What follows belongs to an exercise in optimizing a design on an open flow for small area, a short achievable clock period and few clock cycles per item; a production flow would make more cautious choices.
Function was checked by simulation only, so behaviour that the tests miss may differ from the original.
Some runs may be left out. An edit can pass the tests and still lose a function that they never use.

## flow/design.v in outline (module list and top-level ports)
// module dnn_fa: 11 lines
// module dnn_ha: 9 lines
// module configurable_dnn_accelerator: 2380 lines
module configurable_dnn_accelerator (
    input clk,
    input rst_n,
    input start,
    input load_params,
    input [7:0] param_data,
    input [3:0] param_addr,       
    input param_valid,
    input [7:0] input_data_0,
    input [7:0] input_data_1,
    input [7:0] input_data_2,
    input [7:0] input_data_3,
    output [15:0] output_data_0,
    output [15:0] output_data_1,
    output reg done,
    output reg valid,
    output reg params_loaded
);
  // ...
==> flow/run.sh <==
#!/bin/bash
# synth_recipe.tcl (not shown) runs the flow's synth.tcl, then flattens the netlist and writes it again
# the make line also repeats each setting of config.mk as NAME=value (left out here)
make -C /OpenROAD-flow-scripts/flow DESIGN_CONFIG=/design/flow/config.mk WORK_HOME=/design/flow/orfs CLKGATE_MAP_FILE= SYNTH_SCRIPT=/design/flow/synth_recipe.tcl finish
==> flow/config.mk <==
export PLATFORM = sky130hd
export DESIGN_NAME = configurable_dnn_accelerator
export DESIGN_NICKNAME = configurable_dnn_accelerator
export VERILOG_FILES = /design/flow/design.v
export SDC_FILE = /design/flow/constraint.sdc
export NUM_CORES = 4
export LEC_CHECK = 0
export ABC_CLOCK_PERIOD_IN_PS = 6000
export CAP_MARGIN = 20
export CORE_MARGIN = 2
export CORE_UTILIZATION = 40
export SETUP_SLACK_MARGIN = 1.0
export SLEW_MARGIN = 20
export SYNTH_HIERARCHICAL = 1
==> flow/constraint.sdc <==
create_clock -name core_clock -period 9.0 [get_ports {clk}]
set_input_delay 1.8000 -clock core_clock [delete_from_list [all_inputs] [get_ports {clk}]]
set_output_delay 1.8000 -clock core_clock [all_outputs]
set_load 0.01 [all_outputs]
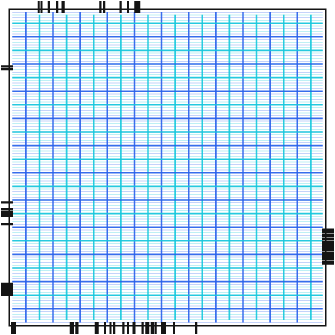
Fig. 1. Supply network (run 1).
Drawn at 1 px/µm. Pins as bars on the die edge.
- VDD: cyan
- VSS: blue
- met5 straps: 22
- met1 rails: 115
- met4 straps: 22

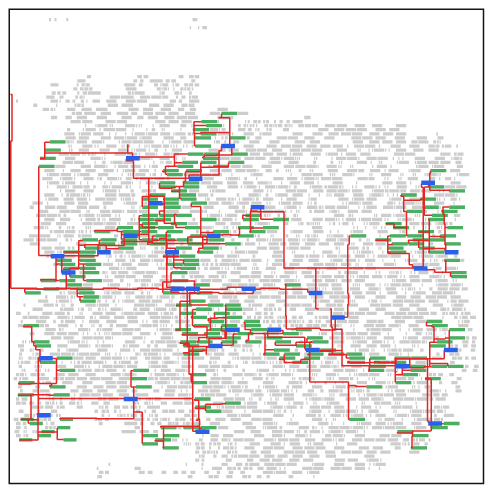
Fig. 2. Clock wires, drivers and flops (run 1).
Drawn at 1.5 px/µm.
- clock drivers: blue (count 30)
- flip-flops: green (count 257)
- clock wires: red (length 4260 µm)
- routed clock nets: 31

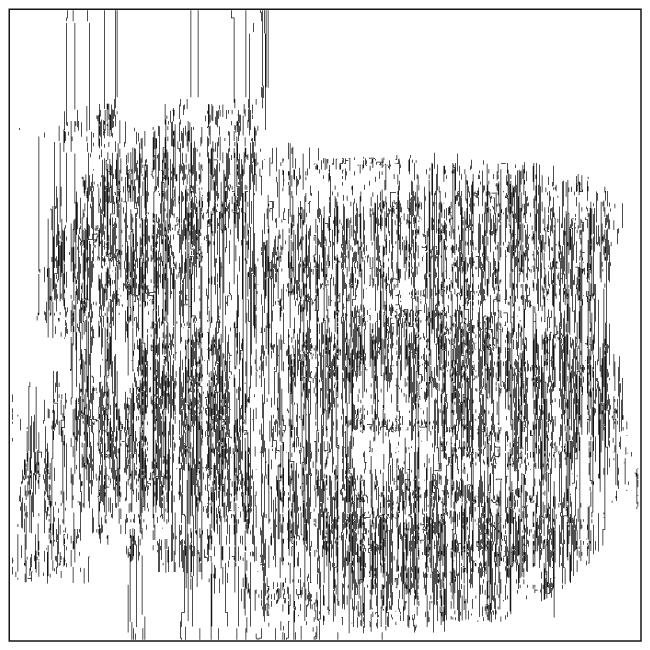
Fig. 3. Signal wires on met2 (run 1).
Drawn at 2 px/µm.
- longest straight run: 114 µm
- nets with wire on the layer: 4023
- share of all routed wire: 48%
- main direction: vertical

==> impl_table.tex, run 1 <==
\begin{tabular}{lr}
\hline
Metric & Value \\
\hline
\multicolumn{2}{l}{\textbf{Floorplan}} \\
\quad I/O pins & 84 \\
\quad Rows & 114 \\
\quad Width of the die & 315 µm \\
\quad Placeable core region & 96300 µm² \\
\quad Die area & 99300 µm² \\
\quad Die height & 315 µm \\
\quad Starting Density & 40.2\% \\
\multicolumn{2}{l}{\textbf{CTS}} \\
\quad H-tree depth reported by CTS & 1 \\
\quad Clk Tree Root Cell & sky130\_fd\_sc\_hd\_\_clkbuf\_16 \\
\quad CTS clock-pin slew for the worst setup and hold paths & 0.07 ns \\
\quad Sink count of the clock tree & 257 \\
\quad Worst-Skew Late Latency & 0.61 ns \\
\quad TritonCTS clock tree & done \\
\quad Number of clock buffers inserted by TritonCTS & 30 \\
\quad Clock Path Buffers & 3 \\
\multicolumn{2}{l}{\textbf{Timing}} \\
\quad Setup TNS Final & 0 ns \\
\quad Fin. Hold Viols & 0 \\
\quad Fmax & 123 MHz \\
\quad Final worst path period share & 90.6\% \\
\quad Number of max-slew violations in the final report & 0 \\
\quad Minimum clock period & 8.15 ns \\
\quad Worst hold margin & 0.489 ns \\
\quad Slew margin rel. & 35.1\% \\
\quad Post-route clock skew & 0.0337 ns \\
\quad Final setup vio count & 0 \\
\quad Setup repair after global routing missed its margin & true \\
\quad Worst Tran Pin Value & 0.971 ns \\
\multicolumn{2}{l}{\textbf{Worst setup path}} \\
\quad Cell breakdown of the critical path & buf\_6 > and2\_4 > fa\_2 > fa\_1 > fa\_1 > fa\_1 > fa\_2 > fa\_2 > fa\_1 > ha\_4 > and3\_4 > a21boi\_4 > a2111oi\_4 > o31ai\_2 > a21oi\_2 > xnor2\_1 > buf\_2 \\
\quad Kind of end point of the critical path & output port \\
\quad Worst EP required & 7.20 ns \\
\quad Worst setup path class & flip-flop to output port \\
\quad Setup crit start kind & flip-flop \\
\quad Data arrival at the endpoint of the critical path & 6.35 ns \\
\quad Flop-to-flop setup slack & 2.61 ns \\
\quad Slowest library cell on the worst path & sky130\_fd\_sc\_hd\_\_fa\_2 \\
\quad Worst Reg-to-Reg Cells & 15 \\
\quad Highest cell delay on the worst timing path & 0.56 ns \\
\quad Most Frequent Cell on Critical Path & sky130\_fd\_sc\_hd\_\_fa\_1 \\
\quad Maximum fanout along the worst path & 3 \\
\multicolumn{2}{l}{\textbf{Final layout}} \\
\quad Summed area of non-filler cells in the final layout & 43100 µm² \\
\quad Number of inserted filler cells in the final layout & 8865 \\
\quad Area grow syn2layout & 11.3\% \\
\quad Proportion of layout cells with a drive suffix above 1 & 8.98\% \\
\quad Flip-flop count of the largest register, all copies and words added & 224 \\
\quad Net count, final & 4522 \\
\quad Count of placed standard cells in the final layout, fillers left out & 4561 \\
\multicolumn{2}{l}{\textbf{Logic synthesis}} \\
\quad Dominant cells by area after synthesis & sky130\_fd\_sc\_hd\_\_fa\_1 (55\%), sky130\_fd\_sc\_hd\_\_edfxtp\_1 (19\%), sky130\_fd\_sc\_hd\_\_nand2\_1 (10\%) \\
\quad Count of flip-flops with a built-in enable after synthesis & 249 \\
\quad Avg Cell Area, Syn & 12.0 µm² \\
\quad Leading register cell type out of synthesis & sky130\_fd\_sc\_hd\_\_edfxtp\_1 \\
\quad Top cell type's share of synthesized area & 55.0\% \\
\quad Fraction of registers with async set or reset after synthesis & 3.11\% \\
\quad Sequential element share of the synthesized area & 19.8\% \\
\quad Post-synth design cell area & 38700 µm² \\
\quad Flop and latch count out of synthesis & 257 \\
\quad Leading cell type by number of instances after synthesis & sky130\_fd\_sc\_hd\_\_fa\_1 \\
\quad Library cell with the largest summed area after synthesis & sky130\_fd\_sc\_hd\_\_fa\_1 \\
\quad Net Count, Synth & 4475 \\
\quad Post-synth cell types & 62 \\
\quad Count of yosys warnings during synthesis & 8 \\
\quad Post-Synthesis Cells & 3214 \\
\quad Top cells by count, synth & sky130\_fd\_sc\_hd\_\_fa\_1 (1063), sky130\_fd\_sc\_hd\_\_nand2\_1 (1034), sky130\_fd\_sc\_hd\_\_edfxtp\_1 (249), sky130\_fd\_sc\_hd\_\_ha\_1 (149), sky130\_fd\_sc\_hd\_\_and2\_1 (147) \\
\multicolumn{2}{l}{\textbf{Global routing}} \\
\quad Combined global-route utilization of all metal layers & 24.6\% \\
\quad First-pass GRT wire length & 179 mm \\
\quad Antenna violations before repair & 0 \\
\quad Maximum number of pins on one net before global-route repair & 143 \\
\quad Via count of the first global-routing pass & 28600 \\
\quad Total global routing overflow & 0 \\
\multicolumn{2}{l}{\textbf{Place}} \\
\quad Weighted congestion reported at the end of routability-driven placement & 0.944 \\
\quad Detailed-placement wirelength estimate & 89.7 mm \\
\quad Cell Area, Placed & 41100 µm² \\
\quad Cell count after placement & 4451 \\
\quad Number of port buffers & 79 \\
\multicolumn{2}{l}{\textbf{Flow run}} \\
\quad Maximum Capacitance Violations & 0 \\
\multicolumn{2}{l}{\textbf{Hold path}} \\
\quad Worst min-delay path category & flip-flop to flip-flop \\
\quad Number of cells traversed by the worst hold path & 0 \\
\multicolumn{2}{l}{\textbf{Outcome}} \\
\quad Run status & timing/DRC/antenna clean \\
\multicolumn{2}{l}{\textbf{Detailed routing}} \\
\quad Vias after detailed routing & 25300 \\
\quad Antenna-violating nets left & 0 \\
\quad DR vias/cell & 5.55 \\
\quad Detailed-route wire length & 117 mm \\
\quad Detail-routed net length per standard cell & 25.6 µm \\
\quad Pre-antenna DRT Iters & 5 \\
\quad Detailed Route Iter0 Violations & 2585 \\
\quad Count of unresolved DRC violations after routing & 0 \\
\hline
\end{tabular}
Testbench counts for the RTL of run 1, summed over its fixed seeds: cycles 1,016, inferences 512.
## run 1: layout make-up
cell class,count,area [µm²],area share [%]
Inverter,21,86.3,0.200
Sequential cell,257,7680,17.8
Clock inverter,23,358,0.831
Tap cell,1276,1600,3.71
Multi-Input combinational cell,2717,30400,70.7
Clock buffer,32,758,1.76
Timing Repair Buffer,234,2160,5.02
Antenna cell,1,2.50,0.00581
## run 1: critical path, delay by kind of cell (launching register included)
family	cells	cell delay [ns]
DFF	1	0.50
and+or+nand+nor	2	0.30
AOI/OAI and AO/OA	4	0.89
buffers and inverters	2	0.34
adders and majority gates	8	3.54
xor gates and xnor gates	1	0.16
## run 1: per-layer routing
layer  vias up  share of wire (%)  GRT usage [%]  routed length (µm)
li1      10200                  -              -                   -
met1     13400                 38           32.8               43800
met2      1475                 48           39.8               56300
met3       235                 11           5.97               12300
met4         0                3.7           7.62                4280
met5         -                  0              0                   0
## run 1: what timing repair did
item | 4_1_cts | 5_1_grt
pin swaps | 40 | 35
endpoints found under the setup margin | 15 | 39
setup buffers | 39 | 15
gates cloned | 0 | 0
hold buffers | 0 | 0
gates resized for setup | 94 | 40
## run 1: cells in the final DEF, fill, tap and decap left out, types with 21 or more instances in the layout
master                            instances
sky130_fd_sc_hd__fa_1                  1045
sky130_fd_sc_hd__clkdlybuf4s50_1         59
sky130_fd_sc_hd__clkbuf_16               30
sky130_fd_sc_hd__edfxtp_1               249
sky130_fd_sc_hd__nand2_1               1032
sky130_fd_sc_hd__xor2_1                  22
sky130_fd_sc_hd__nor2_1                  43
sky130_fd_sc_hd__ha_1                   141
sky130_fd_sc_hd__and2_1                 144
sky130_fd_sc_hd__xnor2_1                 32
sky130_fd_sc_hd__o21ai_0                 21
sky130_fd_sc_hd__buf_4                  128
sky130_fd_sc_hd__a21oi_1                 38
## run 1: kinds of logic (layout without fill, tap and decap cells)
logic type / after synthesis / count (layout) / synth area share (%)
simple gates: 1285 / 1285 / 13.8
buf+inv: 240 / 310 / 2.34
compound gates: 156 / 156 / 2.76
other cells: 0 / 1 / 0
xor+xnor: 60 / 60 / 1.40
fa+ha+maj: 1212 / 1212 / 59.8
mux: 4 / 4 / 0.110
flops: 257 / 257 / 19.8
## run 1: per-stage QoR
| step | worst slack, ns | util (%) |
|---|---|---|
| floorplan | 1.43 | - |
| global placement | 0.536 | 42.7 |
| detailed placement | 0.525 | 42.7 |
| CTS | 0.782 | 44.5 |
| global route | 0.650 | 44.7 |
| finish | 0.846 | 44.7 |
==> run 2, diff against run 1 <==
--- a/flow/config.mk
+++ b/flow/config.mk
@@ -5,10 +5,8 @@
 export SDC_FILE = /design/flow/constraint.sdc
 export NUM_CORES = 4
 export LEC_CHECK = 0
-export ABC_CLOCK_PERIOD_IN_PS = 6000
 export CAP_MARGIN = 20
 export CORE_MARGIN = 2
 export CORE_UTILIZATION = 40
-export SETUP_SLACK_MARGIN = 1.0
 export SLEW_MARGIN = 20
 export SYNTH_HIERARCHICAL = 1
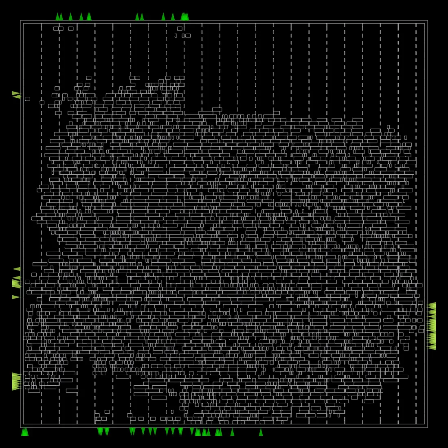
Fig. 4. Cell outlines without signal wires (run 2).
number of tapcells: 1276
Rows: 114
flip-flop and latch share of the layout cell area: 18.1%

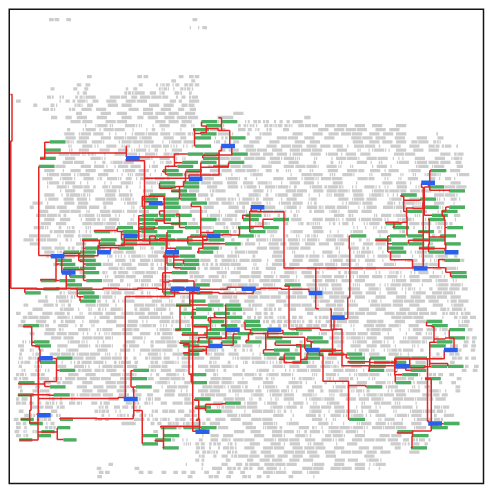
Fig. 5. Clock wires, drivers and flops (run 2).
Drawn at 1.5 px/µm.
- clock drivers: blue (count 30)
- flip-flops: green (count 257)
- clock wires: red (length 4330 µm)
- routed clock nets: 31

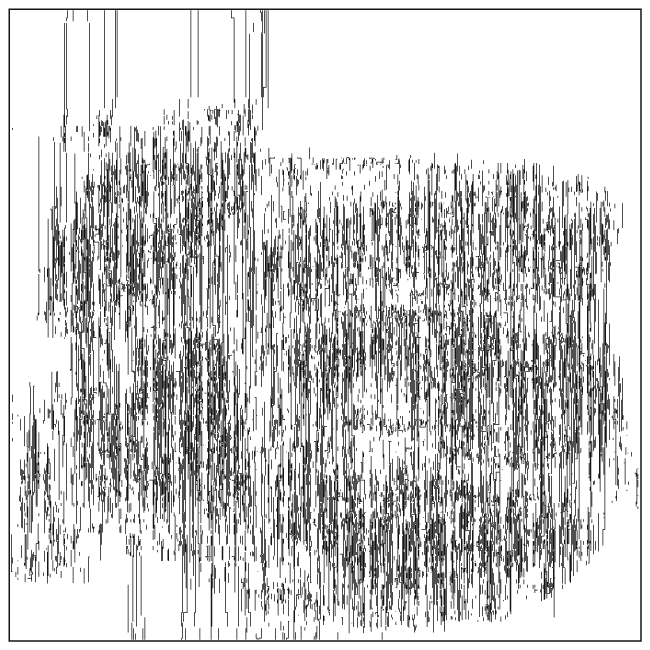
Fig. 6. Signal wires on met2 (run 2).
Drawn at 2 px/µm.
- main direction: vertical
- wire length on this layer: 55.8 mm
- longest straight run: 119 µm

==> impl_table.tex, run 2 <==
\begin{tabular}{lr}
\hline
Metric & Value \\
\hline
\multicolumn{2}{l}{\textbf{Hold path}} \\
\quad Worst min-delay path category & flip-flop to flip-flop \\
\quad Number of cells traversed by the worst hold path & 0 (unchanged) \\
\multicolumn{2}{l}{\textbf{CTS}} \\
\quad Sink count of the clock tree & 257 (unchanged) \\
\quad TritonCTS clock tree & done \\
\quad Clk Tree Root Cell & sky130\_fd\_sc\_hd\_\_clkbuf\_16 \\
\quad Number of clock buffers inserted by TritonCTS & 30 (unchanged) \\
\quad H-tree depth reported by CTS & 1 (unchanged) \\
\quad Worst-Skew Late Latency & 0.63 ns (+0.02 ns) \\
\quad Clock Path Buffers & 3 (unchanged) \\
\quad Hold Buf Count CTS & 0 (unchanged) \\
\quad CTS clock-pin slew for the worst setup and hold paths & 0.06 ns (about the same) \\
\multicolumn{2}{l}{\textbf{Logic synthesis}} \\
\quad Flop and latch count out of synthesis & 257 (unchanged) \\
\quad Post-Synthesis Cells & 3214 (unchanged) \\
\quad Top cells by count, synth & sky130\_fd\_sc\_hd\_\_fa\_1 (1063), sky130\_fd\_sc\_hd\_\_nand2\_1 (1034), sky130\_fd\_sc\_hd\_\_edfxtp\_1 (249), sky130\_fd\_sc\_hd\_\_ha\_1 (149), sky130\_fd\_sc\_hd\_\_and2\_1 (147) \\
\quad Top cell type's share of synthesized area & 55.0\% (unchanged) \\
\quad Leading cell type by number of instances after synthesis & sky130\_fd\_sc\_hd\_\_fa\_1 \\
\quad Fraction of registers with async set or reset after synthesis & 3.11\% (unchanged) \\
\quad Avg Cell Area, Syn & 12.0 µm² (unchanged) \\
\quad Post-synth cell types & 62 (unchanged) \\
\quad Leading register cell type out of synthesis & sky130\_fd\_sc\_hd\_\_edfxtp\_1 \\
\quad Library cell with the largest summed area after synthesis & sky130\_fd\_sc\_hd\_\_fa\_1 \\
\quad Post-synth design cell area & 38700 µm² (unchanged) \\
\quad Net Count, Synth & 4475 (unchanged) \\
\quad Count of yosys warnings during synthesis & 8 (unchanged) \\
\quad Sequential element share of the synthesized area & 19.8\% (unchanged) \\
\quad Dominant cells by area after synthesis & sky130\_fd\_sc\_hd\_\_fa\_1 (55\%), sky130\_fd\_sc\_hd\_\_edfxtp\_1 (19\%), sky130\_fd\_sc\_hd\_\_nand2\_1 (10\%) \\
\quad Count of flip-flops with a built-in enable after synthesis & 249 (unchanged) \\
\multicolumn{2}{l}{\textbf{Worst setup path}} \\
\quad Maximum fanout along the worst path & 9 (+6) \\
\quad Setup crit start kind & flip-flop \\
\quad Data arrival at the endpoint of the critical path & 6.92 ns (+0.57 ns) \\
\quad Flop-to-flop setup slack & 2.62 ns (about the same) \\
\quad Slowest library cell on the worst path & sky130\_fd\_sc\_hd\_\_edfxtp\_1 \\
\quad Worst setup path class & flip-flop to output port \\
\quad Worst Reg-to-Reg Cells & 15 (unchanged) \\
\quad Highest cell delay on the worst timing path & 0.80 ns (+0.24 ns) \\
\quad Cell breakdown of the critical path & nand2\_1 > fa\_1 > fa\_1 > fa\_1 > fa\_1 > fa\_1 > fa\_1 > ha\_1 > and3\_1 > a21boi\_1 > a2111oi\_4 > o31ai\_1 > a21oi\_1 > xnor2\_1 > clkdlybuf4s50\_1 \\
\quad Most Frequent Cell on Critical Path & sky130\_fd\_sc\_hd\_\_fa\_1 \\
\quad Worst EP required & 7.20 ns (about the same) \\
\quad Kind of end point of the critical path & output port \\
\multicolumn{2}{l}{\textbf{Place}} \\
\quad Worst setup slack after placement & 0.525 ns (unchanged) \\
\quad Weighted congestion reported at the end of routability-driven placement & 0.944 (unchanged) \\
\quad Detailed-placement wirelength estimate & 89.7 mm (unchanged) \\
\quad Cell count after placement & 4451 (unchanged) \\
\quad Number of port buffers & 79 (unchanged) \\
\quad Cell Area, Placed & 41100 µm² (unchanged) \\
\multicolumn{2}{l}{\textbf{Timing}} \\
\quad Minimum clock period & 8.72 ns (+0.562 ns) \\
\quad Final worst path period share & 96.8\% (+6.2 points) \\
\quad Slew margin rel. & 34.6\% (-0.56 points) \\
\quad Final setup vio count & 0 (unchanged) \\
\quad Setup TNS Final & 0 ns (unchanged) \\
\quad Fin. Hold Viols & 0 (unchanged) \\
\quad Post-layout worst setup margin & 0.284 ns (-0.562 ns) \\
\quad Worst Tran Pin Value & 0.978 ns (+0.00689 ns) \\
\quad Setup repair after global routing missed its margin & false \\
\quad Fmax & 115 MHz (-6.4\%) \\
\quad Number of max-slew violations in the final report & 0 (unchanged) \\
\quad Post-route clock skew & 0.0432 ns (+0.00955 ns) \\
\multicolumn{2}{l}{\textbf{Global routing}} \\
\quad Antenna violations before repair & 0 (unchanged) \\
\quad First-pass GRT wire length & 178 mm (-0.91\%) \\
\quad Total global routing overflow & 0 (unchanged) \\
\quad Maximum number of pins on one net before global-route repair & 143 (unchanged) \\
\quad Combined global-route utilization of all metal layers & 24.4\% (-0.23 points) \\
\quad Via count of the first global-routing pass & 28300 (-1.1\%) \\
\multicolumn{2}{l}{\textbf{Final layout}} \\
\quad Most common cell after layout, fill and taps aside & sky130\_fd\_sc\_hd\_\_fa\_1 \\
\quad Flip-flop count of the largest register, all copies and words added & 224 (unchanged) \\
\quad Summed area of non-filler cells in the final layout & 42500 µm² (-1.5\%) \\
\quad Area grow syn2layout & 9.66\% \\
\quad Net count, final & 4492 (-0.66\%) \\
\quad Count of placed standard cells in the final layout, fillers left out & 4531 (-0.66\%) \\
\quad Top library cells by usage in the layout, fill and taps aside & sky130\_fd\_sc\_hd\_\_fa\_1 (1063), sky130\_fd\_sc\_hd\_\_nand2\_1 (1034), sky130\_fd\_sc\_hd\_\_edfxtp\_1 (249) \\
\quad Proportion of layout cells with a drive suffix above 1 & 6.05\% (-2.9 points) \\
\multicolumn{2}{l}{\textbf{Floorplan}} \\
\quad Starting Density & 40.2\% (unchanged) \\
\quad Die height & 315 µm (unchanged) \\
\quad Width of the die & 315 µm (unchanged) \\
\quad Placeable core region & 96300 µm² (unchanged) \\
\quad I/O pins & 84 (unchanged) \\
\quad Die area & 99300 µm² (unchanged) \\
\multicolumn{2}{l}{\textbf{Detailed routing}} \\
\quad Count of unresolved DRC violations after routing & 0 (unchanged) \\
\quad Antenna-violating nets left & 0 (unchanged) \\
\quad DR vias/cell & 5.56 (+0.12\%) \\
\quad Detailed-route wire length & 116 mm (-0.74\%) \\
\quad Detail-routed net length per standard cell & 25.6 µm (about the same) \\
\quad Pre-antenna DRT Iters & 5 (unchanged) \\
\quad Detailed Route Iter0 Violations & 2394 (-7.4\%) \\
\quad Vias after detailed routing & 25200 (-0.54\%) \\
\multicolumn{2}{l}{\textbf{Flow run}} \\
\quad Maximum Capacitance Violations & 0 (unchanged) \\
\multicolumn{2}{l}{\textbf{Outcome}} \\
\quad Run status & timing/DRC/antenna clean \\
\hline
\end{tabular}
[run 2: what timing repair did]
item | 4_1_cts | 5_1_grt
setup endpoints to repair | 1 | 3
setup buffers | 5 | 19
resized for setup | 0 | 1
[run 2: cells by family after synthesis]
| group | synth area share [%] |
|---|---|
| AO/OA/AOI/OAI | 2.76 |
| XOR/XNOR | 1.40 |
| adder cells (fa/ha/maj) | 59.8 |
| buffers and inverters | 2.34 |
| flip-flops | 19.8 |
| multiplexers | 0.110 |
| AND/OR/NAND/NOR | 13.8 |
[run 2: cell type report]
class	instances	area (µm²)
Antenna cell	1	2.50
Clock buffer	32	758
Clock inverter	23	358
Fill cell	8925	53800
Inverter	21	86.3
Multi-Input combinational cell	2717	30100
Sequential cell	257	7680
Tap cell	1276	1600
Timing Repair Buffer	204	1830
[run 2: stage by stage]
stage	hold WS (ns)	utilization, %
global route	0.500	44.1
detailed placement	0.480	42.7
CTS	0.495	43.9
finish	0.489	44.1
global placement	0.479	42.7
floorplan	0.424	-
[run 2: layer usage]
layer	routed length, µm	GRT usage [%]	vias to the layer above
met4	4220	7.62	0
li1	-	-	10100
met2	55800	39.4	1442
met3	12000	5.85	224
met1	43800	32.6	13400
met5	0	0	-
[run 2: critical path: cells and delay by family, from the launching register on]
kind            cells  cell delay, ns
fa+ha+maj           7            3.32
flops               1            0.80
xor+xnor            1            0.21
simple gates        2            0.42
buf+inv             1            0.58
compound gates      4            0.93
==> run 3, diff against run 2 <==
--- a/flow/config.mk
+++ b/flow/config.mk
@@ -5,8 +5,10 @@
 export SDC_FILE = /design/flow/constraint.sdc
 export NUM_CORES = 4
 export LEC_CHECK = 0
+export ABC_CLOCK_PERIOD_IN_PS = 5000
 export CAP_MARGIN = 20
 export CORE_MARGIN = 2
 export CORE_UTILIZATION = 40
+export SETUP_SLACK_MARGIN = 2.0
 export SLEW_MARGIN = 20
 export SYNTH_HIERARCHICAL = 1
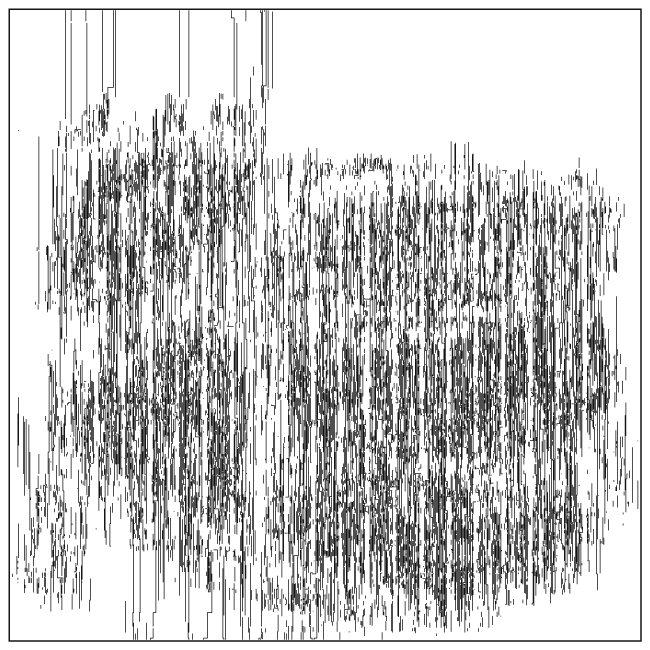
Fig. 7. Signal wires on met2 (run 3).
Drawn at 2 px/µm.
detailed-route wire length: 125 mm
vias after detailed routing: 26300
met2 usage in global routing: 41.2%

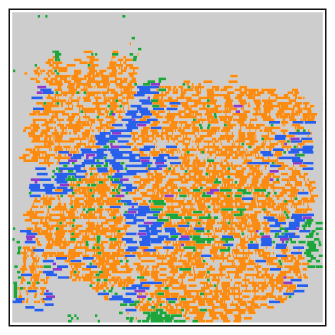
Fig. 8. Placed cells, one colour a class (run 3).
Drawn at 1 px/µm. Fill, decap, tap and diode cells in grey.
- clock drivers and dummy loads: purple (cells 58; share of their area 2.3%)
- combinational and other logic: orange (cells 2738; share of their area 71%)
- flops: blue (cells 257; share of their area 18%)
- other buffers and delay cells: green (cells 351; share of their area 9.1%)

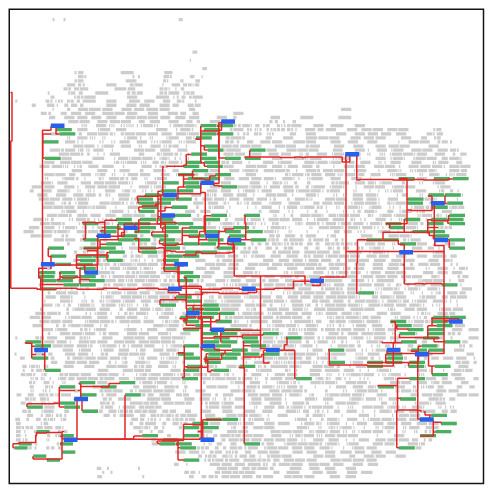
Fig. 9. Clock wires, drivers and flops (run 3).
Drawn at 1.5 px/µm.
- clock drivers: blue (count 31)
- flip-flops: green (count 257)
- clock wires: red (length 4430 µm)
- routed clock nets: 32

==> impl_table.tex, run 3 <==
\begin{tabular}{lr}
\hline
Metric & Value \\
\hline
\multicolumn{2}{l}{\textbf{Place}} \\
\quad Cell Area, Placed & 41300 µm² (+0.40\%) \\
\quad Number of port buffers & 79 (unchanged) \\
\quad Worst setup slack after placement & 0.418 ns (-0.107 ns) \\
\multicolumn{2}{l}{\textbf{Logic synthesis}} \\
\quad Main combinational cell family by area after synthesis & adder cells \\
\quad Post-Synth Adder-Cell Area & 59.8\% (unchanged) \\
\quad Avg Cell Area, Syn & 12.0 µm² (unchanged) \\
\quad Post-synth design cell area & 38700 µm² (unchanged) \\
\quad Sequential element share of the synthesized area & 19.8\% (unchanged) \\
\quad Post-Synthesis Cells & 3214 (unchanged) \\
\quad Leading register cell type out of synthesis & sky130\_fd\_sc\_hd\_\_edfxtp\_1 \\
\quad Top cell type's share of synthesized area & 55.0\% (unchanged) \\
\quad Net Count, Synth & 4475 (unchanged) \\
\quad Flop and latch count out of synthesis & 257 (unchanged) \\
\quad Leading cell type by number of instances after synthesis & sky130\_fd\_sc\_hd\_\_fa\_1 \\
\quad Fraction of registers with async set or reset after synthesis & 3.11\% (unchanged) \\
\quad Count of flip-flops with a built-in enable after synthesis & 249 (unchanged) \\
\quad Share of the synthesized area in compound gates (AO/OA/AOI/OAI) & 2.76\% (unchanged) \\
\quad Area share of and/or/nand/nor cells after synthesis & 13.8\% (unchanged) \\
\multicolumn{2}{l}{\textbf{Hold path}} \\
\quad Number of cells traversed by the worst hold path & 0 (unchanged) \\
\quad Worst min-delay path category & flip-flop to flip-flop \\
\multicolumn{2}{l}{\textbf{Outcome}} \\
\quad Run status & timing/DRC/antenna clean \\
\multicolumn{2}{l}{\textbf{Timing}} \\
\quad Setup TNS Final & 0 ns (unchanged) \\
\quad Fmax & 124 MHz (+8.3\%) \\
\quad Post-route clock skew & 0.0143 ns (-0.0290 ns) \\
\quad Number of max-slew violations in the final report & 0 (unchanged) \\
\quad Final worst path period share & 89.4\% (-7.5 points) \\
\quad Setup repair after global routing missed its margin & true \\
\quad Slew margin rel. & 31.5\% (-3.1 points) \\
\quad Final setup vio count & 0 (unchanged) \\
\quad Fin. Hold Viols & 0 (unchanged) \\
\multicolumn{2}{l}{\textbf{Final layout}} \\
\quad Net count, final & 4640 (+3.3\%) \\
\quad Summed area of non-filler cells in the final layout & 45500 µm² (+7.1\%) \\
\quad Most common cell after layout, fill and taps aside & sky130\_fd\_sc\_hd\_\_nand2\_1 \\
\quad Proportion of layout cells with a drive suffix above 1 & 17.4\% (+11 points) \\
\quad Area grow syn2layout & 17.4\% \\
\multicolumn{2}{l}{\textbf{Global routing}} \\
\quad Total global routing overflow & 0 (unchanged) \\
\quad Antenna violations before repair & 1 (+1) \\
\quad First-pass GRT wire length & 186 mm (+4.5\%) \\
\quad Combined global-route utilization of all metal layers & 25.6\% (+1.2 points) \\
\multicolumn{2}{l}{\textbf{CTS}} \\
\quad Hold Buf Count CTS & 0 (unchanged) \\
\quad H-tree depth reported by CTS & 1 (unchanged) \\
\quad CTS clock-pin slew for the worst setup and hold paths & 0.06 ns (about the same) \\
\quad Worst-Skew Late Latency & 0.64 ns (about the same) \\
\quad Clk Tree Root Cell & sky130\_fd\_sc\_hd\_\_clkbuf\_16 \\
\quad Clock Path Buffers & 3 (unchanged) \\
\quad Sink count of the clock tree & 257 (unchanged) \\
\quad TritonCTS clock tree & done \\
\multicolumn{2}{l}{\textbf{Worst setup path}} \\
\quad Setup crit start kind & flip-flop \\
\quad Data arrival at the endpoint of the critical path & 6.25 ns (-0.67 ns) \\
\quad Worst EP required & 7.20 ns (about the same) \\
\quad Worst Reg-to-Reg Cells & 17 (+2) \\
\quad Maximum fanout along the worst path & 3 (-6) \\
\quad Flop-to-flop setup slack & 2.58 ns (-0.04 ns) \\
\multicolumn{2}{l}{\textbf{Detailed routing}} \\
\quad DR vias/cell & 5.61 (+0.84\%) \\
\quad Detail-routed net length per standard cell & 26.7 µm (+4.6\%) \\
\quad Detailed Route Iter0 Violations & 2638 (+10\%) \\
\quad Pre-antenna DRT Iters & 6 (+1) \\
\multicolumn{2}{l}{\textbf{Floorplan}} \\
\quad Width of the die & 315 µm (unchanged) \\
\quad Starting Density & 40.2\% (unchanged) \\
\quad Placeable core region & 96300 µm² (unchanged) \\
\quad I/O pins & 84 (unchanged) \\
\quad Rows & 114 (unchanged) \\
\quad Die area & 99300 µm² (unchanged) \\
\multicolumn{2}{l}{\textbf{Flow run}} \\
\quad Maximum Capacitance Violations & 0 (unchanged) \\
\hline
\end{tabular}
==> run 3: cell types whose count changed in the layout (fill, tap and decap cells not counted), moves of 18 or more <==
cell,change
sky130_fd_sc_hd__fa_2,+74
sky130_fd_sc_hd__buf_6,+40
sky130_fd_sc_hd__fa_1,-74
sky130_fd_sc_hd__nand2_1,-21
sky130_fd_sc_hd__buf_12,+39
sky130_fd_sc_hd__ha_4,+18
sky130_fd_sc_hd__clkdlybuf4s50_1,-54
sky130_fd_sc_hd__buf_2,+23
sky130_fd_sc_hd__a21oi_1,-18
sky130_fd_sc_hd__ha_1,-27
sky130_fd_sc_hd__buf_4,+58
==> run 3: stage by stage <==
stage / instances / util (%) / hold slack, ns
after global placement: 4447 / 42.9 / 0.457
after CTS: 4613 / 45.8 / 0.458
final: 4681 / 47.2 / 0.456
after global routing: 4680 / 47.2 / 0.476
after detailed placement: 4447 / 42.9 / 0.454
after floorplan: 3214 / - / 0.424
==> run 3: cell type report <==
cell class	instances	area, µm²	share of cell area (%)
multi-input cells	2717	31100	68.4
flip-flops and latches	257	7680	16.9
repair buffers	351	3990	8.77
well taps	1276	1600	3.51
clock buffers	31	776	1.71
clock inverters	27	253	0.556
inverters	21	85.1	0.187
diodes	1	2.50	0.00550
==> run 3: logic make-up after synthesis <==
kind of cell    after synthesis
simple gates               1285
fa+ha+maj                  1212
buf+inv                     240
flops                       257
compound gates              156
mux                           4
xor+xnor                     60
==> run 3: routing by layer <==
metal / track usage (%) / share of wire (%) / up-vias / wire length [µm]
met4: 10.9 / 6.0 / 0 / 7450
met1: 32.7 / 36 / 13900 / 45300
met5: 0 / 0 / - / 0
met2: 41.2 / 47 / 1513 / 59300
li1: - / - / 10500 / -
met3: 6.81 / 10 / 340 / 13100
==> run 3: timing repair <==
action	in CTS	in global routing
setup buffers	93	59
gates resized for setup	361	243
pin swaps	90	127
endpoints found under the hold margin	0	0
endpoints found under the setup margin	46	44
cloned	15	8
==> run 3: critical path, cell delays in order, from the launching register on <==
cell	delay, ns
sky130_fd_sc_hd__edfxtp_1	0.50
sky130_fd_sc_hd__buf_6	0.18
sky130_fd_sc_hd__and2_4	0.15
sky130_fd_sc_hd__fa_2	0.34
sky130_fd_sc_hd__fa_2	0.55
sky130_fd_sc_hd__fa_1	0.42
sky130_fd_sc_hd__fa_1	0.51
sky130_fd_sc_hd__fa_2	0.36
sky130_fd_sc_hd__fa_1	0.46
sky130_fd_sc_hd__fa_1	0.58
sky130_fd_sc_hd__ha_4	0.23
sky130_fd_sc_hd__and3_4	0.19
sky130_fd_sc_hd__a21boi_4	0.15
sky130_fd_sc_hd__a2111oi_4	0.38
sky130_fd_sc_hd__o31ai_2	0.13
sky130_fd_sc_hd__a21oi_2	0.16
sky130_fd_sc_hd__xnor2_1	0.14
sky130_fd_sc_hd__buf_2	0.17
==> run 4, diff against run 3 <==
==> flow/flow/run.sh (new file) <==
#!/bin/bash
# Layout: the standard flow (standard.sh, unchanged synthesis, floorplan,
# power grid, placement, CTS and routing), with one change: the port buffers
# that global placement inserts are sky130_fd_sc_hd__buf_4 cells.  Left to
# itself buffer_ports picks clkdlybuf4s50_1, a delay cell, and the timing
# repair (footprint-matched on sky130hd) cannot swap it for a faster buffer.
# Every input and output port still gets its buffer.
set -euo pipefail
export BUFFER_PORTS_ARGS="-buffer_cell sky130_fd_sc_hd__buf_4"
bash standard.sh > standard.log 2>&1
==> flow/standard.sh (new file) <==
#!/bin/bash
# synth_recipe.tcl (not shown) runs the flow's synth.tcl, then flattens the netlist and writes it again
# the make line also repeats each setting of config.mk as NAME=value (left out here)
make -C /OpenROAD-flow-scripts/flow DESIGN_CONFIG=/design/flow/config.mk WORK_HOME=/design/flow/orfs CLKGATE_MAP_FILE= SYNTH_SCRIPT=/design/flow/synth_recipe.tcl "${@:-finish}"
--- a/flow/config.mk
+++ b/flow/config.mk
@@ -5,10 +5,11 @@
 export SDC_FILE = /design/flow/constraint.sdc
 export NUM_CORES = 4
 export LEC_CHECK = 0
-export ABC_CLOCK_PERIOD_IN_PS = 5000
+export ABC_CLOCK_PERIOD_IN_PS = 6000
 export CAP_MARGIN = 20
 export CORE_MARGIN = 2
-export CORE_UTILIZATION = 40
-export SETUP_SLACK_MARGIN = 2.0
+export CORE_UTILIZATION = 60
+export PLACE_DENSITY = 0.75
+export SETUP_SLACK_MARGIN = 1.5
 export SLEW_MARGIN = 20
 export SYNTH_HIERARCHICAL = 1
removed: flow/run.sh
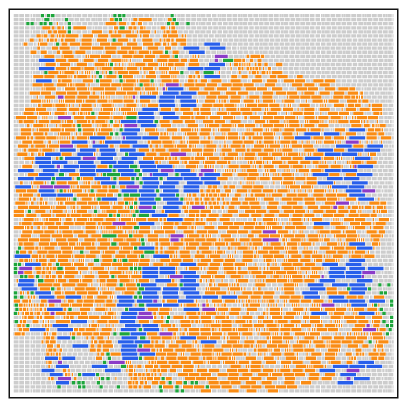
Fig. 10. Placed cells, one colour a class (run 4).
Drawn at 1.5 px/µm. Fill, decap, tap and diode cells in grey.
- clock drivers and dummy loads: purple (cells 56; share of their area 2.6%)
- other buffers and delay cells: green (cells 197; share of their area 4.1%)
- flops: blue (cells 257; share of their area 19%)
- combinational and other logic: orange (cells 2738; share of their area 75%)

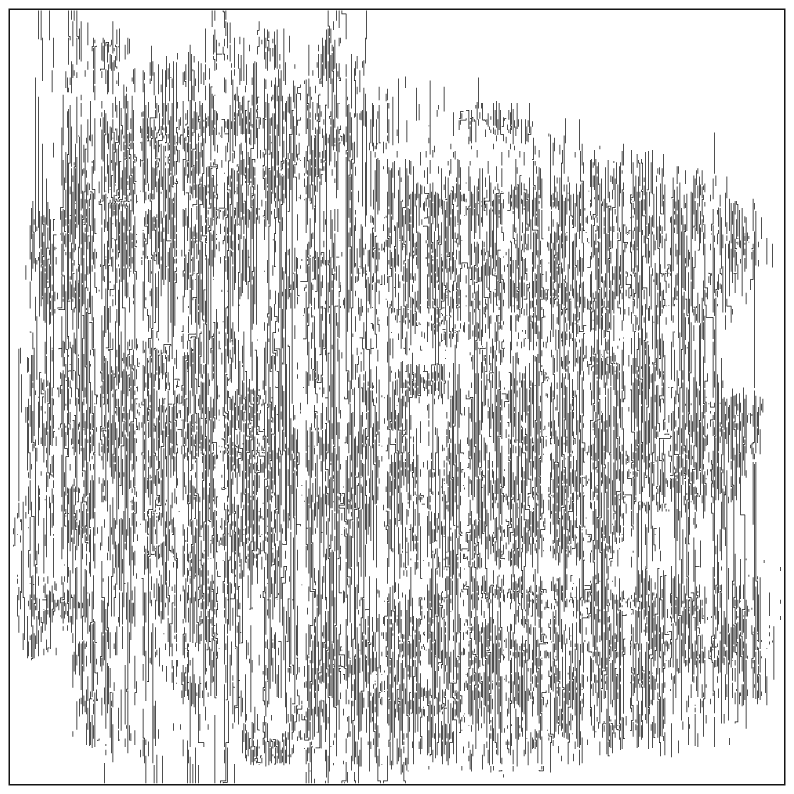
Fig. 11. Signal wires on met2 (run 4).
Drawn at 3 px/µm.
met2 usage in global routing: 55.9%
detailed-route wire length: 115 mm
vias after detailed routing: 26800

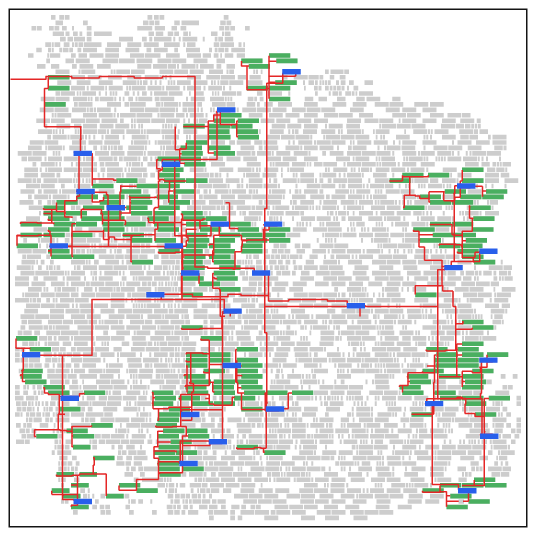
Fig. 12. Clock wires, drivers and flops (run 4).
Drawn at 2 px/µm.
Worst-Skew Late Latency: 0.65 ns
post-route clock skew: 0.0484 ns

==> impl_table.tex, run 4 <==
\begin{tabular}{lr}
\hline
Metric & Value \\
\hline
\multicolumn{2}{l}{\textbf{CTS}} \\
\quad Sink count of the clock tree & 257 (unchanged) \\
\quad TritonCTS clock tree & done \\
\quad H-tree depth reported by CTS & 1 (unchanged) \\
\quad CTS clock-pin slew for the worst setup and hold paths & 0.07 ns (about the same) \\
\quad Clock Path Buffers & 3 (unchanged) \\
\quad Clk Tree Root Cell & sky130\_fd\_sc\_hd\_\_clkbuf\_16 \\
\multicolumn{2}{l}{\textbf{Worst setup path}} \\
\quad Number of logic stages on the critical path including buffering & 17 (unchanged) \\
\quad Cell breakdown of the critical path & buf\_6 > nand2\_1 > fa\_1 > fa\_1 > fa\_1 > fa\_1 > fa\_1 > fa\_1 > fa\_1 > ha\_4 > and3\_4 > a21boi\_4 > a2111oi\_4 > o31ai\_2 > a21oi\_2 > xnor2\_1 > buf\_4 \\
\quad Setup crit start kind & flip-flop \\
\quad Worst EP required & 7.20 ns (about the same) \\
\quad Crit path max-delay family & adder cells \\
\quad Slowest library cell on the worst path & sky130\_fd\_sc\_hd\_\_fa\_1 \\
\quad Flop-to-flop setup slack & 2.62 ns (+0.04 ns) \\
\quad Maximum fanout along the worst path & 16 (+13) \\
\quad Data arrival at the endpoint of the critical path & 6.16 ns (-0.09 ns) \\
\quad Worst Reg-to-Reg Cells & 16 (-1) \\
\quad Most Frequent Cell on Critical Path & sky130\_fd\_sc\_hd\_\_fa\_1 \\
\quad Highest cell delay on the worst timing path & 0.53 ns (-0.05 ns) \\
\multicolumn{2}{l}{\textbf{Timing}} \\
\quad Fin. Hold Viols & 0 (unchanged) \\
\quad Worst hold margin & 0.501 ns (+0.0444 ns) \\
\quad Final setup vio count & 0 (unchanged) \\
\quad Number of max-slew violations in the final report & 0 (unchanged) \\
\quad Setup repair after global routing missed its margin & true \\
\quad Fmax & 126 MHz (+1.0\%) \\
\quad Setup TNS Final & 0 ns (unchanged) \\
\quad Final worst path period share & 88.5\% (-0.90 points) \\
\quad Slew margin rel. & 28.2\% (-3.3 points) \\
\multicolumn{2}{l}{\textbf{Logic synthesis}} \\
\quad Post-synthesis share of cell area spent on xor and xnor gates & 1.40\% \\
\quad Leading cell type by number of instances after synthesis & sky130\_fd\_sc\_hd\_\_fa\_1 \\
\quad Top cell type's share of synthesized area & 55.0\% (unchanged) \\
\quad Main combinational cell family by area after synthesis & adder cells \\
\quad Fraction of registers with async set or reset after synthesis & 3.11\% (unchanged) \\
\quad Share of the synthesized area in compound gates (AO/OA/AOI/OAI) & 2.76\% (unchanged) \\
\quad Net Count, Synth & 4475 (unchanged) \\
\quad Post-Synth Adder-Cell Area & 59.8\% (unchanged) \\
\quad Count of flip-flops with a built-in enable after synthesis & 249 (unchanged) \\
\quad Avg Cell Area, Syn & 12.0 µm² (unchanged) \\
\quad Area share of and/or/nand/nor cells after synthesis & 13.8\% (unchanged) \\
\quad Post-Synthesis Cells & 3214 (unchanged) \\
\quad Post-synth design cell area & 38700 µm² (unchanged) \\
\quad Sequential element share of the synthesized area & 19.8\% (unchanged) \\
\multicolumn{2}{l}{\textbf{Floorplan}} \\
\quad Die area & 66600 µm² (-33\%) \\
\quad Width of the die & 258 µm (-18\%) \\
\quad Placeable core region & 64100 µm² (-33\%) \\
\quad I/O pins & 84 (unchanged) \\
\quad Starting Density & 60.4\% (+20 points) \\
\multicolumn{2}{l}{\textbf{Detailed routing}} \\
\quad Detail-routed net length per standard cell & 27.9 µm (+4.4\%) \\
\quad Pre-antenna DRT Iters & 8 (+2) \\
\quad DR vias/cell & 6.54 (+17\%) \\
\multicolumn{2}{l}{\textbf{Final layout}} \\
\quad Most common cell after layout, fill and taps aside & sky130\_fd\_sc\_hd\_\_fa\_1 \\
\quad Proportion of layout cells with a drive suffix above 1 & 10.8\% (-6.6 points) \\
\quad Area grow syn2layout & 8.94\% \\
\quad Net count, final & 4485 (-3.3\%) \\
\quad ANT cells & 0 (-1) \\
\quad Top library cells by usage in the layout, fill and taps aside & sky130\_fd\_sc\_hd\_\_fa\_1 (1038), sky130\_fd\_sc\_hd\_\_nand2\_1 (1027), sky130\_fd\_sc\_hd\_\_edfxtp\_1 (249) \\
\quad Count of placed standard cells in the final layout, fillers left out & 4103 (-12\%) \\
\quad Summed area of non-filler cells in the final layout & 42200 µm² (-7.2\%) \\
\multicolumn{2}{l}{\textbf{Global routing}} \\
\quad Combined global-route utilization of all metal layers & 36.1\% (+10 points) \\
\quad Antenna violations before repair & 3 (+2) \\
\multicolumn{2}{l}{\textbf{Flow run}} \\
\quad Maximum Capacitance Violations & 0 (unchanged) \\
\multicolumn{2}{l}{\textbf{Outcome}} \\
\quad Run status & timing/DRC/antenna clean \\
\multicolumn{2}{l}{\textbf{Place}} \\
\quad Cell count after placement & 3949 (-11\%) \\
\quad Number of port buffers & 79 (unchanged) \\
\quad Cell Area, Placed & 39700 µm² (-3.8\%) \\
\quad Worst setup slack after placement & 1.01 ns (+0.587 ns) \\
\multicolumn{2}{l}{\textbf{Hold path}} \\
\quad Number of cells traversed by the worst hold path & 0 (unchanged) \\
\quad Worst min-delay path category & flip-flop to flip-flop \\
\hline
\end{tabular}
## run 4: logic make-up after synthesis
logic type               count (synthesis)
AO/OA/AOI/OAI                          156
XOR/XNOR                                60
adder cells (fa/ha/maj)               1212
buffers and inverters                  240
flip-flops                             257
multiplexers                             4
AND/OR/NAND/NOR                       1285
## run 4: layout make-up
| type | instances | area [µm²] |
|---|---|---|
| timing repair buffer | 197 | 1670 |
| clock inverter | 25 | 304 |
| clock buffer | 31 | 754 |
| inverter | 21 | 82.6 |
| tap | 855 | 1070 |
| multi-input combinational | 2717 | 30600 |
| fill | 4547 | 21900 |
| sequential | 257 | 7680 |
## run 4: per-stage QoR
step                      util, %
after floorplan                 -
after global placement       61.9
after detailed placement     61.9
after CTS                    65.0
after global routing         65.8
final                        65.8
## run 4: timing repair
action                                  in CTS  in global routing
setup buffers                               74                 22
resized for setup                           64                 62
cloned                                       1                  1
pin swaps                                   48                 44
hold buffers                                 0                  0
endpoints found under the setup margin      17                 17
## run 4: per-layer routing
metal / vias up / part of all wire, % / track usage, %
met4: 4 / 7.0 / 21.0
met3: 566 / 14 / 11.5
met1: 13800 / 32 / 45.1
met5: - / 0.024 / 0
met2: 2360 / 47 / 55.9
li1: 10100 / - / -
## run 4: worst reg2reg max path: stages, from the launching register on
cell,delay [ns]
sky130_fd_sc_hd__edfxtp_1,0.57
sky130_fd_sc_hd__and2_1,0.29
sky130_fd_sc_hd__fa_1,0.70
sky130_fd_sc_hd__fa_1,0.48
sky130_fd_sc_hd__fa_1,0.51
sky130_fd_sc_hd__fa_1,0.43
sky130_fd_sc_hd__fa_1,0.40
sky130_fd_sc_hd__fa_1,0.51
sky130_fd_sc_hd__fa_1,0.47
sky130_fd_sc_hd__ha_1,0.39
sky130_fd_sc_hd__a21o_1,0.18
sky130_fd_sc_hd__a211oi_1,0.24
sky130_fd_sc_hd__o21ai_1,0.12
sky130_fd_sc_hd__a21oi_1,0.18
sky130_fd_sc_hd__o21a_1,0.18
sky130_fd_sc_hd__xnor2_1,0.28
sky130_fd_sc_hd__nor2_1,0.16
==> run 5, diff against run 4 <==
--- a/flow/config.mk
+++ b/flow/config.mk
@@ -8,8 +8,7 @@
 export ABC_CLOCK_PERIOD_IN_PS = 6000
 export CAP_MARGIN = 20
 export CORE_MARGIN = 2
-export CORE_UTILIZATION = 60
-export PLACE_DENSITY = 0.75
+export CORE_UTILIZATION = 40
 export SETUP_SLACK_MARGIN = 1.5
 export SLEW_MARGIN = 20
 export SYNTH_HIERARCHICAL = 1
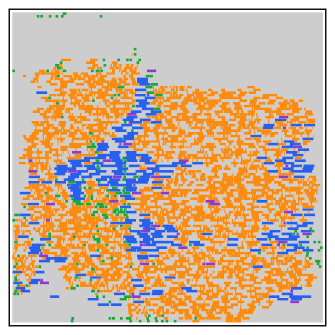
Fig. 13. Placed cells, one colour a class (run 5).
Drawn at 1 px/µm. Fill, decap, tap and diode cells in grey.
summed area of non-filler cells in the final layout: 42700 µm²
placeable core region: 96300 µm²
flip-flop and latch share of the layout cell area: 18.0%
final core area utilization: 44.3%

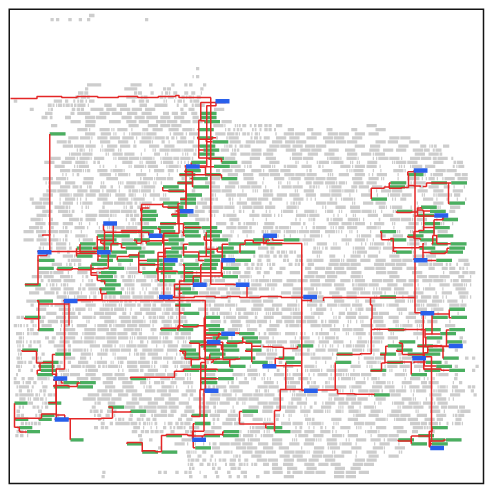
Fig. 14. Clock wires, drivers and flops (run 5).
Drawn at 1.5 px/µm.
- flip-flops: green (count 257)
- clock wires: red (length 4300 µm)
- clock drivers: blue (count 30)
- routed clock nets: 31

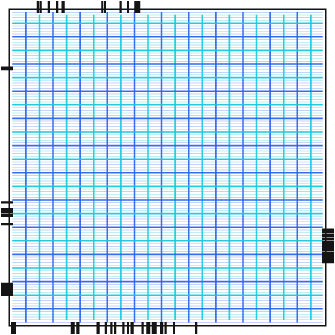
Fig. 15. Supply network (run 5).
Drawn at 1 px/µm. Pins as bars on the die edge.
- VSS: blue
- VDD: cyan
- rows: 114
- met1 rails: 115
- signal pins: 84
- met5 straps: 22

==> impl_table.tex, run 5 <==
\begin{tabular}{lr}
\hline
Metric & Value \\
\hline
\multicolumn{2}{l}{\textbf{Flow run}} \\
\quad Maximum Capacitance Violations & 0 (unchanged) \\
\multicolumn{2}{l}{\textbf{Worst setup path}} \\
\quad Crit path max-delay family & adder cells \\
\quad Maximum fanout along the worst path & 4 (-12) \\
\quad Worst Reg-to-Reg Cells & 15 (-1) \\
\quad Setup crit start kind & flip-flop \\
\quad Slowest library cell on the worst path & sky130\_fd\_sc\_hd\_\_fa\_1 \\
\quad Number of logic stages on the critical path including buffering & 18 (+1) \\
\quad Kind of end point of the critical path & output port \\
\quad Most Frequent Cell on Critical Path & sky130\_fd\_sc\_hd\_\_fa\_1 \\
\quad Cell breakdown of the critical path & buf\_4 > buf\_6 > nand2\_4 > fa\_2 > fa\_1 > fa\_1 > fa\_1 > fa\_2 > fa\_2 > fa\_1 > ha\_4 > and3\_4 > a21boi\_4 > a2111oi\_4 > o31ai\_2 > a21oi\_2 > xnor2\_1 > buf\_4 \\
\quad Number of buffer and inverter stages on the critical path & 3 \\
\quad Worst setup path class & flip-flop to output port \\
\quad Highest cell delay on the worst timing path & 0.55 ns (+0.02 ns) \\
\quad Worst EP required & 7.20 ns (about the same) \\
\quad Flop-to-flop setup slack & 2.71 ns (+0.09 ns) \\
\quad Data arrival at the endpoint of the critical path & 6.12 ns (-0.04 ns) \\
\multicolumn{2}{l}{\textbf{Global routing}} \\
\quad Combined global-route utilization of all metal layers & 24.5\% (-12 points) \\
\quad First-pass GRT wire length & 180 mm \\
\quad Total global routing overflow & 0 \\
\quad Via count of the first global-routing pass & 28700 \\
\quad Maximum number of pins on one net before global-route repair & 84 \\
\quad Antenna violations before repair & 0 (-3) \\
\multicolumn{2}{l}{\textbf{Logic synthesis}} \\
\quad Avg Cell Area, Syn & 12.0 µm² (unchanged) \\
\quad Dominant cells by area after synthesis & sky130\_fd\_sc\_hd\_\_fa\_1 (55\%), sky130\_fd\_sc\_hd\_\_edfxtp\_1 (19\%), sky130\_fd\_sc\_hd\_\_nand2\_1 (10\%) \\
\quad Leading register cell type out of synthesis & sky130\_fd\_sc\_hd\_\_edfxtp\_1 \\
\quad Leading cell type by number of instances after synthesis & sky130\_fd\_sc\_hd\_\_fa\_1 \\
\quad Top cell type's share of synthesized area & 55.0\% (unchanged) \\
\quad Library cell with the largest summed area after synthesis & sky130\_fd\_sc\_hd\_\_fa\_1 \\
\quad Count of yosys warnings during synthesis & 8 \\
\quad Count of flip-flops with a built-in enable after synthesis & 249 (unchanged) \\
\quad Top cells by count, synth & sky130\_fd\_sc\_hd\_\_fa\_1 (1063), sky130\_fd\_sc\_hd\_\_nand2\_1 (1034), sky130\_fd\_sc\_hd\_\_edfxtp\_1 (249), sky130\_fd\_sc\_hd\_\_ha\_1 (149), sky130\_fd\_sc\_hd\_\_and2\_1 (147) \\
\quad Post-synth cell types & 62 \\
\quad Post-Synthesis Cells & 3214 (unchanged) \\
\quad Post-synth design cell area & 38700 µm² (unchanged) \\
\quad Sequential element share of the synthesized area & 19.8\% (unchanged) \\
\quad Fraction of registers with async set or reset after synthesis & 3.11\% (unchanged) \\
\quad Flop and latch count out of synthesis & 257 \\
\quad Net Count, Synth & 4475 (unchanged) \\
\multicolumn{2}{l}{\textbf{Place}} \\
\quad Worst setup slack after placement & 1.12 ns (+0.110 ns) \\
\quad Weighted congestion reported at the end of routability-driven placement & 0.927 \\
\quad Number of port buffers & 79 (unchanged) \\
\quad Detailed-placement wirelength estimate & 86.2 mm \\
\quad Cell count after placement & 4376 (+11\%) \\
\multicolumn{2}{l}{\textbf{Floorplan}} \\
\quad I/O pins & 84 (unchanged) \\
\quad Die area & 99300 µm² (+49\%) \\
\quad Die height & 315 µm \\
\quad Starting Density & 40.2\% (-20 points) \\
\quad Rows & 114 \\
\quad Width of the die & 315 µm (+22\%) \\
\multicolumn{2}{l}{\textbf{Timing}} \\
\quad Slew margin rel. & 32.6\% (+4.4 points) \\
\quad Final worst path period share & 88.0\% (-0.47 points) \\
\quad Post-route clock skew & 0.0563 ns (+0.00793 ns) \\
\quad Fmax & 126 MHz (+0.53\%) \\
\quad Setup repair after global routing missed its margin & true \\
\quad Fin. Hold Viols & 0 (unchanged) \\
\quad Worst hold margin & 0.466 ns (-0.0344 ns) \\
\quad Minimum clock period & 7.92 ns \\
\quad Number of max-slew violations in the final report & 0 (unchanged) \\
\quad Worst Tran Pin Value & 1.01 ns \\
\quad Post-layout worst setup margin & 1.08 ns \\
\quad Setup TNS Final & 0 ns (unchanged) \\
\quad Final setup vio count & 0 (unchanged) \\
\multicolumn{2}{l}{\textbf{CTS}} \\
\quad Clk Tree Root Cell & sky130\_fd\_sc\_hd\_\_clkbuf\_16 \\
\quad H-tree depth reported by CTS & 1 (unchanged) \\
\quad Clock Path Buffers & 3 (unchanged) \\
\quad Worst-Skew Late Latency & 0.63 ns (-0.02 ns) \\
\quad Number of clock buffers inserted by TritonCTS & 30 \\
\quad TritonCTS clock tree & done \\
\quad Sink count of the clock tree & 257 (unchanged) \\
\quad CTS clock-pin slew for the worst setup and hold paths & 0.06 ns (about the same) \\
\quad Hold Buf Count CTS & 0 (unchanged) \\
\multicolumn{2}{l}{\textbf{Hold path}} \\
\quad Number of cells traversed by the worst hold path & 0 (unchanged) \\
\quad Worst min-delay path category & flip-flop to flip-flop \\
\multicolumn{2}{l}{\textbf{Detailed routing}} \\
\quad Count of unresolved DRC violations after routing & 0 \\
\quad Vias after detailed routing & 25400 (-5.5\%) \\
\quad DR vias/cell & 5.59 (-14\%) \\
\quad Detail-routed net length per standard cell & 25.7 µm (-8.0\%) \\
\quad Antenna-violating nets left & 0 \\
\quad Detailed-route wire length & 117 mm (+1.7\%) \\
\quad Detailed Route Iter0 Violations & 2459 \\
\quad Pre-antenna DRT Iters & 5 (-3) \\
\multicolumn{2}{l}{\textbf{Final layout}} \\
\quad Top library cells by usage in the layout, fill and taps aside & sky130\_fd\_sc\_hd\_\_fa\_1 (1031), sky130\_fd\_sc\_hd\_\_nand2\_1 (1029), sky130\_fd\_sc\_hd\_\_edfxtp\_1 (249) \\
\quad Net count, final & 4495 (+0.22\%) \\
\quad Combined area of the multi-input logic cells & 30600 µm² (-0.13\%) \\
\quad Count of placed standard cells in the final layout, fillers left out & 4534 (+11\%) \\
\quad Flip-flop count of the largest register, all copies and words added & 224 \\
\quad Register cell area after layout & 7680 µm² (unchanged) \\
\quad Proportion of layout cells with a drive suffix above 1 & 10.9\% (+0.15 points) \\
\quad Most common cell after layout, fill and taps aside & sky130\_fd\_sc\_hd\_\_fa\_1 \\
\quad Area grow syn2layout & 10.3\% \\
\quad Number of inserted filler cells in the final layout & 8878 (+95\%) \\
\multicolumn{2}{l}{\textbf{Outcome}} \\
\quad Run status & timing/DRC/antenna clean \\
\hline
\end{tabular}
==> run 5: cell counts after synthesis <==
No cell type changed its count.
==> run 5: timing repair <==
action	4_1_cts	5_1_grt
resized for setup	88	37
endpoints found under the setup margin	15	17
buffers inserted	76	25
pin swaps	43	38
==> run 5: area by class of cell <==
class                   instances  area share, %
diodes                          1        0.00586
clock buffers                  32           1.78
clock inverters                23          0.437
inverters                      21          0.193
multi-input cells            2717           71.6
flip-flops and latches        257           18.0
well taps                    1276           3.74
repair buffers                207           4.27
==> run 5: worst reg2reg max path, cell delays in order, from the launching register on <==
cell                       delay, ns
sky130_fd_sc_hd__edfxtp_1       0.63
sky130_fd_sc_hd__nand2_1        0.14
sky130_fd_sc_hd__fa_1           0.42
sky130_fd_sc_hd__fa_1           0.40
sky130_fd_sc_hd__fa_1           0.49
sky130_fd_sc_hd__fa_1           0.42
sky130_fd_sc_hd__fa_1           0.53
sky130_fd_sc_hd__fa_1           0.44
sky130_fd_sc_hd__fa_1           0.51
sky130_fd_sc_hd__fa_1           0.42
sky130_fd_sc_hd__ha_1           0.35
sky130_fd_sc_hd__and4_2         0.29
sky130_fd_sc_hd__a311o_2        0.43
sky130_fd_sc_hd__a221o_1        0.34
sky130_fd_sc_hd__xor2_1         0.20
sky130_fd_sc_hd__nor2_2         0.06
==> run 5: cells by family after synthesis <==
| logic type | count (synthesis) | synth area share, % |
|---|---|---|
| simple gates | 1285 | 13.8 |
| fa+ha+maj | 1212 | 59.8 |
| flops | 257 | 19.8 |
| buf+inv | 240 | 2.34 |
| compound gates | 156 | 2.76 |
| xor+xnor | 60 | 1.40 |
| mux | 4 | 0.110 |
==> run 5: layer usage <==
layer | vias to the layer above | share of wire (%) | global-route usage (%)
met5 | - | 0 | 0
met4 | 0 | 3.8 | 8.29
met3 | 224 | 9.6 | 5.52
met2 | 1327 | 48 | 39.4
met1 | 13700 | 38 | 33.0
li1 | 10100 | - | -
==> run 5: stage by stage <==
stage | instance area [µm²]
4_1_cts | 42300
6_report | 42700
2_1_floorplan | 38700
3_5_place_dp | 40300
3_3_place_gp | 40300
5_1_grt | 42700
==> run 6, diff against run 5 <==
--- a/flow/config.mk
+++ b/flow/config.mk
@@ -9,6 +9,6 @@
 export CAP_MARGIN = 20
 export CORE_MARGIN = 2
 export CORE_UTILIZATION = 40
-export SETUP_SLACK_MARGIN = 1.5
+export SETUP_SLACK_MARGIN = 0.5
 export SLEW_MARGIN = 20
 export SYNTH_HIERARCHICAL = 1
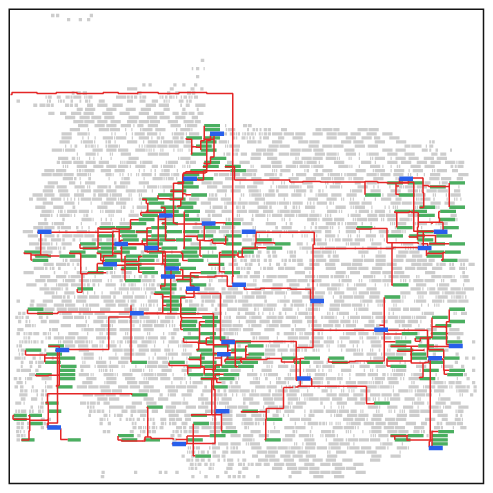
Fig. 16. Clock wires, drivers and flops (run 6).
Drawn at 1.5 px/µm.
- clock wires: red (length 4450 µm)
- flip-flops: green (count 257)
- clock drivers: blue (count 29)
- routed clock nets: 30

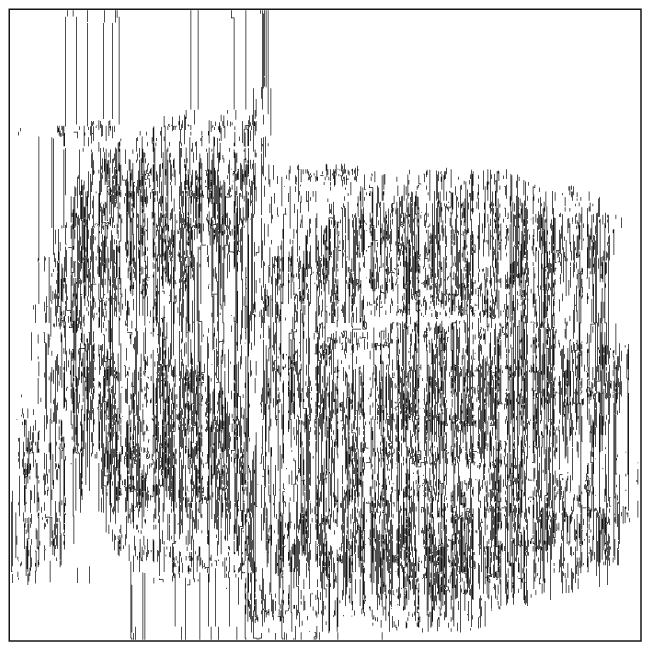
Fig. 17. Signal wires on met2 (run 6).
Drawn at 2 px/µm.
- main direction: vertical
- nets with wire on the layer: 3922
- wire length on this layer: 55.1 mm

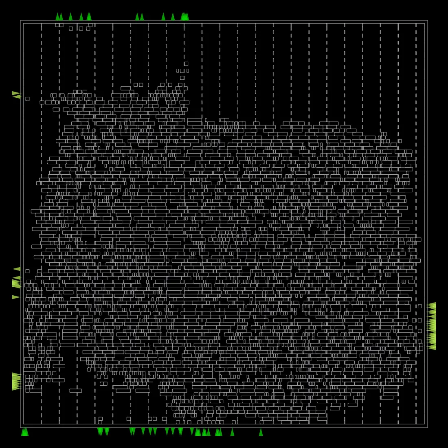
Fig. 18. Cell outlines without signal wires (run 6).
final core area utilization: 42.9%
final sequential cell count: 257
count of placed standard cells in the final layout, fillers left out: 4441

==> impl_table.tex, run 6 <==
\begin{tabular}{lr}
\hline
Metric & Value \\
\hline
\multicolumn{2}{l}{\textbf{Outcome}} \\
\quad Run status & timing/DRC/antenna clean \\
\multicolumn{2}{l}{\textbf{Detailed routing}} \\
\quad DR vias/cell & 5.58 (-0.23\%) \\
\quad Antenna-violating nets left & 0 (unchanged) \\
\quad Pre-antenna DRT Iters & 7 (+2) \\
\quad Detailed-route wire length & 114 mm (-2.4\%) \\
\quad Detail-routed net length per standard cell & 25.6 µm (-0.33\%) \\
\quad Vias after detailed routing & 24800 (-2.3\%) \\
\quad Detailed Route Iter0 Violations & 2613 (+6.3\%) \\
\multicolumn{2}{l}{\textbf{Hold path}} \\
\quad Number of cells traversed by the worst hold path & 0 (unchanged) \\
\quad Worst min-delay path category & flip-flop to flip-flop \\
\multicolumn{2}{l}{\textbf{CTS}} \\
\quad TritonCTS clock tree & done \\
\quad Clock Path Buffers & 3 (unchanged) \\
\quad Number of clock buffers inserted by TritonCTS & 29 (-3.3\%) \\
\quad Hold Buf Count CTS & 0 (unchanged) \\
\quad Worst-Skew Late Latency & 0.63 ns (about the same) \\
\quad H-tree depth reported by CTS & 1 (unchanged) \\
\quad Clk Tree Root Cell & sky130\_fd\_sc\_hd\_\_clkbuf\_16 \\
\quad Sink count of the clock tree & 257 (unchanged) \\
\quad CTS clock-pin slew for the worst setup and hold paths & 0.07 ns (about the same) \\
\multicolumn{2}{l}{\textbf{Place}} \\
\quad Detailed-placement wirelength estimate & 85.9 mm (-0.30\%) \\
\quad Cell Area, Placed & 40300 µm² (about the same) \\
\multicolumn{2}{l}{\textbf{Floorplan}} \\
\quad I/O pins & 84 (unchanged) \\
\quad Rows & 114 (unchanged) \\
\quad Starting Density & 40.2\% (unchanged) \\
\quad Placeable core region & 96300 µm² (unchanged) \\
\quad Width of the die & 315 µm (unchanged) \\
\multicolumn{2}{l}{\textbf{Global routing}} \\
\quad First-pass GRT wire length & 176 mm (-2.6\%) \\
\quad Total global routing overflow & 0 (unchanged) \\
\quad Routing usage on met1 & 32.8\% (-0.18 points) \\
\quad Antenna violations before repair & 0 (unchanged) \\
\quad Combined global-route utilization of all metal layers & 23.9\% (-0.58 points) \\
\quad Via count of the first global-routing pass & 27800 (-3.2\%) \\
\quad Global route hottest layer & met2 \\
\quad Maximum number of pins on one net before global-route repair & 116 (+38\%) \\
\quad Met3 global-route usage & 4.90\% (-0.62 points) \\
\multicolumn{2}{l}{\textbf{Logic synthesis}} \\
\quad Post-Synthesis Cells & 3214 (unchanged) \\
\quad Post-synth cell types & 62 (unchanged) \\
\quad Post-synth design cell area & 38700 µm² (unchanged) \\
\quad Count of yosys warnings during synthesis & 8 (unchanged) \\
\quad Top cell type's share of synthesized area & 55.0\% (unchanged) \\
\quad Library cell with the largest summed area after synthesis & sky130\_fd\_sc\_hd\_\_fa\_1 \\
\quad Sequential element share of the synthesized area & 19.8\% (unchanged) \\
\quad Flop and latch count out of synthesis & 257 (unchanged) \\
\quad Dominant cells by area after synthesis & sky130\_fd\_sc\_hd\_\_fa\_1 (55\%), sky130\_fd\_sc\_hd\_\_edfxtp\_1 (19\%), sky130\_fd\_sc\_hd\_\_nand2\_1 (10\%) \\
\quad Count of flip-flops with a built-in enable after synthesis & 249 (unchanged) \\
\quad Leading register cell type out of synthesis & sky130\_fd\_sc\_hd\_\_edfxtp\_1 \\
\quad Top cells by count, synth & sky130\_fd\_sc\_hd\_\_fa\_1 (1063), sky130\_fd\_sc\_hd\_\_nand2\_1 (1034), sky130\_fd\_sc\_hd\_\_edfxtp\_1 (249), sky130\_fd\_sc\_hd\_\_ha\_1 (149), sky130\_fd\_sc\_hd\_\_and2\_1 (147) \\
\quad Net Count, Synth & 4475 (unchanged) \\
\quad Leading cell type by number of instances after synthesis & sky130\_fd\_sc\_hd\_\_fa\_1 \\
\multicolumn{2}{l}{\textbf{Flow run}} \\
\quad Maximum Capacitance Violations & 0 (unchanged) \\
\multicolumn{2}{l}{\textbf{Worst setup path}} \\
\quad Setup crit start kind & flip-flop \\
\quad Worst Reg-to-Reg Cells & 15 (unchanged) \\
\quad Maximum fanout along the worst path & 9 (+5) \\
\quad Worst setup path class & flip-flop to output port \\
\quad Flop-to-flop setup slack & 2.55 ns (-0.16 ns) \\
\quad Data arrival at the endpoint of the critical path & 6.53 ns (+0.41 ns) \\
\quad Worst EP required & 7.20 ns (about the same) \\
\multicolumn{2}{l}{\textbf{Final layout}} \\
\quad Most common cell after layout, fill and taps aside & sky130\_fd\_sc\_hd\_\_fa\_1 \\
\quad Flip-flop count of the largest register, all copies and words added & 224 (unchanged) \\
\quad Number of inserted filler cells in the final layout & 8994 (+1.3\%) \\
\quad Proportion of layout cells with a drive suffix above 1 & 5.91\% (-5.0 points) \\
\quad Area grow syn2layout & 6.78\% \\
\quad Net count, final & 4403 (-2.0\%) \\
\quad ANT cells & 0 (-1) \\
\quad Top library cells by usage in the layout, fill and taps aside & sky130\_fd\_sc\_hd\_\_fa\_1 (1063), sky130\_fd\_sc\_hd\_\_nand2\_1 (1034), sky130\_fd\_sc\_hd\_\_edfxtp\_1 (249) \\
\multicolumn{2}{l}{\textbf{Timing}} \\
\quad Post-route clock skew & 0.0368 ns (-0.0195 ns) \\
\quad Slew margin rel. & 38.3\% (+5.8 points) \\
\quad Final worst path period share & 92.6\% (+4.6 points) \\
\quad Setup repair after global routing missed its margin & true \\
\quad Setup TNS Final & 0 ns (unchanged) \\
\quad Fmax & 120 MHz (-4.9\%) \\
\quad Fin. Hold Viols & 0 (unchanged) \\
\quad Number of max-slew violations in the final report & 0 (unchanged) \\
\quad Worst hold margin & 0.488 ns (+0.0217 ns) \\
\quad Minimum clock period & 8.33 ns (+0.412 ns) \\
\quad Worst Tran Pin Value & 0.925 ns (-0.0863 ns) \\
\quad Post-layout worst setup margin & 0.666 ns (-0.412 ns) \\
\hline
\end{tabular}
## run 6: metal layers
layer | wire length (µm) | vias up
met5 | 0 | -
met4 | 3850 | 0
met3 | 11200 | 218
met2 | 55100 | 1346
met1 | 43600 | 13300
li1 | - | 9955
## run 6: cell type report
cell class                 count  area, µm²  share of cell area, %
clock buffer                  30        729                   1.76
clock inverter                24        219                  0.530
inverter                      21       86.3                  0.209
multi-input combinational   2717      30100                   72.9
sequential                   257       7680                   18.6
tap                         1276       1600                   3.86
timing repair buffer         116        883                   2.14
## run 6: metrics by stage
stage | instances | util (%)
2_1_floorplan | 3214 | -
3_3_place_gp | 4379 | 41.9
3_5_place_dp | 4379 | 41.9
4_1_cts | 4433 | 42.9
5_1_grt | 4441 | 42.9
6_report | 4441 | 42.9
## run 6: cell families after synthesis
logic type,synth area share [%]
multiplexers,0.110
AND/OR/NAND/NOR,13.8
XOR/XNOR,1.40
flip-flops,19.8
adder cells (fa/ha/maj),59.8
buffers and inverters,2.34
AO/OA/AOI/OAI,2.76
## run 6: critical path, cell delays in order, from the launching register on
cell	delay (ns)
sky130_fd_sc_hd__edfxtp_1	0.64
sky130_fd_sc_hd__nand2_1	0.13
sky130_fd_sc_hd__fa_1	0.41
sky130_fd_sc_hd__fa_1	0.58
sky130_fd_sc_hd__fa_1	0.45
sky130_fd_sc_hd__fa_1	0.50
sky130_fd_sc_hd__fa_1	0.40
sky130_fd_sc_hd__fa_1	0.51
sky130_fd_sc_hd__fa_1	0.42
sky130_fd_sc_hd__ha_1	0.33
sky130_fd_sc_hd__and3_1	0.24
sky130_fd_sc_hd__nor2b_1	0.19
sky130_fd_sc_hd__a2111oi_4	0.47
sky130_fd_sc_hd__o31ai_1	0.14
sky130_fd_sc_hd__a21oi_1	0.23
sky130_fd_sc_hd__xnor2_1	0.15
sky130_fd_sc_hd__buf_4	0.14
## run 6: what timing repair did
action / in CTS / in global routing
resized for setup: 1 / 2
endpoints found under the setup margin: 1 / 2
setup buffers: 0 / 8
pin swaps: 0 / 2
hold endpoints to repair: 0 / 0
==> run 7, diff against run 6 <==
--- a/flow/config.mk
+++ b/flow/config.mk
@@ -9,6 +9,6 @@
 export CAP_MARGIN = 20
 export CORE_MARGIN = 2
 export CORE_UTILIZATION = 40
-export SETUP_SLACK_MARGIN = 0.5
+export SETUP_SLACK_MARGIN = 1.0
 export SLEW_MARGIN = 20
 export SYNTH_HIERARCHICAL = 1
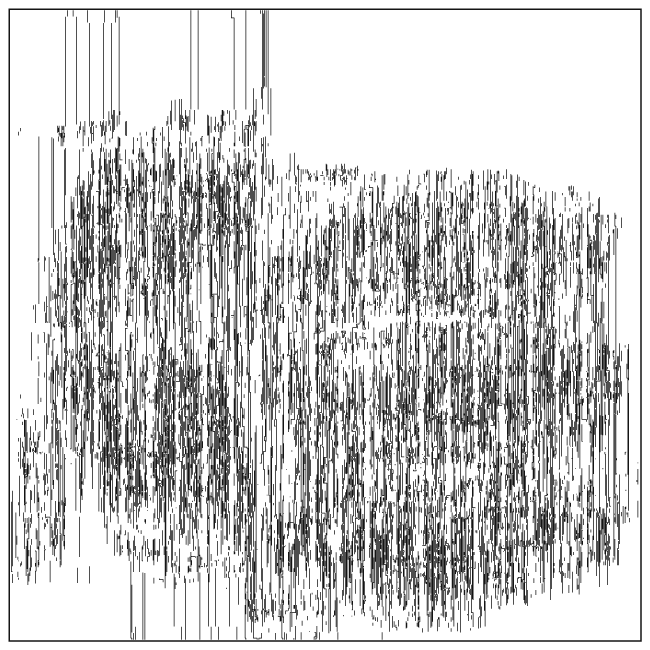
Fig. 19. Signal wires on met2 (run 7).
Drawn at 2 px/µm.
vias after detailed routing: 25200
detailed-route wire length: 116 mm
met2 usage in global routing: 38.9%

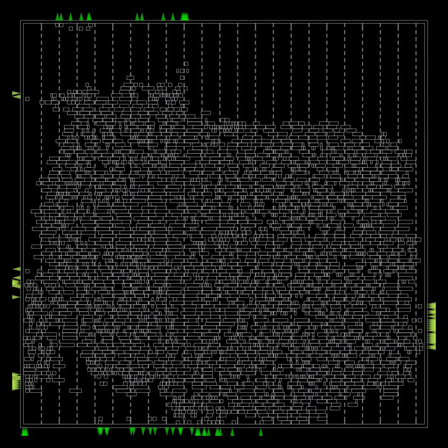
Fig. 20. Cell outlines without signal wires (run 7).
count of placed standard cells in the final layout, fillers left out: 4504
final core area utilization: 43.9%
number of inserted filler cells in the final layout: 8932
flip-flop and latch share of the layout cell area: 18.2%

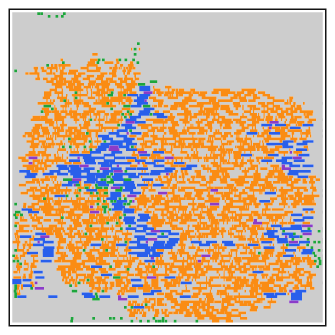
Fig. 21. Placed cells, one colour a class (run 7).
Drawn at 1 px/µm. Fill, decap, tap and diode cells in grey.
- other buffers and delay cells: green (cells 178; share of their area 3.7%)
- flops: blue (cells 257; share of their area 19%)
- combinational and other logic: orange (cells 2738; share of their area 75%)
- clock drivers and dummy loads: purple (cells 54; share of their area 2.3%)

==> impl_table.tex, run 7 <==
\begin{tabular}{lr}
\hline
Metric & Value \\
\hline
\multicolumn{2}{l}{\textbf{Final layout}} \\
\quad Top library cells by usage in the layout, fill and taps aside & sky130\_fd\_sc\_hd\_\_nand2\_1 (1033), sky130\_fd\_sc\_hd\_\_fa\_1 (1033), sky130\_fd\_sc\_hd\_\_edfxtp\_1 (249) \\
\quad Area grow syn2layout & 9.24\% \\
\quad Flip-flop count of the largest register, all copies and words added & 224 (unchanged) \\
\quad Proportion of layout cells with a drive suffix above 1 & 9.58\% (+3.7 points) \\
\quad Net count, final & 4465 (+1.4\%) \\
\multicolumn{2}{l}{\textbf{CTS}} \\
\quad CTS clock-pin slew for the worst setup and hold paths & 0.07 ns (about the same) \\
\quad Clock Path Buffers & 3 (unchanged) \\
\quad H-tree depth reported by CTS & 1 (unchanged) \\
\quad Sink count of the clock tree & 257 (unchanged) \\
\quad Clk Tree Root Cell & sky130\_fd\_sc\_hd\_\_clkbuf\_16 \\
\quad Worst-Skew Late Latency & 0.64 ns (about the same) \\
\quad Hold Buf Count CTS & 0 (unchanged) \\
\quad TritonCTS clock tree & done \\
\quad Number of clock buffers inserted by TritonCTS & 29 (unchanged) \\
\multicolumn{2}{l}{\textbf{Logic synthesis}} \\
\quad Top cells by count, synth & sky130\_fd\_sc\_hd\_\_fa\_1 (1063), sky130\_fd\_sc\_hd\_\_nand2\_1 (1034), sky130\_fd\_sc\_hd\_\_edfxtp\_1 (249), sky130\_fd\_sc\_hd\_\_ha\_1 (149), sky130\_fd\_sc\_hd\_\_and2\_1 (147) \\
\quad Dominant cells by area after synthesis & sky130\_fd\_sc\_hd\_\_fa\_1 (55\%), sky130\_fd\_sc\_hd\_\_edfxtp\_1 (19\%), sky130\_fd\_sc\_hd\_\_nand2\_1 (10\%) \\
\quad Net Count, Synth & 4475 (unchanged) \\
\quad Post-synth design cell area & 38700 µm² (unchanged) \\
\quad Count of yosys warnings during synthesis & 8 (unchanged) \\
\quad Leading cell type by number of instances after synthesis & sky130\_fd\_sc\_hd\_\_fa\_1 \\
\quad Leading register cell type out of synthesis & sky130\_fd\_sc\_hd\_\_edfxtp\_1 \\
\quad Sequential element share of the synthesized area & 19.8\% (unchanged) \\
\quad Flop and latch count out of synthesis & 257 (unchanged) \\
\quad Post-Synthesis Cells & 3214 (unchanged) \\
\quad Post-synth cell types & 62 (unchanged) \\
\quad Library cell with the largest summed area after synthesis & sky130\_fd\_sc\_hd\_\_fa\_1 \\
\quad Top cell type's share of synthesized area & 55.0\% (unchanged) \\
\quad Fraction of registers with async set or reset after synthesis & 3.11\% \\
\quad Avg Cell Area, Syn & 12.0 µm² \\
\quad Count of flip-flops with a built-in enable after synthesis & 249 (unchanged) \\
\multicolumn{2}{l}{\textbf{Outcome}} \\
\quad Run status & timing/DRC/antenna clean \\
\multicolumn{2}{l}{\textbf{Detailed routing}} \\
\quad Count of unresolved DRC violations after routing & 0 \\
\quad Pre-antenna DRT Iters & 6 (-1) \\
\quad Antenna-violating nets left & 0 (unchanged) \\
\quad Detailed Route Iter0 Violations & 2516 (-3.7\%) \\
\quad DR vias/cell & 5.59 (+0.19\%) \\
\quad Detail-routed net length per standard cell & 25.7 µm (+0.21\%) \\
\multicolumn{2}{l}{\textbf{Flow run}} \\
\quad Maximum Capacitance Violations & 0 (unchanged) \\
\multicolumn{2}{l}{\textbf{Global routing}} \\
\quad First-pass GRT wire length & 177 mm (+0.92\%) \\
\quad Global route hottest layer & met2 \\
\quad Combined global-route utilization of all metal layers & 24.2\% (+0.24 points) \\
\quad Via count of the first global-routing pass & 28000 (+0.88\%) \\
\quad Met3 global-route usage & 4.83\% (-0.072 points) \\
\quad Routing usage on met1 & 33.1\% (+0.29 points) \\
\quad Total global routing overflow & 0 (unchanged) \\
\quad Antenna violations before repair & 0 (unchanged) \\
\quad Maximum number of pins on one net before global-route repair & 116 (unchanged) \\
\multicolumn{2}{l}{\textbf{Floorplan}} \\
\quad Starting Density & 40.2\% (unchanged) \\
\quad Placeable core region & 96300 µm² (unchanged) \\
\quad Die height & 315 µm \\
\quad Rows & 114 (unchanged) \\
\quad Width of the die & 315 µm (unchanged) \\
\quad I/O pins & 84 (unchanged) \\
\quad Die area & 99300 µm² \\
\multicolumn{2}{l}{\textbf{Worst setup path}} \\
\quad Worst setup path class & flip-flop to output port \\
\quad Number of buffer and inverter stages on the critical path & 3 (+2) \\
\quad Data arrival at the endpoint of the critical path & 6.15 ns (-0.38 ns) \\
\quad Worst EP required & 7.20 ns (about the same) \\
\quad Crit path max-delay family & adder cells \\
\quad Number of logic stages on the critical path including buffering & 18 (+2) \\
\quad Setup crit start kind & flip-flop \\
\quad Flop-to-flop setup slack & 2.55 ns (about the same) \\
\quad Highest cell delay on the worst timing path & 0.63 ns (about the same) \\
\quad Worst Reg-to-Reg Cells & 14 (-1) \\
\quad Maximum fanout along the worst path & 4 (-5) \\
\quad Most Frequent Cell on Critical Path & sky130\_fd\_sc\_hd\_\_fa\_1 \\
\quad Slowest library cell on the worst path & sky130\_fd\_sc\_hd\_\_fa\_1 \\
\quad Kind of end point of the critical path & output port \\
\quad Cell breakdown of the critical path & buf\_8 > nand2\_1 > fa\_2 > fa\_1 > fa\_1 > fa\_1 > fa\_2 > fa\_1 > fa\_1 > ha\_4 > and3\_4 > nor2b\_4 > a2111oi\_4 > buf\_4 > o31ai\_4 > a21oi\_2 > xnor2\_1 > buf\_4 \\
\multicolumn{2}{l}{\textbf{Timing}} \\
\quad Minimum clock period & 7.95 ns (-0.385 ns) \\
\quad Fin. Hold Viols & 0 (unchanged) \\
\quad Worst hold margin & 0.486 ns (-0.00233 ns) \\
\quad Number of max-slew violations in the final report & 0 (unchanged) \\
\quad Setup repair after global routing missed its margin & true \\
\quad Slew margin rel. & 40.0\% (+1.7 points) \\
\quad Worst Tran Pin Value & 0.899 ns (-0.0259 ns) \\
\quad Setup TNS Final & 0 ns (unchanged) \\
\quad Fmax & 126 MHz (+4.8\%) \\
\quad Final setup vio count & 0 \\
\quad Post-layout worst setup margin & 1.05 ns (+0.385 ns) \\
\quad Post-route clock skew & 0.0393 ns (+0.00249 ns) \\
\quad Final worst path period share & 88.3\% (-4.3 points) \\
\multicolumn{2}{l}{\textbf{Hold path}} \\
\quad Worst min-delay path category & flip-flop to flip-flop \\
\quad Number of cells traversed by the worst hold path & 0 (unchanged) \\
\multicolumn{2}{l}{\textbf{Place}} \\
\quad Number of port buffers & 79 \\
\quad Worst setup slack after placement & 1.03 ns \\
\quad Cell count after placement & 4379 (unchanged) \\
\quad Detailed-placement wirelength estimate & 85.9 mm (unchanged) \\
\quad Weighted congestion reported at the end of routability-driven placement & 0.924 \\
\hline
\end{tabular}
## run 7: cell families (layout without fill, tap and decap cells)
kind of cell	Yosys count	after routing	synth area share (%)
AO/OA/AOI/OAI	156	156	2.76
XOR/XNOR	60	60	1.40
adder cells (fa/ha/maj)	1212	1212	59.8
buffers and inverters	240	253	2.34
flip-flops	257	257	19.8
multiplexers	4	4	0.110
other	0	1	0
AND/OR/NAND/NOR	1285	1285	13.8
## run 7: per-stage QoR
| stage | util, % | area [µm²] |
|---|---|---|
| 2_1_floorplan | - | 38700 |
| 3_3_place_gp | 41.9 | 40300 |
| 3_5_place_dp | 41.9 | 40300 |
| 4_1_cts | 43.5 | 41800 |
| 5_1_grt | 43.9 | 42300 |
| 6_report | 43.9 | 42300 |
## run 7: area by class of cell
class | instances | area [µm²]
inverters | 21 | 86.3
fillers | 8932 | 54000
flip-flops and latches | 257 | 7680
clock inverters | 24 | 219
repair buffers | 178 | 1500
diodes | 1 | 2.50
clock buffers | 30 | 729
well taps | 1276 | 1600
multi-input cells | 2717 | 30500
## run 7: worst register-to-register path: stages (launching register included)
cell,delay (ns)
sky130_fd_sc_hd__edfxtp_1,0.74
sky130_fd_sc_hd__nand2_1,0.19
sky130_fd_sc_hd__fa_1,0.47
sky130_fd_sc_hd__fa_1,0.54
sky130_fd_sc_hd__fa_1,0.57
sky130_fd_sc_hd__fa_1,0.45
sky130_fd_sc_hd__fa_1,0.57
sky130_fd_sc_hd__fa_1,0.43
sky130_fd_sc_hd__fa_1,0.48
sky130_fd_sc_hd__ha_1,0.37
sky130_fd_sc_hd__and4_2,0.28
sky130_fd_sc_hd__o2111ai_1,0.11
sky130_fd_sc_hd__o21a_1,0.20
sky130_fd_sc_hd__xnor2_1,0.55
sky130_fd_sc_hd__a21oi_1,0.18
## run 7: timing repair
action / in CTS / in global routing
cloned: 0 / 1
setup endpoints to repair: 10 / 9
resized for setup: 41 / 44
pin swaps: 25 / 36
setup buffers: 42 / 27
## run 7: routing by layer
layer / vias up / wire [µm]
li1: 10100 / -
met1: 13400 / 44000
met2: 1447 / 55900
met3: 237 / 11500
met4: 0 / 4260
met5: - / 0
==> run 8, diff against run 7 <==
--- a/flow/config.mk
+++ b/flow/config.mk
@@ -9,6 +9,8 @@
 export CAP_MARGIN = 20
 export CORE_MARGIN = 2
 export CORE_UTILIZATION = 40
+export CTS_CLUSTER_DIAMETER = 80
+export CTS_CLUSTER_SIZE = 30
 export SETUP_SLACK_MARGIN = 1.0
 export SLEW_MARGIN = 20
 export SYNTH_HIERARCHICAL = 1
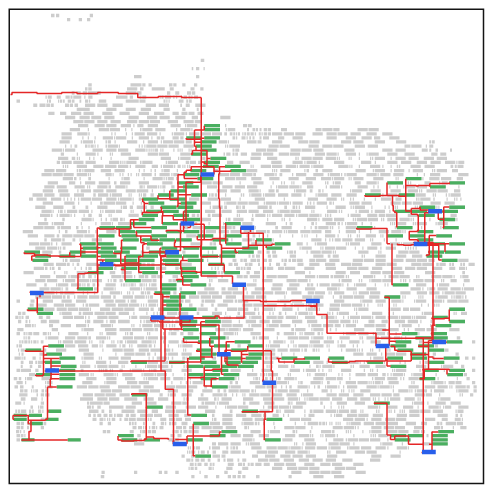
Fig. 22. Clock wires, drivers and flops (run 8).
Drawn at 1.5 px/µm.
- clock wires: red (length 3920 µm)
- flip-flops: green (count 257)
- clock drivers: blue (count 19)
- routed clock nets: 20

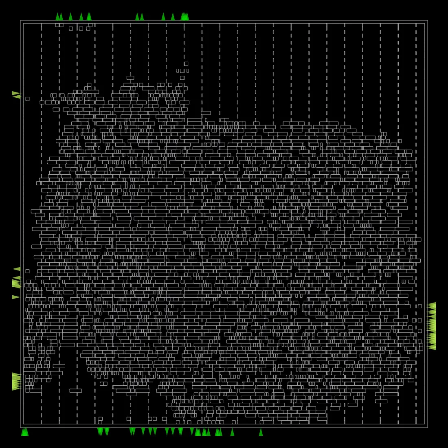
Fig. 23. Cell outlines without signal wires (run 8).
count of placed standard cells in the final layout, fillers left out: 4488
final core area utilization: 43.7%
number of inserted filler cells in the final layout: 8941
flip-flop and latch share of the layout cell area: 18.3%

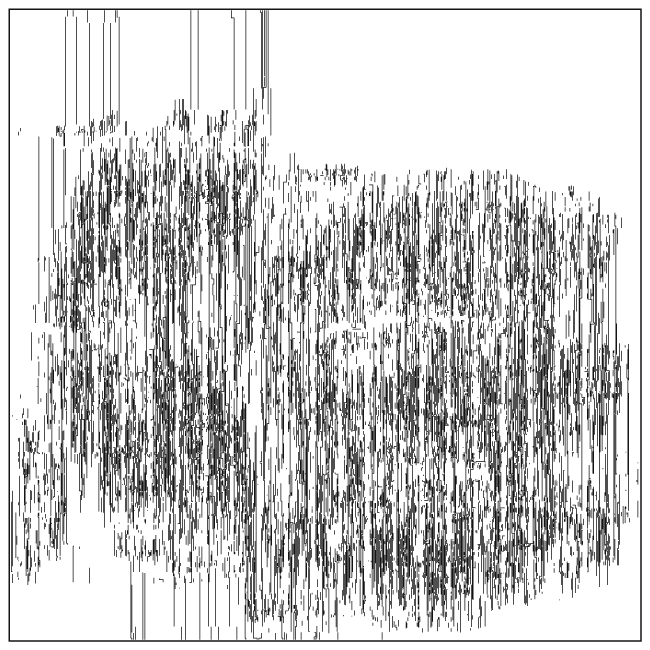
Fig. 24. Signal wires on met2 (run 8).
Drawn at 2 px/µm.
- main direction: vertical
- nets with wire on the layer: 3986
- wire length on this layer: 55.8 mm

==> impl_table.tex, run 8 <==
\begin{tabular}{lr}
\hline
Metric & Value \\
\hline
\multicolumn{2}{l}{\textbf{Detailed routing}} \\
\quad DR vias/cell & 5.58 (-0.13\%) \\
\quad Detail-routed net length per standard cell & 25.7 µm (about the same) \\
\quad Count of unresolved DRC violations after routing & 0 (unchanged) \\
\quad Antenna-violating nets left & 0 (unchanged) \\
\quad Detailed-route wire length & 115 mm (-0.44\%) \\
\multicolumn{2}{l}{\textbf{Timing}} \\
\quad Final setup vio count & 0 (unchanged) \\
\quad Setup TNS Final & 0 ns (unchanged) \\
\quad Fmax & 126 MHz (+0.15\%) \\
\quad Worst hold margin & 0.501 ns (+0.0152 ns) \\
\quad Number of max-slew violations in the final report & 0 (unchanged) \\
\quad Fin. Hold Viols & 0 (unchanged) \\
\quad Worst Tran Pin Value & 0.878 ns (-0.0218 ns) \\
\quad Minimum clock period & 7.94 ns (-0.0117 ns) \\
\quad Final worst path period share & 88.2\% (-0.13 points) \\
\quad Setup repair after global routing missed its margin & true \\
\quad Post-layout worst setup margin & 1.06 ns (+0.0116 ns) \\
\quad Post-route clock skew & 0.0345 ns (-0.00478 ns) \\
\multicolumn{2}{l}{\textbf{Logic synthesis}} \\
\quad Post-Synthesis Cells & 3214 (unchanged) \\
\quad Library cell with the largest summed area after synthesis & sky130\_fd\_sc\_hd\_\_fa\_1 \\
\quad Leading register cell type out of synthesis & sky130\_fd\_sc\_hd\_\_edfxtp\_1 \\
\quad Top cells by count, synth & sky130\_fd\_sc\_hd\_\_fa\_1 (1063), sky130\_fd\_sc\_hd\_\_nand2\_1 (1034), sky130\_fd\_sc\_hd\_\_edfxtp\_1 (249), sky130\_fd\_sc\_hd\_\_ha\_1 (149), sky130\_fd\_sc\_hd\_\_and2\_1 (147) \\
\quad Fraction of registers with async set or reset after synthesis & 3.11\% (unchanged) \\
\quad Count of flip-flops with a built-in enable after synthesis & 249 (unchanged) \\
\quad Leading cell type by number of instances after synthesis & sky130\_fd\_sc\_hd\_\_fa\_1 \\
\quad Sequential element share of the synthesized area & 19.8\% (unchanged) \\
\quad Flop and latch count out of synthesis & 257 (unchanged) \\
\quad Dominant cells by area after synthesis & sky130\_fd\_sc\_hd\_\_fa\_1 (55\%), sky130\_fd\_sc\_hd\_\_edfxtp\_1 (19\%), sky130\_fd\_sc\_hd\_\_nand2\_1 (10\%) \\
\quad Post-synth design cell area & 38700 µm² (unchanged) \\
\quad Count of yosys warnings during synthesis & 8 (unchanged) \\
\quad Net Count, Synth & 4475 (unchanged) \\
\quad Avg Cell Area, Syn & 12.0 µm² (unchanged) \\
\multicolumn{2}{l}{\textbf{Global routing}} \\
\quad Maximum number of pins on one net before global-route repair & 116 (unchanged) \\
\quad Global route hottest layer & met2 \\
\quad Met2 usage in global routing & 38.9\% (about the same) \\
\quad First-pass GRT wire length & 176 mm (-0.63\%) \\
\quad Total global routing overflow & 0 (unchanged) \\
\quad Met3 global-route usage & 4.84\% (+0.013 points) \\
\quad Via count of the first global-routing pass & 28000 (-0.096\%) \\
\quad Antenna violations before repair & 1 (+1) \\
\quad Combined global-route utilization of all metal layers & 24.0\% (-0.14 points) \\
\multicolumn{2}{l}{\textbf{Floorplan}} \\
\quad Placeable core region & 96300 µm² (unchanged) \\
\quad Starting Density & 40.2\% (unchanged) \\
\quad Width of the die & 315 µm (unchanged) \\
\quad Rows & 114 (unchanged) \\
\quad I/O pins & 84 (unchanged) \\
\quad Die area & 99300 µm² (unchanged) \\
\multicolumn{2}{l}{\textbf{CTS}} \\
\quad TritonCTS clock tree & done \\
\quad Clk Tree Root Cell & sky130\_fd\_sc\_hd\_\_clkbuf\_16 \\
\quad Worst-Skew Late Latency & 0.58 ns (-0.06 ns) \\
\quad Number of clock buffers inserted by TritonCTS & 19 (-34\%) \\
\quad Clock Path Buffers & 3 (unchanged) \\
\multicolumn{2}{l}{\textbf{Final layout}} \\
\quad Flip-flop count of the largest register, all copies and words added & 224 (unchanged) \\
\quad Top library cells by usage in the layout, fill and taps aside & sky130\_fd\_sc\_hd\_\_fa\_1 (1049), sky130\_fd\_sc\_hd\_\_nand2\_1 (1031), sky130\_fd\_sc\_hd\_\_edfxtp\_1 (249) \\
\multicolumn{2}{l}{\textbf{Worst setup path}} \\
\quad Flop-to-flop setup slack & 2.57 ns (+0.02 ns) \\
\quad Worst setup path class & flip-flop to output port \\
\quad Worst Reg-to-Reg Cells & 14 (unchanged) \\
\quad Maximum fanout along the worst path & 4 (unchanged) \\
\quad Kind of end point of the critical path & output port \\
\quad Setup crit start kind & flip-flop \\
\quad Worst EP required & 7.20 ns (about the same) \\
\multicolumn{2}{l}{\textbf{Outcome}} \\
\quad Run status & timing/DRC/antenna clean \\
\multicolumn{2}{l}{\textbf{Place}} \\
\quad Worst setup slack after placement & 1.03 ns (unchanged) \\
\quad Detailed-placement wirelength estimate & 85.9 mm (unchanged) \\
\quad Number of port buffers & 79 (unchanged) \\
\quad Weighted congestion reported at the end of routability-driven placement & 0.924 (unchanged) \\
\multicolumn{2}{l}{\textbf{Hold path}} \\
\quad Number of cells traversed by the worst hold path & 0 (unchanged) \\
\quad Worst min-delay path category & flip-flop to flip-flop \\
\multicolumn{2}{l}{\textbf{Flow run}} \\
\quad Maximum Capacitance Violations & 0 (unchanged) \\
\hline
\end{tabular}
-- run 8: critical path, stage by stage (launching register included) --
cell and delay (ns):
sky130_fd_sc_hd__edfxtp_1 0.54, sky130_fd_sc_hd__and2_4 0.21, sky130_fd_sc_hd__fa_2 0.34, sky130_fd_sc_hd__fa_1 0.49
sky130_fd_sc_hd__fa_1 0.53, sky130_fd_sc_hd__fa_2 0.47, sky130_fd_sc_hd__fa_2 0.36, sky130_fd_sc_hd__fa_1 0.52
sky130_fd_sc_hd__fa_1 0.46, sky130_fd_sc_hd__ha_4 0.27, sky130_fd_sc_hd__and3_4 0.19, sky130_fd_sc_hd__nor2b_4 0.14
sky130_fd_sc_hd__a2111oi_4 0.33, sky130_fd_sc_hd__buf_4 0.20, sky130_fd_sc_hd__o31ai_4 0.08, sky130_fd_sc_hd__a21oi_2 0.17
sky130_fd_sc_hd__xnor2_1 0.14, sky130_fd_sc_hd__buf_4 0.14
-- run 8: kinds of logic (layout without fill, tap and decap cells) --
kind of cell             Yosys count  in the layout  synth area share [%]
XOR/XNOR                          60             60                  1.40
buffers and inverters            240            237                  2.34
adder cells (fa/ha/maj)         1212           1212                  59.8
AND/OR/NAND/NOR                 1285           1285                  13.8
flip-flops                       257            257                  19.8
other                              0              1                     0
AO/OA/AOI/OAI                    156            156                  2.76
multiplexers                       4              4                 0.110
-- run 8: cell type report --
type / instances / area, µm² / share of cell area [%]
diodes: 1 / 2.50 / 0.00595
clock buffers: 19 / 475 / 1.13
multi-input cells: 2717 / 30400 / 72.4
repair buffers: 182 / 1570 / 3.74
clock inverters: 15 / 213 / 0.506
inverters: 21 / 86.3 / 0.205
well taps: 1276 / 1600 / 3.80
flip-flops and latches: 257 / 7680 / 18.3
-- run 8: through the flow --
step	cells	instance area, µm²	util, %
2_1_floorplan	3214	38700	-
3_3_place_gp	4379	40300	41.9
3_5_place_dp	4379	40300	41.9
4_1_cts	4451	41500	43.1
5_1_grt	4487	42100	43.7
6_report	4488	42100	43.7
-- run 8: per-layer routing --
| layer | wire length [µm] | part of all wire [%] |
|---|---|---|
| met1 | 43900 | 38 |
| met2 | 55800 | 48 |
| met3 | 11100 | 9.7 |
| met4 | 4280 | 3.7 |
| met5 | 0 | 0 |
-- run 8: what timing repair did --
action | CTS | global route
setup endpoints to repair | 9 | 9
cloned | 0 | 1
resized for setup | 34 | 40
hold endpoints to repair | 0 | 0
buffers inserted | 38 | 35
hold buffers | 0 | 0
pin swaps | 15 | 27
==> run 9, diff against run 8 <==
--- a/flow/config.mk
+++ b/flow/config.mk
@@ -9,8 +9,8 @@
 export CAP_MARGIN = 20
 export CORE_MARGIN = 2
 export CORE_UTILIZATION = 40
-export CTS_CLUSTER_DIAMETER = 80
-export CTS_CLUSTER_SIZE = 30
+export CTS_CLUSTER_DIAMETER = 50
+export CTS_CLUSTER_SIZE = 20
 export SETUP_SLACK_MARGIN = 1.0
 export SLEW_MARGIN = 20
 export SYNTH_HIERARCHICAL = 1
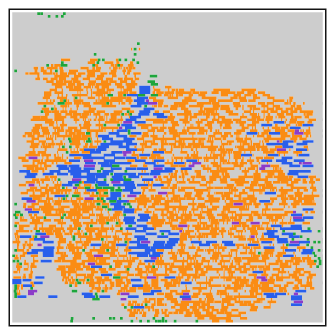
Fig. 25. Placed cells, one colour a class (run 9).
Drawn at 1 px/µm. Fill, decap, tap and diode cells in grey.
flip-flop and latch share of the layout cell area: 18.0%
summed area of non-filler cells in the final layout: 42700 µm²

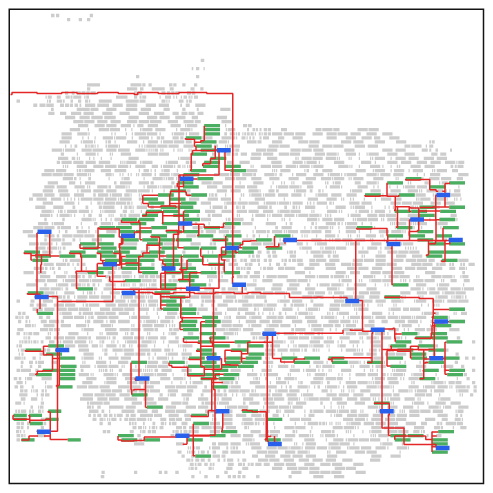
Fig. 26. Clock wires, drivers and flops (run 9).
Drawn at 1.5 px/µm.
Worst-Skew Late Latency: 0.66 ns
post-route clock skew: 0.0331 ns

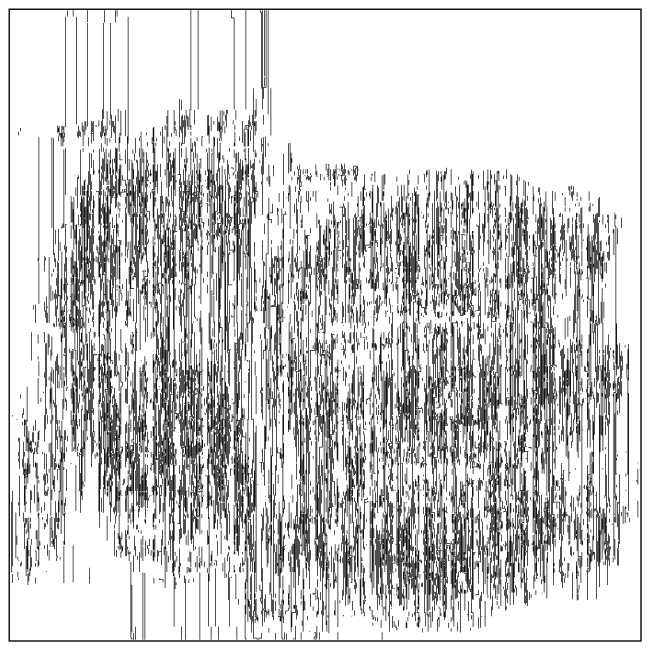
Fig. 27. Signal wires on met2 (run 9).
Drawn at 2 px/µm.
- share of all routed wire: 48%
- wire length on this layer: 56.0 mm

==> impl_table.tex, run 9 <==
\begin{tabular}{lr}
\hline
Metric & Value \\
\hline
\multicolumn{2}{l}{\textbf{Timing}} \\
\quad Minimum clock period & 7.97 ns (+0.0310 ns) \\
\quad Setup TNS Final & 0 ns (unchanged) \\
\quad Number of max-slew violations in the final report & 0 (unchanged) \\
\quad Setup repair after global routing missed its margin & true \\
\quad Final worst path period share & 88.5\% (+0.34 points) \\
\quad Post-layout worst setup margin & 1.03 ns (-0.0310 ns) \\
\quad Slew margin rel. & 41.3\% \\
\quad Fin. Hold Viols & 0 (unchanged) \\
\quad Final setup vio count & 0 (unchanged) \\
\quad Fmax & 126 MHz (-0.39\%) \\
\quad Worst Tran Pin Value & 0.881 ns (+0.00358 ns) \\
\multicolumn{2}{l}{\textbf{Detailed routing}} \\
\quad DR vias/cell & 5.58 (about the same) \\
\quad Vias after detailed routing & 25200 \\
\quad Detailed Route Iter0 Violations & 2545 \\
\quad Count of unresolved DRC violations after routing & 0 (unchanged) \\
\quad Detailed-route wire length & 116 mm (+0.41\%) \\
\quad Antenna-violating nets left & 0 (unchanged) \\
\quad Pre-antenna DRT Iters & 5 \\
\quad Detail-routed net length per standard cell & 25.6 µm (-0.30\%) \\
\multicolumn{2}{l}{\textbf{Final layout}} \\
\quad Net count, final & 4480 \\
\quad Flip-flop count of the largest register, all copies and words added & 224 (unchanged) \\
\quad Proportion of layout cells with a drive suffix above 1 & 10.5\% \\
\quad Number of inserted filler cells in the final layout & 8884 (-0.64\%) \\
\quad Area grow syn2layout & 10.2\% \\
\quad Top library cells by usage in the layout, fill and taps aside & sky130\_fd\_sc\_hd\_\_fa\_1 (1033), sky130\_fd\_sc\_hd\_\_nand2\_1 (1031), sky130\_fd\_sc\_hd\_\_edfxtp\_1 (249) \\
\quad Most common cell after layout, fill and taps aside & sky130\_fd\_sc\_hd\_\_fa\_1 \\
\multicolumn{2}{l}{\textbf{Global routing}} \\
\quad Via count of the first global-routing pass & 28300 (+1.1\%) \\
\quad Maximum number of pins on one net before global-route repair & 116 (unchanged) \\
\quad Antenna violations before repair & 0 (-1) \\
\quad Total global routing overflow & 0 (unchanged) \\
\quad Combined global-route utilization of all metal layers & 24.3\% (+0.25 points) \\
\quad First-pass GRT wire length & 178 mm (+1.0\%) \\
\multicolumn{2}{l}{\textbf{CTS}} \\
\quad Sink count of the clock tree & 257 \\
\quad H-tree depth reported by CTS & 1 \\
\quad Clk Tree Root Cell & sky130\_fd\_sc\_hd\_\_clkbuf\_16 \\
\quad CTS clock-pin slew for the worst setup and hold paths & 0.07 ns \\
\quad Clock Path Buffers & 3 (unchanged) \\
\quad TritonCTS clock tree & done \\
\quad Hold Buf Count CTS & 0 (unchanged) \\
\quad Number of clock buffers inserted by TritonCTS & 31 (+12) \\
\multicolumn{2}{l}{\textbf{Logic synthesis}} \\
\quad Post-synth cell types & 62 \\
\quad Count of flip-flops with a built-in enable after synthesis & 249 (unchanged) \\
\quad Dominant cells by area after synthesis & sky130\_fd\_sc\_hd\_\_fa\_1 (55\%), sky130\_fd\_sc\_hd\_\_edfxtp\_1 (19\%), sky130\_fd\_sc\_hd\_\_nand2\_1 (10\%) \\
\quad Count of yosys warnings during synthesis & 8 (unchanged) \\
\quad Fraction of registers with async set or reset after synthesis & 3.11\% (unchanged) \\
\quad Leading cell type by number of instances after synthesis & sky130\_fd\_sc\_hd\_\_fa\_1 \\
\quad Flop and latch count out of synthesis & 257 (unchanged) \\
\quad Sequential element share of the synthesized area & 19.8\% (unchanged) \\
\quad Library cell with the largest summed area after synthesis & sky130\_fd\_sc\_hd\_\_fa\_1 \\
\quad Post-synth design cell area & 38700 µm² (unchanged) \\
\quad Top cells by count, synth & sky130\_fd\_sc\_hd\_\_fa\_1 (1063), sky130\_fd\_sc\_hd\_\_nand2\_1 (1034), sky130\_fd\_sc\_hd\_\_edfxtp\_1 (249), sky130\_fd\_sc\_hd\_\_ha\_1 (149), sky130\_fd\_sc\_hd\_\_and2\_1 (147) \\
\quad Post-Synthesis Cells & 3214 (unchanged) \\
\quad Top cell type's share of synthesized area & 55.0\% \\
\quad Net Count, Synth & 4475 (unchanged) \\
\quad Leading register cell type out of synthesis & sky130\_fd\_sc\_hd\_\_edfxtp\_1 \\
\quad Avg Cell Area, Syn & 12.0 µm² (unchanged) \\
\multicolumn{2}{l}{\textbf{Place}} \\
\quad Cell Area, Placed & 40300 µm² (unchanged) \\
\quad Detailed-placement wirelength estimate & 85.9 mm (unchanged) \\
\quad Number of port buffers & 79 (unchanged) \\
\quad Weighted congestion reported at the end of routability-driven placement & 0.924 (unchanged) \\
\quad Worst setup slack after placement & 1.03 ns (unchanged) \\
\multicolumn{2}{l}{\textbf{Worst setup path}} \\
\quad Crit path max-delay family & adder cells \\
\quad Number of logic stages on the critical path including buffering & 17 (unchanged) \\
\quad Most Frequent Cell on Critical Path & sky130\_fd\_sc\_hd\_\_fa\_1 \\
\quad Worst setup path class & flip-flop to output port \\
\quad Number of buffer and inverter stages on the critical path & 2 (unchanged) \\
\quad Flop-to-flop setup slack & 2.56 ns (about the same) \\
\quad Cell breakdown of the critical path & and2\_4 > fa\_2 > fa\_1 > fa\_1 > fa\_2 > fa\_2 > fa\_1 > fa\_1 > ha\_4 > and3\_4 > a21boi\_4 > a2111oi\_4 > buf\_6 > o31ai\_4 > a21oi\_2 > xnor2\_1 > buf\_4 \\
\quad Setup crit start kind & flip-flop \\
\quad Kind of end point of the critical path & output port \\
\quad Highest cell delay on the worst timing path & 0.54 ns (about the same) \\
\quad Maximum fanout along the worst path & 4 (unchanged) \\
\quad Worst EP required & 7.20 ns (about the same) \\
\quad Worst Reg-to-Reg Cells & 15 (+1) \\
\quad Data arrival at the endpoint of the critical path & 6.17 ns \\
\quad Slowest library cell on the worst path & sky130\_fd\_sc\_hd\_\_fa\_1 \\
\multicolumn{2}{l}{\textbf{Floorplan}} \\
\quad Die area & 99300 µm² (unchanged) \\
\quad Rows & 114 (unchanged) \\
\quad Placeable core region & 96300 µm² (unchanged) \\
\quad Die height & 315 µm \\
\quad Starting Density & 40.2\% (unchanged) \\
\quad Width of the die & 315 µm (unchanged) \\
\quad I/O pins & 84 (unchanged) \\
\multicolumn{2}{l}{\textbf{Flow run}} \\
\quad Maximum Capacitance Violations & 0 (unchanged) \\
\multicolumn{2}{l}{\textbf{Hold path}} \\
\quad Number of cells traversed by the worst hold path & 0 (unchanged) \\
\quad Worst min-delay path category & flip-flop to flip-flop \\
\multicolumn{2}{l}{\textbf{Outcome}} \\
\quad Run status & timing/DRC/antenna clean \\
\hline
\end{tabular}
==> run 9: metrics by stage <==
step | cells | utilization (%) | hold slack (ns)
after CTS | 4501 | 44.0 | 0.477
after global placement | 4379 | 41.9 | 0.478
after floorplan | 3214 | - | 0.424
after global routing | 4519 | 44.3 | 0.509
after detailed placement | 4379 | 41.9 | 0.476
final | 4520 | 44.3 | 0.485
==> run 9: area by class of cell <==
type                       instances  area (µm²)  share of cell area, %
multi-input combinational       2717       30500                   71.5
sequential                       257        7680                   18.0
timing repair buffer             191        1660                   3.89
tap                             1276        1600                   3.74
clock buffer                      31         776                   1.82
clock inverter                    26         348                  0.815
inverter                          21        86.3                  0.202
antenna                            1        2.50                0.00586
==> run 9: routing by layer <==
layer	wire, µm	GRT usage, %
met2	56000	39.2
met3	11500	5.06
met5	0	0
met1	43600	32.8
met4	4540	8.04
==> run 9: cell families (layout without fill, tap and decap cells) <==
family	count (synthesis)	count (layout)	synth area share [%]
other	0	1	0
muxes	4	4	0.110
AOI/OAI and AO/OA	156	156	2.76
xor gates and xnor gates	60	60	1.40
buffers and inverters	240	269	2.34
and+or+nand+nor	1285	1285	13.8
adders and majority gates	1212	1212	59.8
DFF	257	257	19.8
==> run 9: what timing repair did <==
action                                  CTS  global route
buffers inserted                         65            18
gates resized for setup                  60            46
pin swaps                                39            51
endpoints found under the setup margin   10             9
==> run 10, diff against run 9 <==
--- a/flow/config.mk
+++ b/flow/config.mk
@@ -6,11 +6,9 @@
 export NUM_CORES = 4
 export LEC_CHECK = 0
 export ABC_CLOCK_PERIOD_IN_PS = 6000
-export CAP_MARGIN = 20
+export CAP_MARGIN = 0
 export CORE_MARGIN = 2
 export CORE_UTILIZATION = 40
-export CTS_CLUSTER_DIAMETER = 50
-export CTS_CLUSTER_SIZE = 20
-export SETUP_SLACK_MARGIN = 1.0
-export SLEW_MARGIN = 20
+export SETUP_SLACK_MARGIN = 1.5
+export SLEW_MARGIN = 0
 export SYNTH_HIERARCHICAL = 1
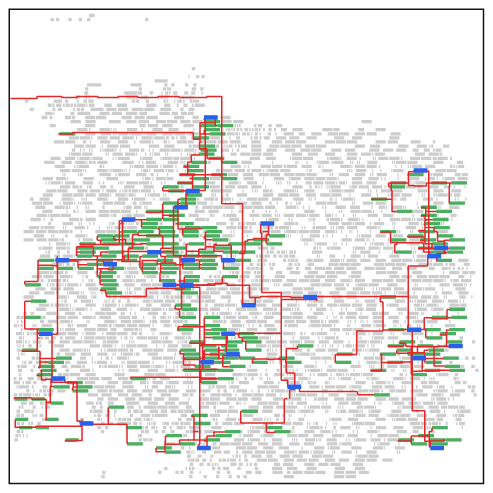
Fig. 28. Clock wires, drivers and flops (run 10).
Drawn at 1.5 px/µm.
- flip-flops: green (count 257)
- clock wires: red (length 4240 µm)
- clock drivers: blue (count 29)
- routed clock nets: 30

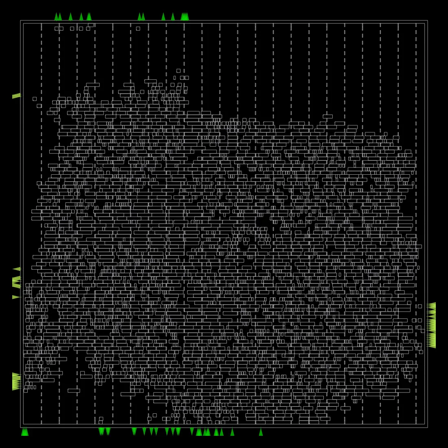
Fig. 29. Cell outlines without signal wires (run 10).
final core area utilization: 44.2%
number of inserted filler cells in the final layout: 8836

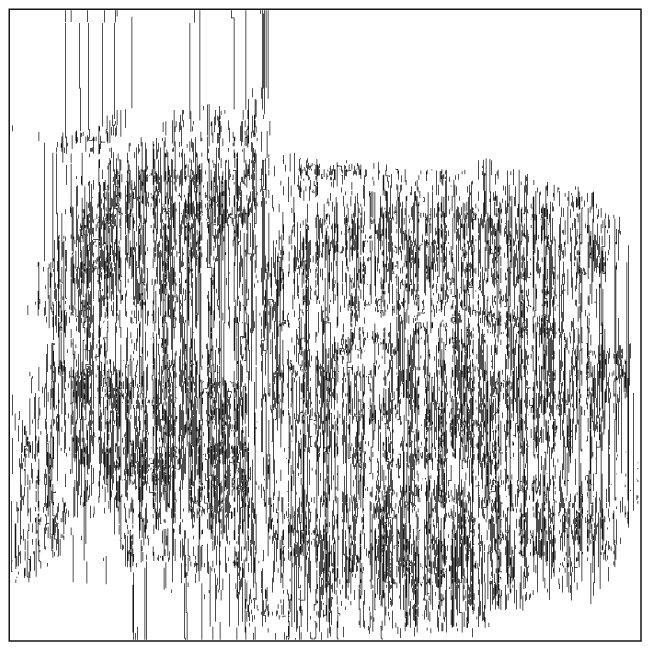
Fig. 30. Signal wires on met2 (run 10).
Drawn at 2 px/µm.
- wire length on this layer: 55.7 mm
- share of all routed wire: 48%
- longest straight run: 141 µm
- nets with wire on the layer: 4011

==> impl_table.tex, run 10 <==
\begin{tabular}{lr}
\hline
Metric & Value \\
\hline
\multicolumn{2}{l}{\textbf{Logic synthesis}} \\
\quad Post-Synthesis Cells & 3214 (unchanged) \\
\quad Leading cell type by number of instances after synthesis & sky130\_fd\_sc\_hd\_\_fa\_1 \\
\quad Top cells by count, synth & sky130\_fd\_sc\_hd\_\_fa\_1 (1063), sky130\_fd\_sc\_hd\_\_nand2\_1 (1034), sky130\_fd\_sc\_hd\_\_edfxtp\_1 (249), sky130\_fd\_sc\_hd\_\_ha\_1 (149), sky130\_fd\_sc\_hd\_\_and2\_1 (147) \\
\quad Leading register cell type out of synthesis & sky130\_fd\_sc\_hd\_\_edfxtp\_1 \\
\quad Avg Cell Area, Syn & 12.0 µm² (unchanged) \\
\quad Fraction of registers with async set or reset after synthesis & 3.11\% (unchanged) \\
\quad Count of yosys warnings during synthesis & 8 (unchanged) \\
\quad Post-synth design cell area & 38700 µm² (unchanged) \\
\quad Post-synth cell types & 62 (unchanged) \\
\multicolumn{2}{l}{\textbf{Detailed routing}} \\
\quad Count of unresolved DRC violations after routing & 0 (unchanged) \\
\quad Vias after detailed routing & 25200 (+0.052\%) \\
\quad Detail-routed net length per standard cell & 25.7 µm (+0.35\%) \\
\quad Antenna-violating nets left & 0 (unchanged) \\
\quad Pre-antenna DRT Iters & 6 (+1) \\
\multicolumn{2}{l}{\textbf{Worst setup path}} \\
\quad Cell breakdown of the critical path & and2\_4 > fa\_2 > fa\_1 > fa\_1 > fa\_1 > fa\_2 > fa\_1 > fa\_1 > ha\_4 > and3\_4 > a21boi\_4 > a2111oi\_4 > o31ai\_2 > a21oi\_2 > xnor2\_1 > buf\_4 \\
\quad Highest cell delay on the worst timing path & 0.56 ns (+0.02 ns) \\
\quad Worst setup path class & flip-flop to output port \\
\quad Kind of end point of the critical path & output port \\
\quad Slowest library cell on the worst path & sky130\_fd\_sc\_hd\_\_fa\_1 \\
\quad Setup crit start kind & flip-flop \\
\quad Worst EP required & 7.20 ns (about the same) \\
\quad Maximum fanout along the worst path & 3 (-1) \\
\quad Crit path max-delay family & adder cells \\
\quad Most Frequent Cell on Critical Path & sky130\_fd\_sc\_hd\_\_fa\_1 \\
\multicolumn{2}{l}{\textbf{Hold path}} \\
\quad Number of cells traversed by the worst hold path & 0 (unchanged) \\
\quad Worst min-delay path category & flip-flop to flip-flop \\
\multicolumn{2}{l}{\textbf{Final layout}} \\
\quad Summed area of non-filler cells in the final layout & 42500 µm² (-0.37\%) \\
\quad Flip-flop count of the largest register, all copies and words added & 224 (unchanged) \\
\quad Area grow syn2layout & 9.83\% \\
\quad Net count, final & 4480 (unchanged) \\
\quad Top library cells by usage in the layout, fill and taps aside & sky130\_fd\_sc\_hd\_\_fa\_1 (1034), sky130\_fd\_sc\_hd\_\_nand2\_1 (1030), sky130\_fd\_sc\_hd\_\_edfxtp\_1 (249) \\
\multicolumn{2}{l}{\textbf{Flow run}} \\
\quad Maximum Capacitance Violations & 0 (unchanged) \\
\multicolumn{2}{l}{\textbf{Timing}} \\
\quad Setup TNS Final & 0 ns (unchanged) \\
\quad Fin. Hold Viols & 0 (unchanged) \\
\quad Post-layout worst setup margin & 1.11 ns (+0.0777 ns) \\
\quad Post-route clock skew & 0.0222 ns (-0.0109 ns) \\
\quad Number of max-slew violations in the final report & 0 (unchanged) \\
\quad Setup repair after global routing missed its margin & true \\
\quad Fmax & 127 MHz (+0.98\%) \\
\quad Minimum clock period & 7.89 ns (-0.0777 ns) \\
\quad Worst hold margin & 0.488 ns (+0.00228 ns) \\
\quad Final worst path period share & 87.7\% (-0.86 points) \\
\multicolumn{2}{l}{\textbf{Floorplan}} \\
\quad Die area & 99300 µm² (unchanged) \\
\quad I/O pins & 84 (unchanged) \\
\quad Starting Density & 40.2\% (unchanged) \\
\quad Placeable core region & 96300 µm² (unchanged) \\
\quad Width of the die & 315 µm (unchanged) \\
\quad Die height & 315 µm (unchanged) \\
\multicolumn{2}{l}{\textbf{Outcome}} \\
\quad Run status & timing/DRC/antenna clean \\
\multicolumn{2}{l}{\textbf{CTS}} \\
\quad Clk Tree Root Cell & sky130\_fd\_sc\_hd\_\_clkbuf\_16 \\
\quad H-tree depth reported by CTS & 1 (unchanged) \\
\quad TritonCTS clock tree & done \\
\multicolumn{2}{l}{\textbf{Global routing}} \\
\quad Maximum number of pins on one net before global-route repair & 84 (-28\%) \\
\quad Total global routing overflow & 0 (unchanged) \\
\quad Via count of the first global-routing pass & 28600 (+1.2\%) \\
\quad Combined global-route utilization of all metal layers & 24.4\% (+0.093 points) \\
\quad First-pass GRT wire length & 179 mm (+0.77\%) \\
\multicolumn{2}{l}{\textbf{Place}} \\
\quad Cell count after placement & 4376 (-0.069\%) \\
\quad Number of port buffers & 79 (unchanged) \\
\quad Worst setup slack after placement & 1.13 ns (+0.0927 ns) \\
\quad Detailed-placement wirelength estimate & 86.2 mm (+0.35\%) \\
\hline
\end{tabular}
## run 10: cell counts after synthesis
No cell type changed its count.
## run 10: cell type report
type	instances	area (µm²)
timing repair buffer	193	1650
clock inverter	23	210
antenna	1	2.50
inverter	21	82.6
fill	8836	53800
clock buffer	31	733
tap	1276	1600
sequential	257	7680
multi-input combinational	2717	30600
## run 10: per-stage QoR
stage                     utilization [%]
after CTS                            43.9
after global placement               41.8
after detailed placement             41.8
final                                44.2
after global routing                 44.2
after floorplan                         -
## run 10: metal layers
layer | GRT usage [%] | vias up | part of all wire [%]
li1 | - | 10100 | -
met1 | 32.4 | 13500 | 38
met2 | 39.2 | 1354 | 48
met3 | 5.80 | 256 | 10
met4 | 8.61 | 0 | 4.1
met5 | 0 | - | 0
## run 10: timing repair
item                                    in CTS  in global routing
setup buffers                               81                  7
endpoints found under the setup margin      14                 16
hold buffers                                 0                  0
hold endpoints to repair                     0                  0
resized for setup                           76                 47
pin swaps                                   43                 48
## run 10: kinds of logic (layout without fill, tap and decap cells)
logic type	after synthesis	after routing	synth area share (%)
simple gates	1285	1285	13.8
compound gates	156	156	2.76
fa+ha+maj	1212	1212	59.8
flops	257	257	19.8
mux	4	4	0.110
xor+xnor	60	60	1.40
other cells	0	1	0
buf+inv	240	268	2.34
## run 10: worst register-to-register path, stage by stage (launching register included)
cell and delay [ns]:
sky130_fd_sc_hd__edfxtp_1 0.62, sky130_fd_sc_hd__nand2_1 0.15, sky130_fd_sc_hd__fa_1 0.42, sky130_fd_sc_hd__fa_1 0.41, sky130_fd_sc_hd__fa_1 0.49, sky130_fd_sc_hd__fa_1 0.42, sky130_fd_sc_hd__fa_1 0.53, sky130_fd_sc_hd__fa_1 0.44
sky130_fd_sc_hd__fa_1 0.51, sky130_fd_sc_hd__fa_1 0.42, sky130_fd_sc_hd__ha_1 0.36, sky130_fd_sc_hd__and4_2 0.28, sky130_fd_sc_hd__o2111ai_1 0.13, sky130_fd_sc_hd__o21a_1 0.21, sky130_fd_sc_hd__xnor2_1 0.51, sky130_fd_sc_hd__a21oi_1 0.18

## Gallery

Cell outlines without signal wires.
panel A
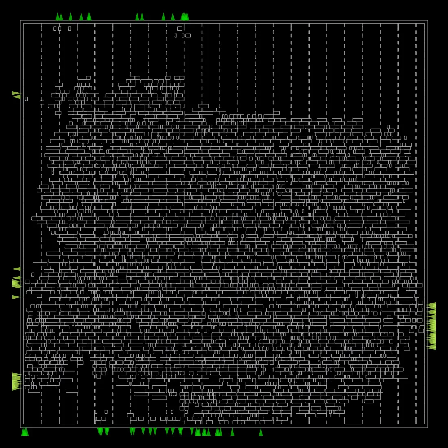
panel B
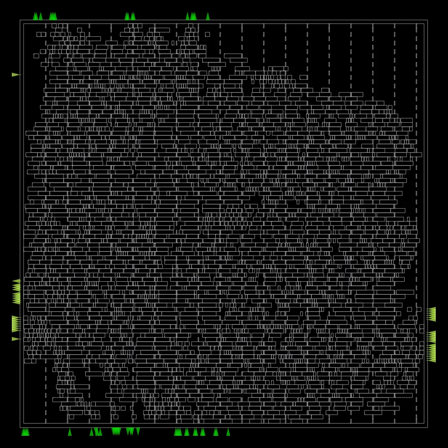
- highest utilization: panel B
panel B -> run 4
panel A -> run 1

## static timing again, ports no longer ideal
The flow's constraints put no driver on any port. The routed layouts listed below were extracted and timed again, unchanged, in two steps. Step 1 sets driving cells, clkbuf_16 on the clock port and buf_2 on the other inputs (assumed; they add their load-dependent delay and slew). Step 2 adds t to the input delays and takes it off the output delays; t is the mean of the earliest and latest rising clock arrival at the registers after step 1. Input paths then give back, and output paths get back, about the clock's delay inside the block. Slacks: no drivers / after step 1 / after step 2; pairs: no drivers / after step 1.
run | t (ns) | setup WS [ns] | clock arrival spread, ns
run 1 | 0.665 | 0.846 / 0.784 / 0.597 | 0.043 / 0.043
run 2 | 0.671 | 0.284 / 0.222 / 0.431 | 0.054 / 0.054
run 3 | 0.694 | 0.955 / 0.889 / 1.355 | 0.015 / 0.014
run 4 | 0.685 | 1.036 / 0.973 / 1.087 | 0.051 / 0.051
run 5 | 0.671 | 1.078 / 1.012 / 1.135 | 0.058 / 0.057
run 6 | 0.681 | 0.666 / 0.602 / 1.006 | 0.040 / 0.040
run 7 | 0.687 | 1.051 / 0.983 / 1.009 | 0.042 / 0.042
run 8 | 0.633 | 1.063 / 0.995 / 1.076 | 0.036 / 0.036
run 9 | 0.704 | 1.032 / 0.967 / 1.015 | 0.033 / 0.033
run 10 | 0.670 | 1.110 / 1.040 / 1.077 | 0.022 / 0.022
After both steps every run listed still meets setup and hold. For run 1, which loses most, drivers alone change the setup slack by -0.062 ns; drivers and shift together by -0.249 ns.
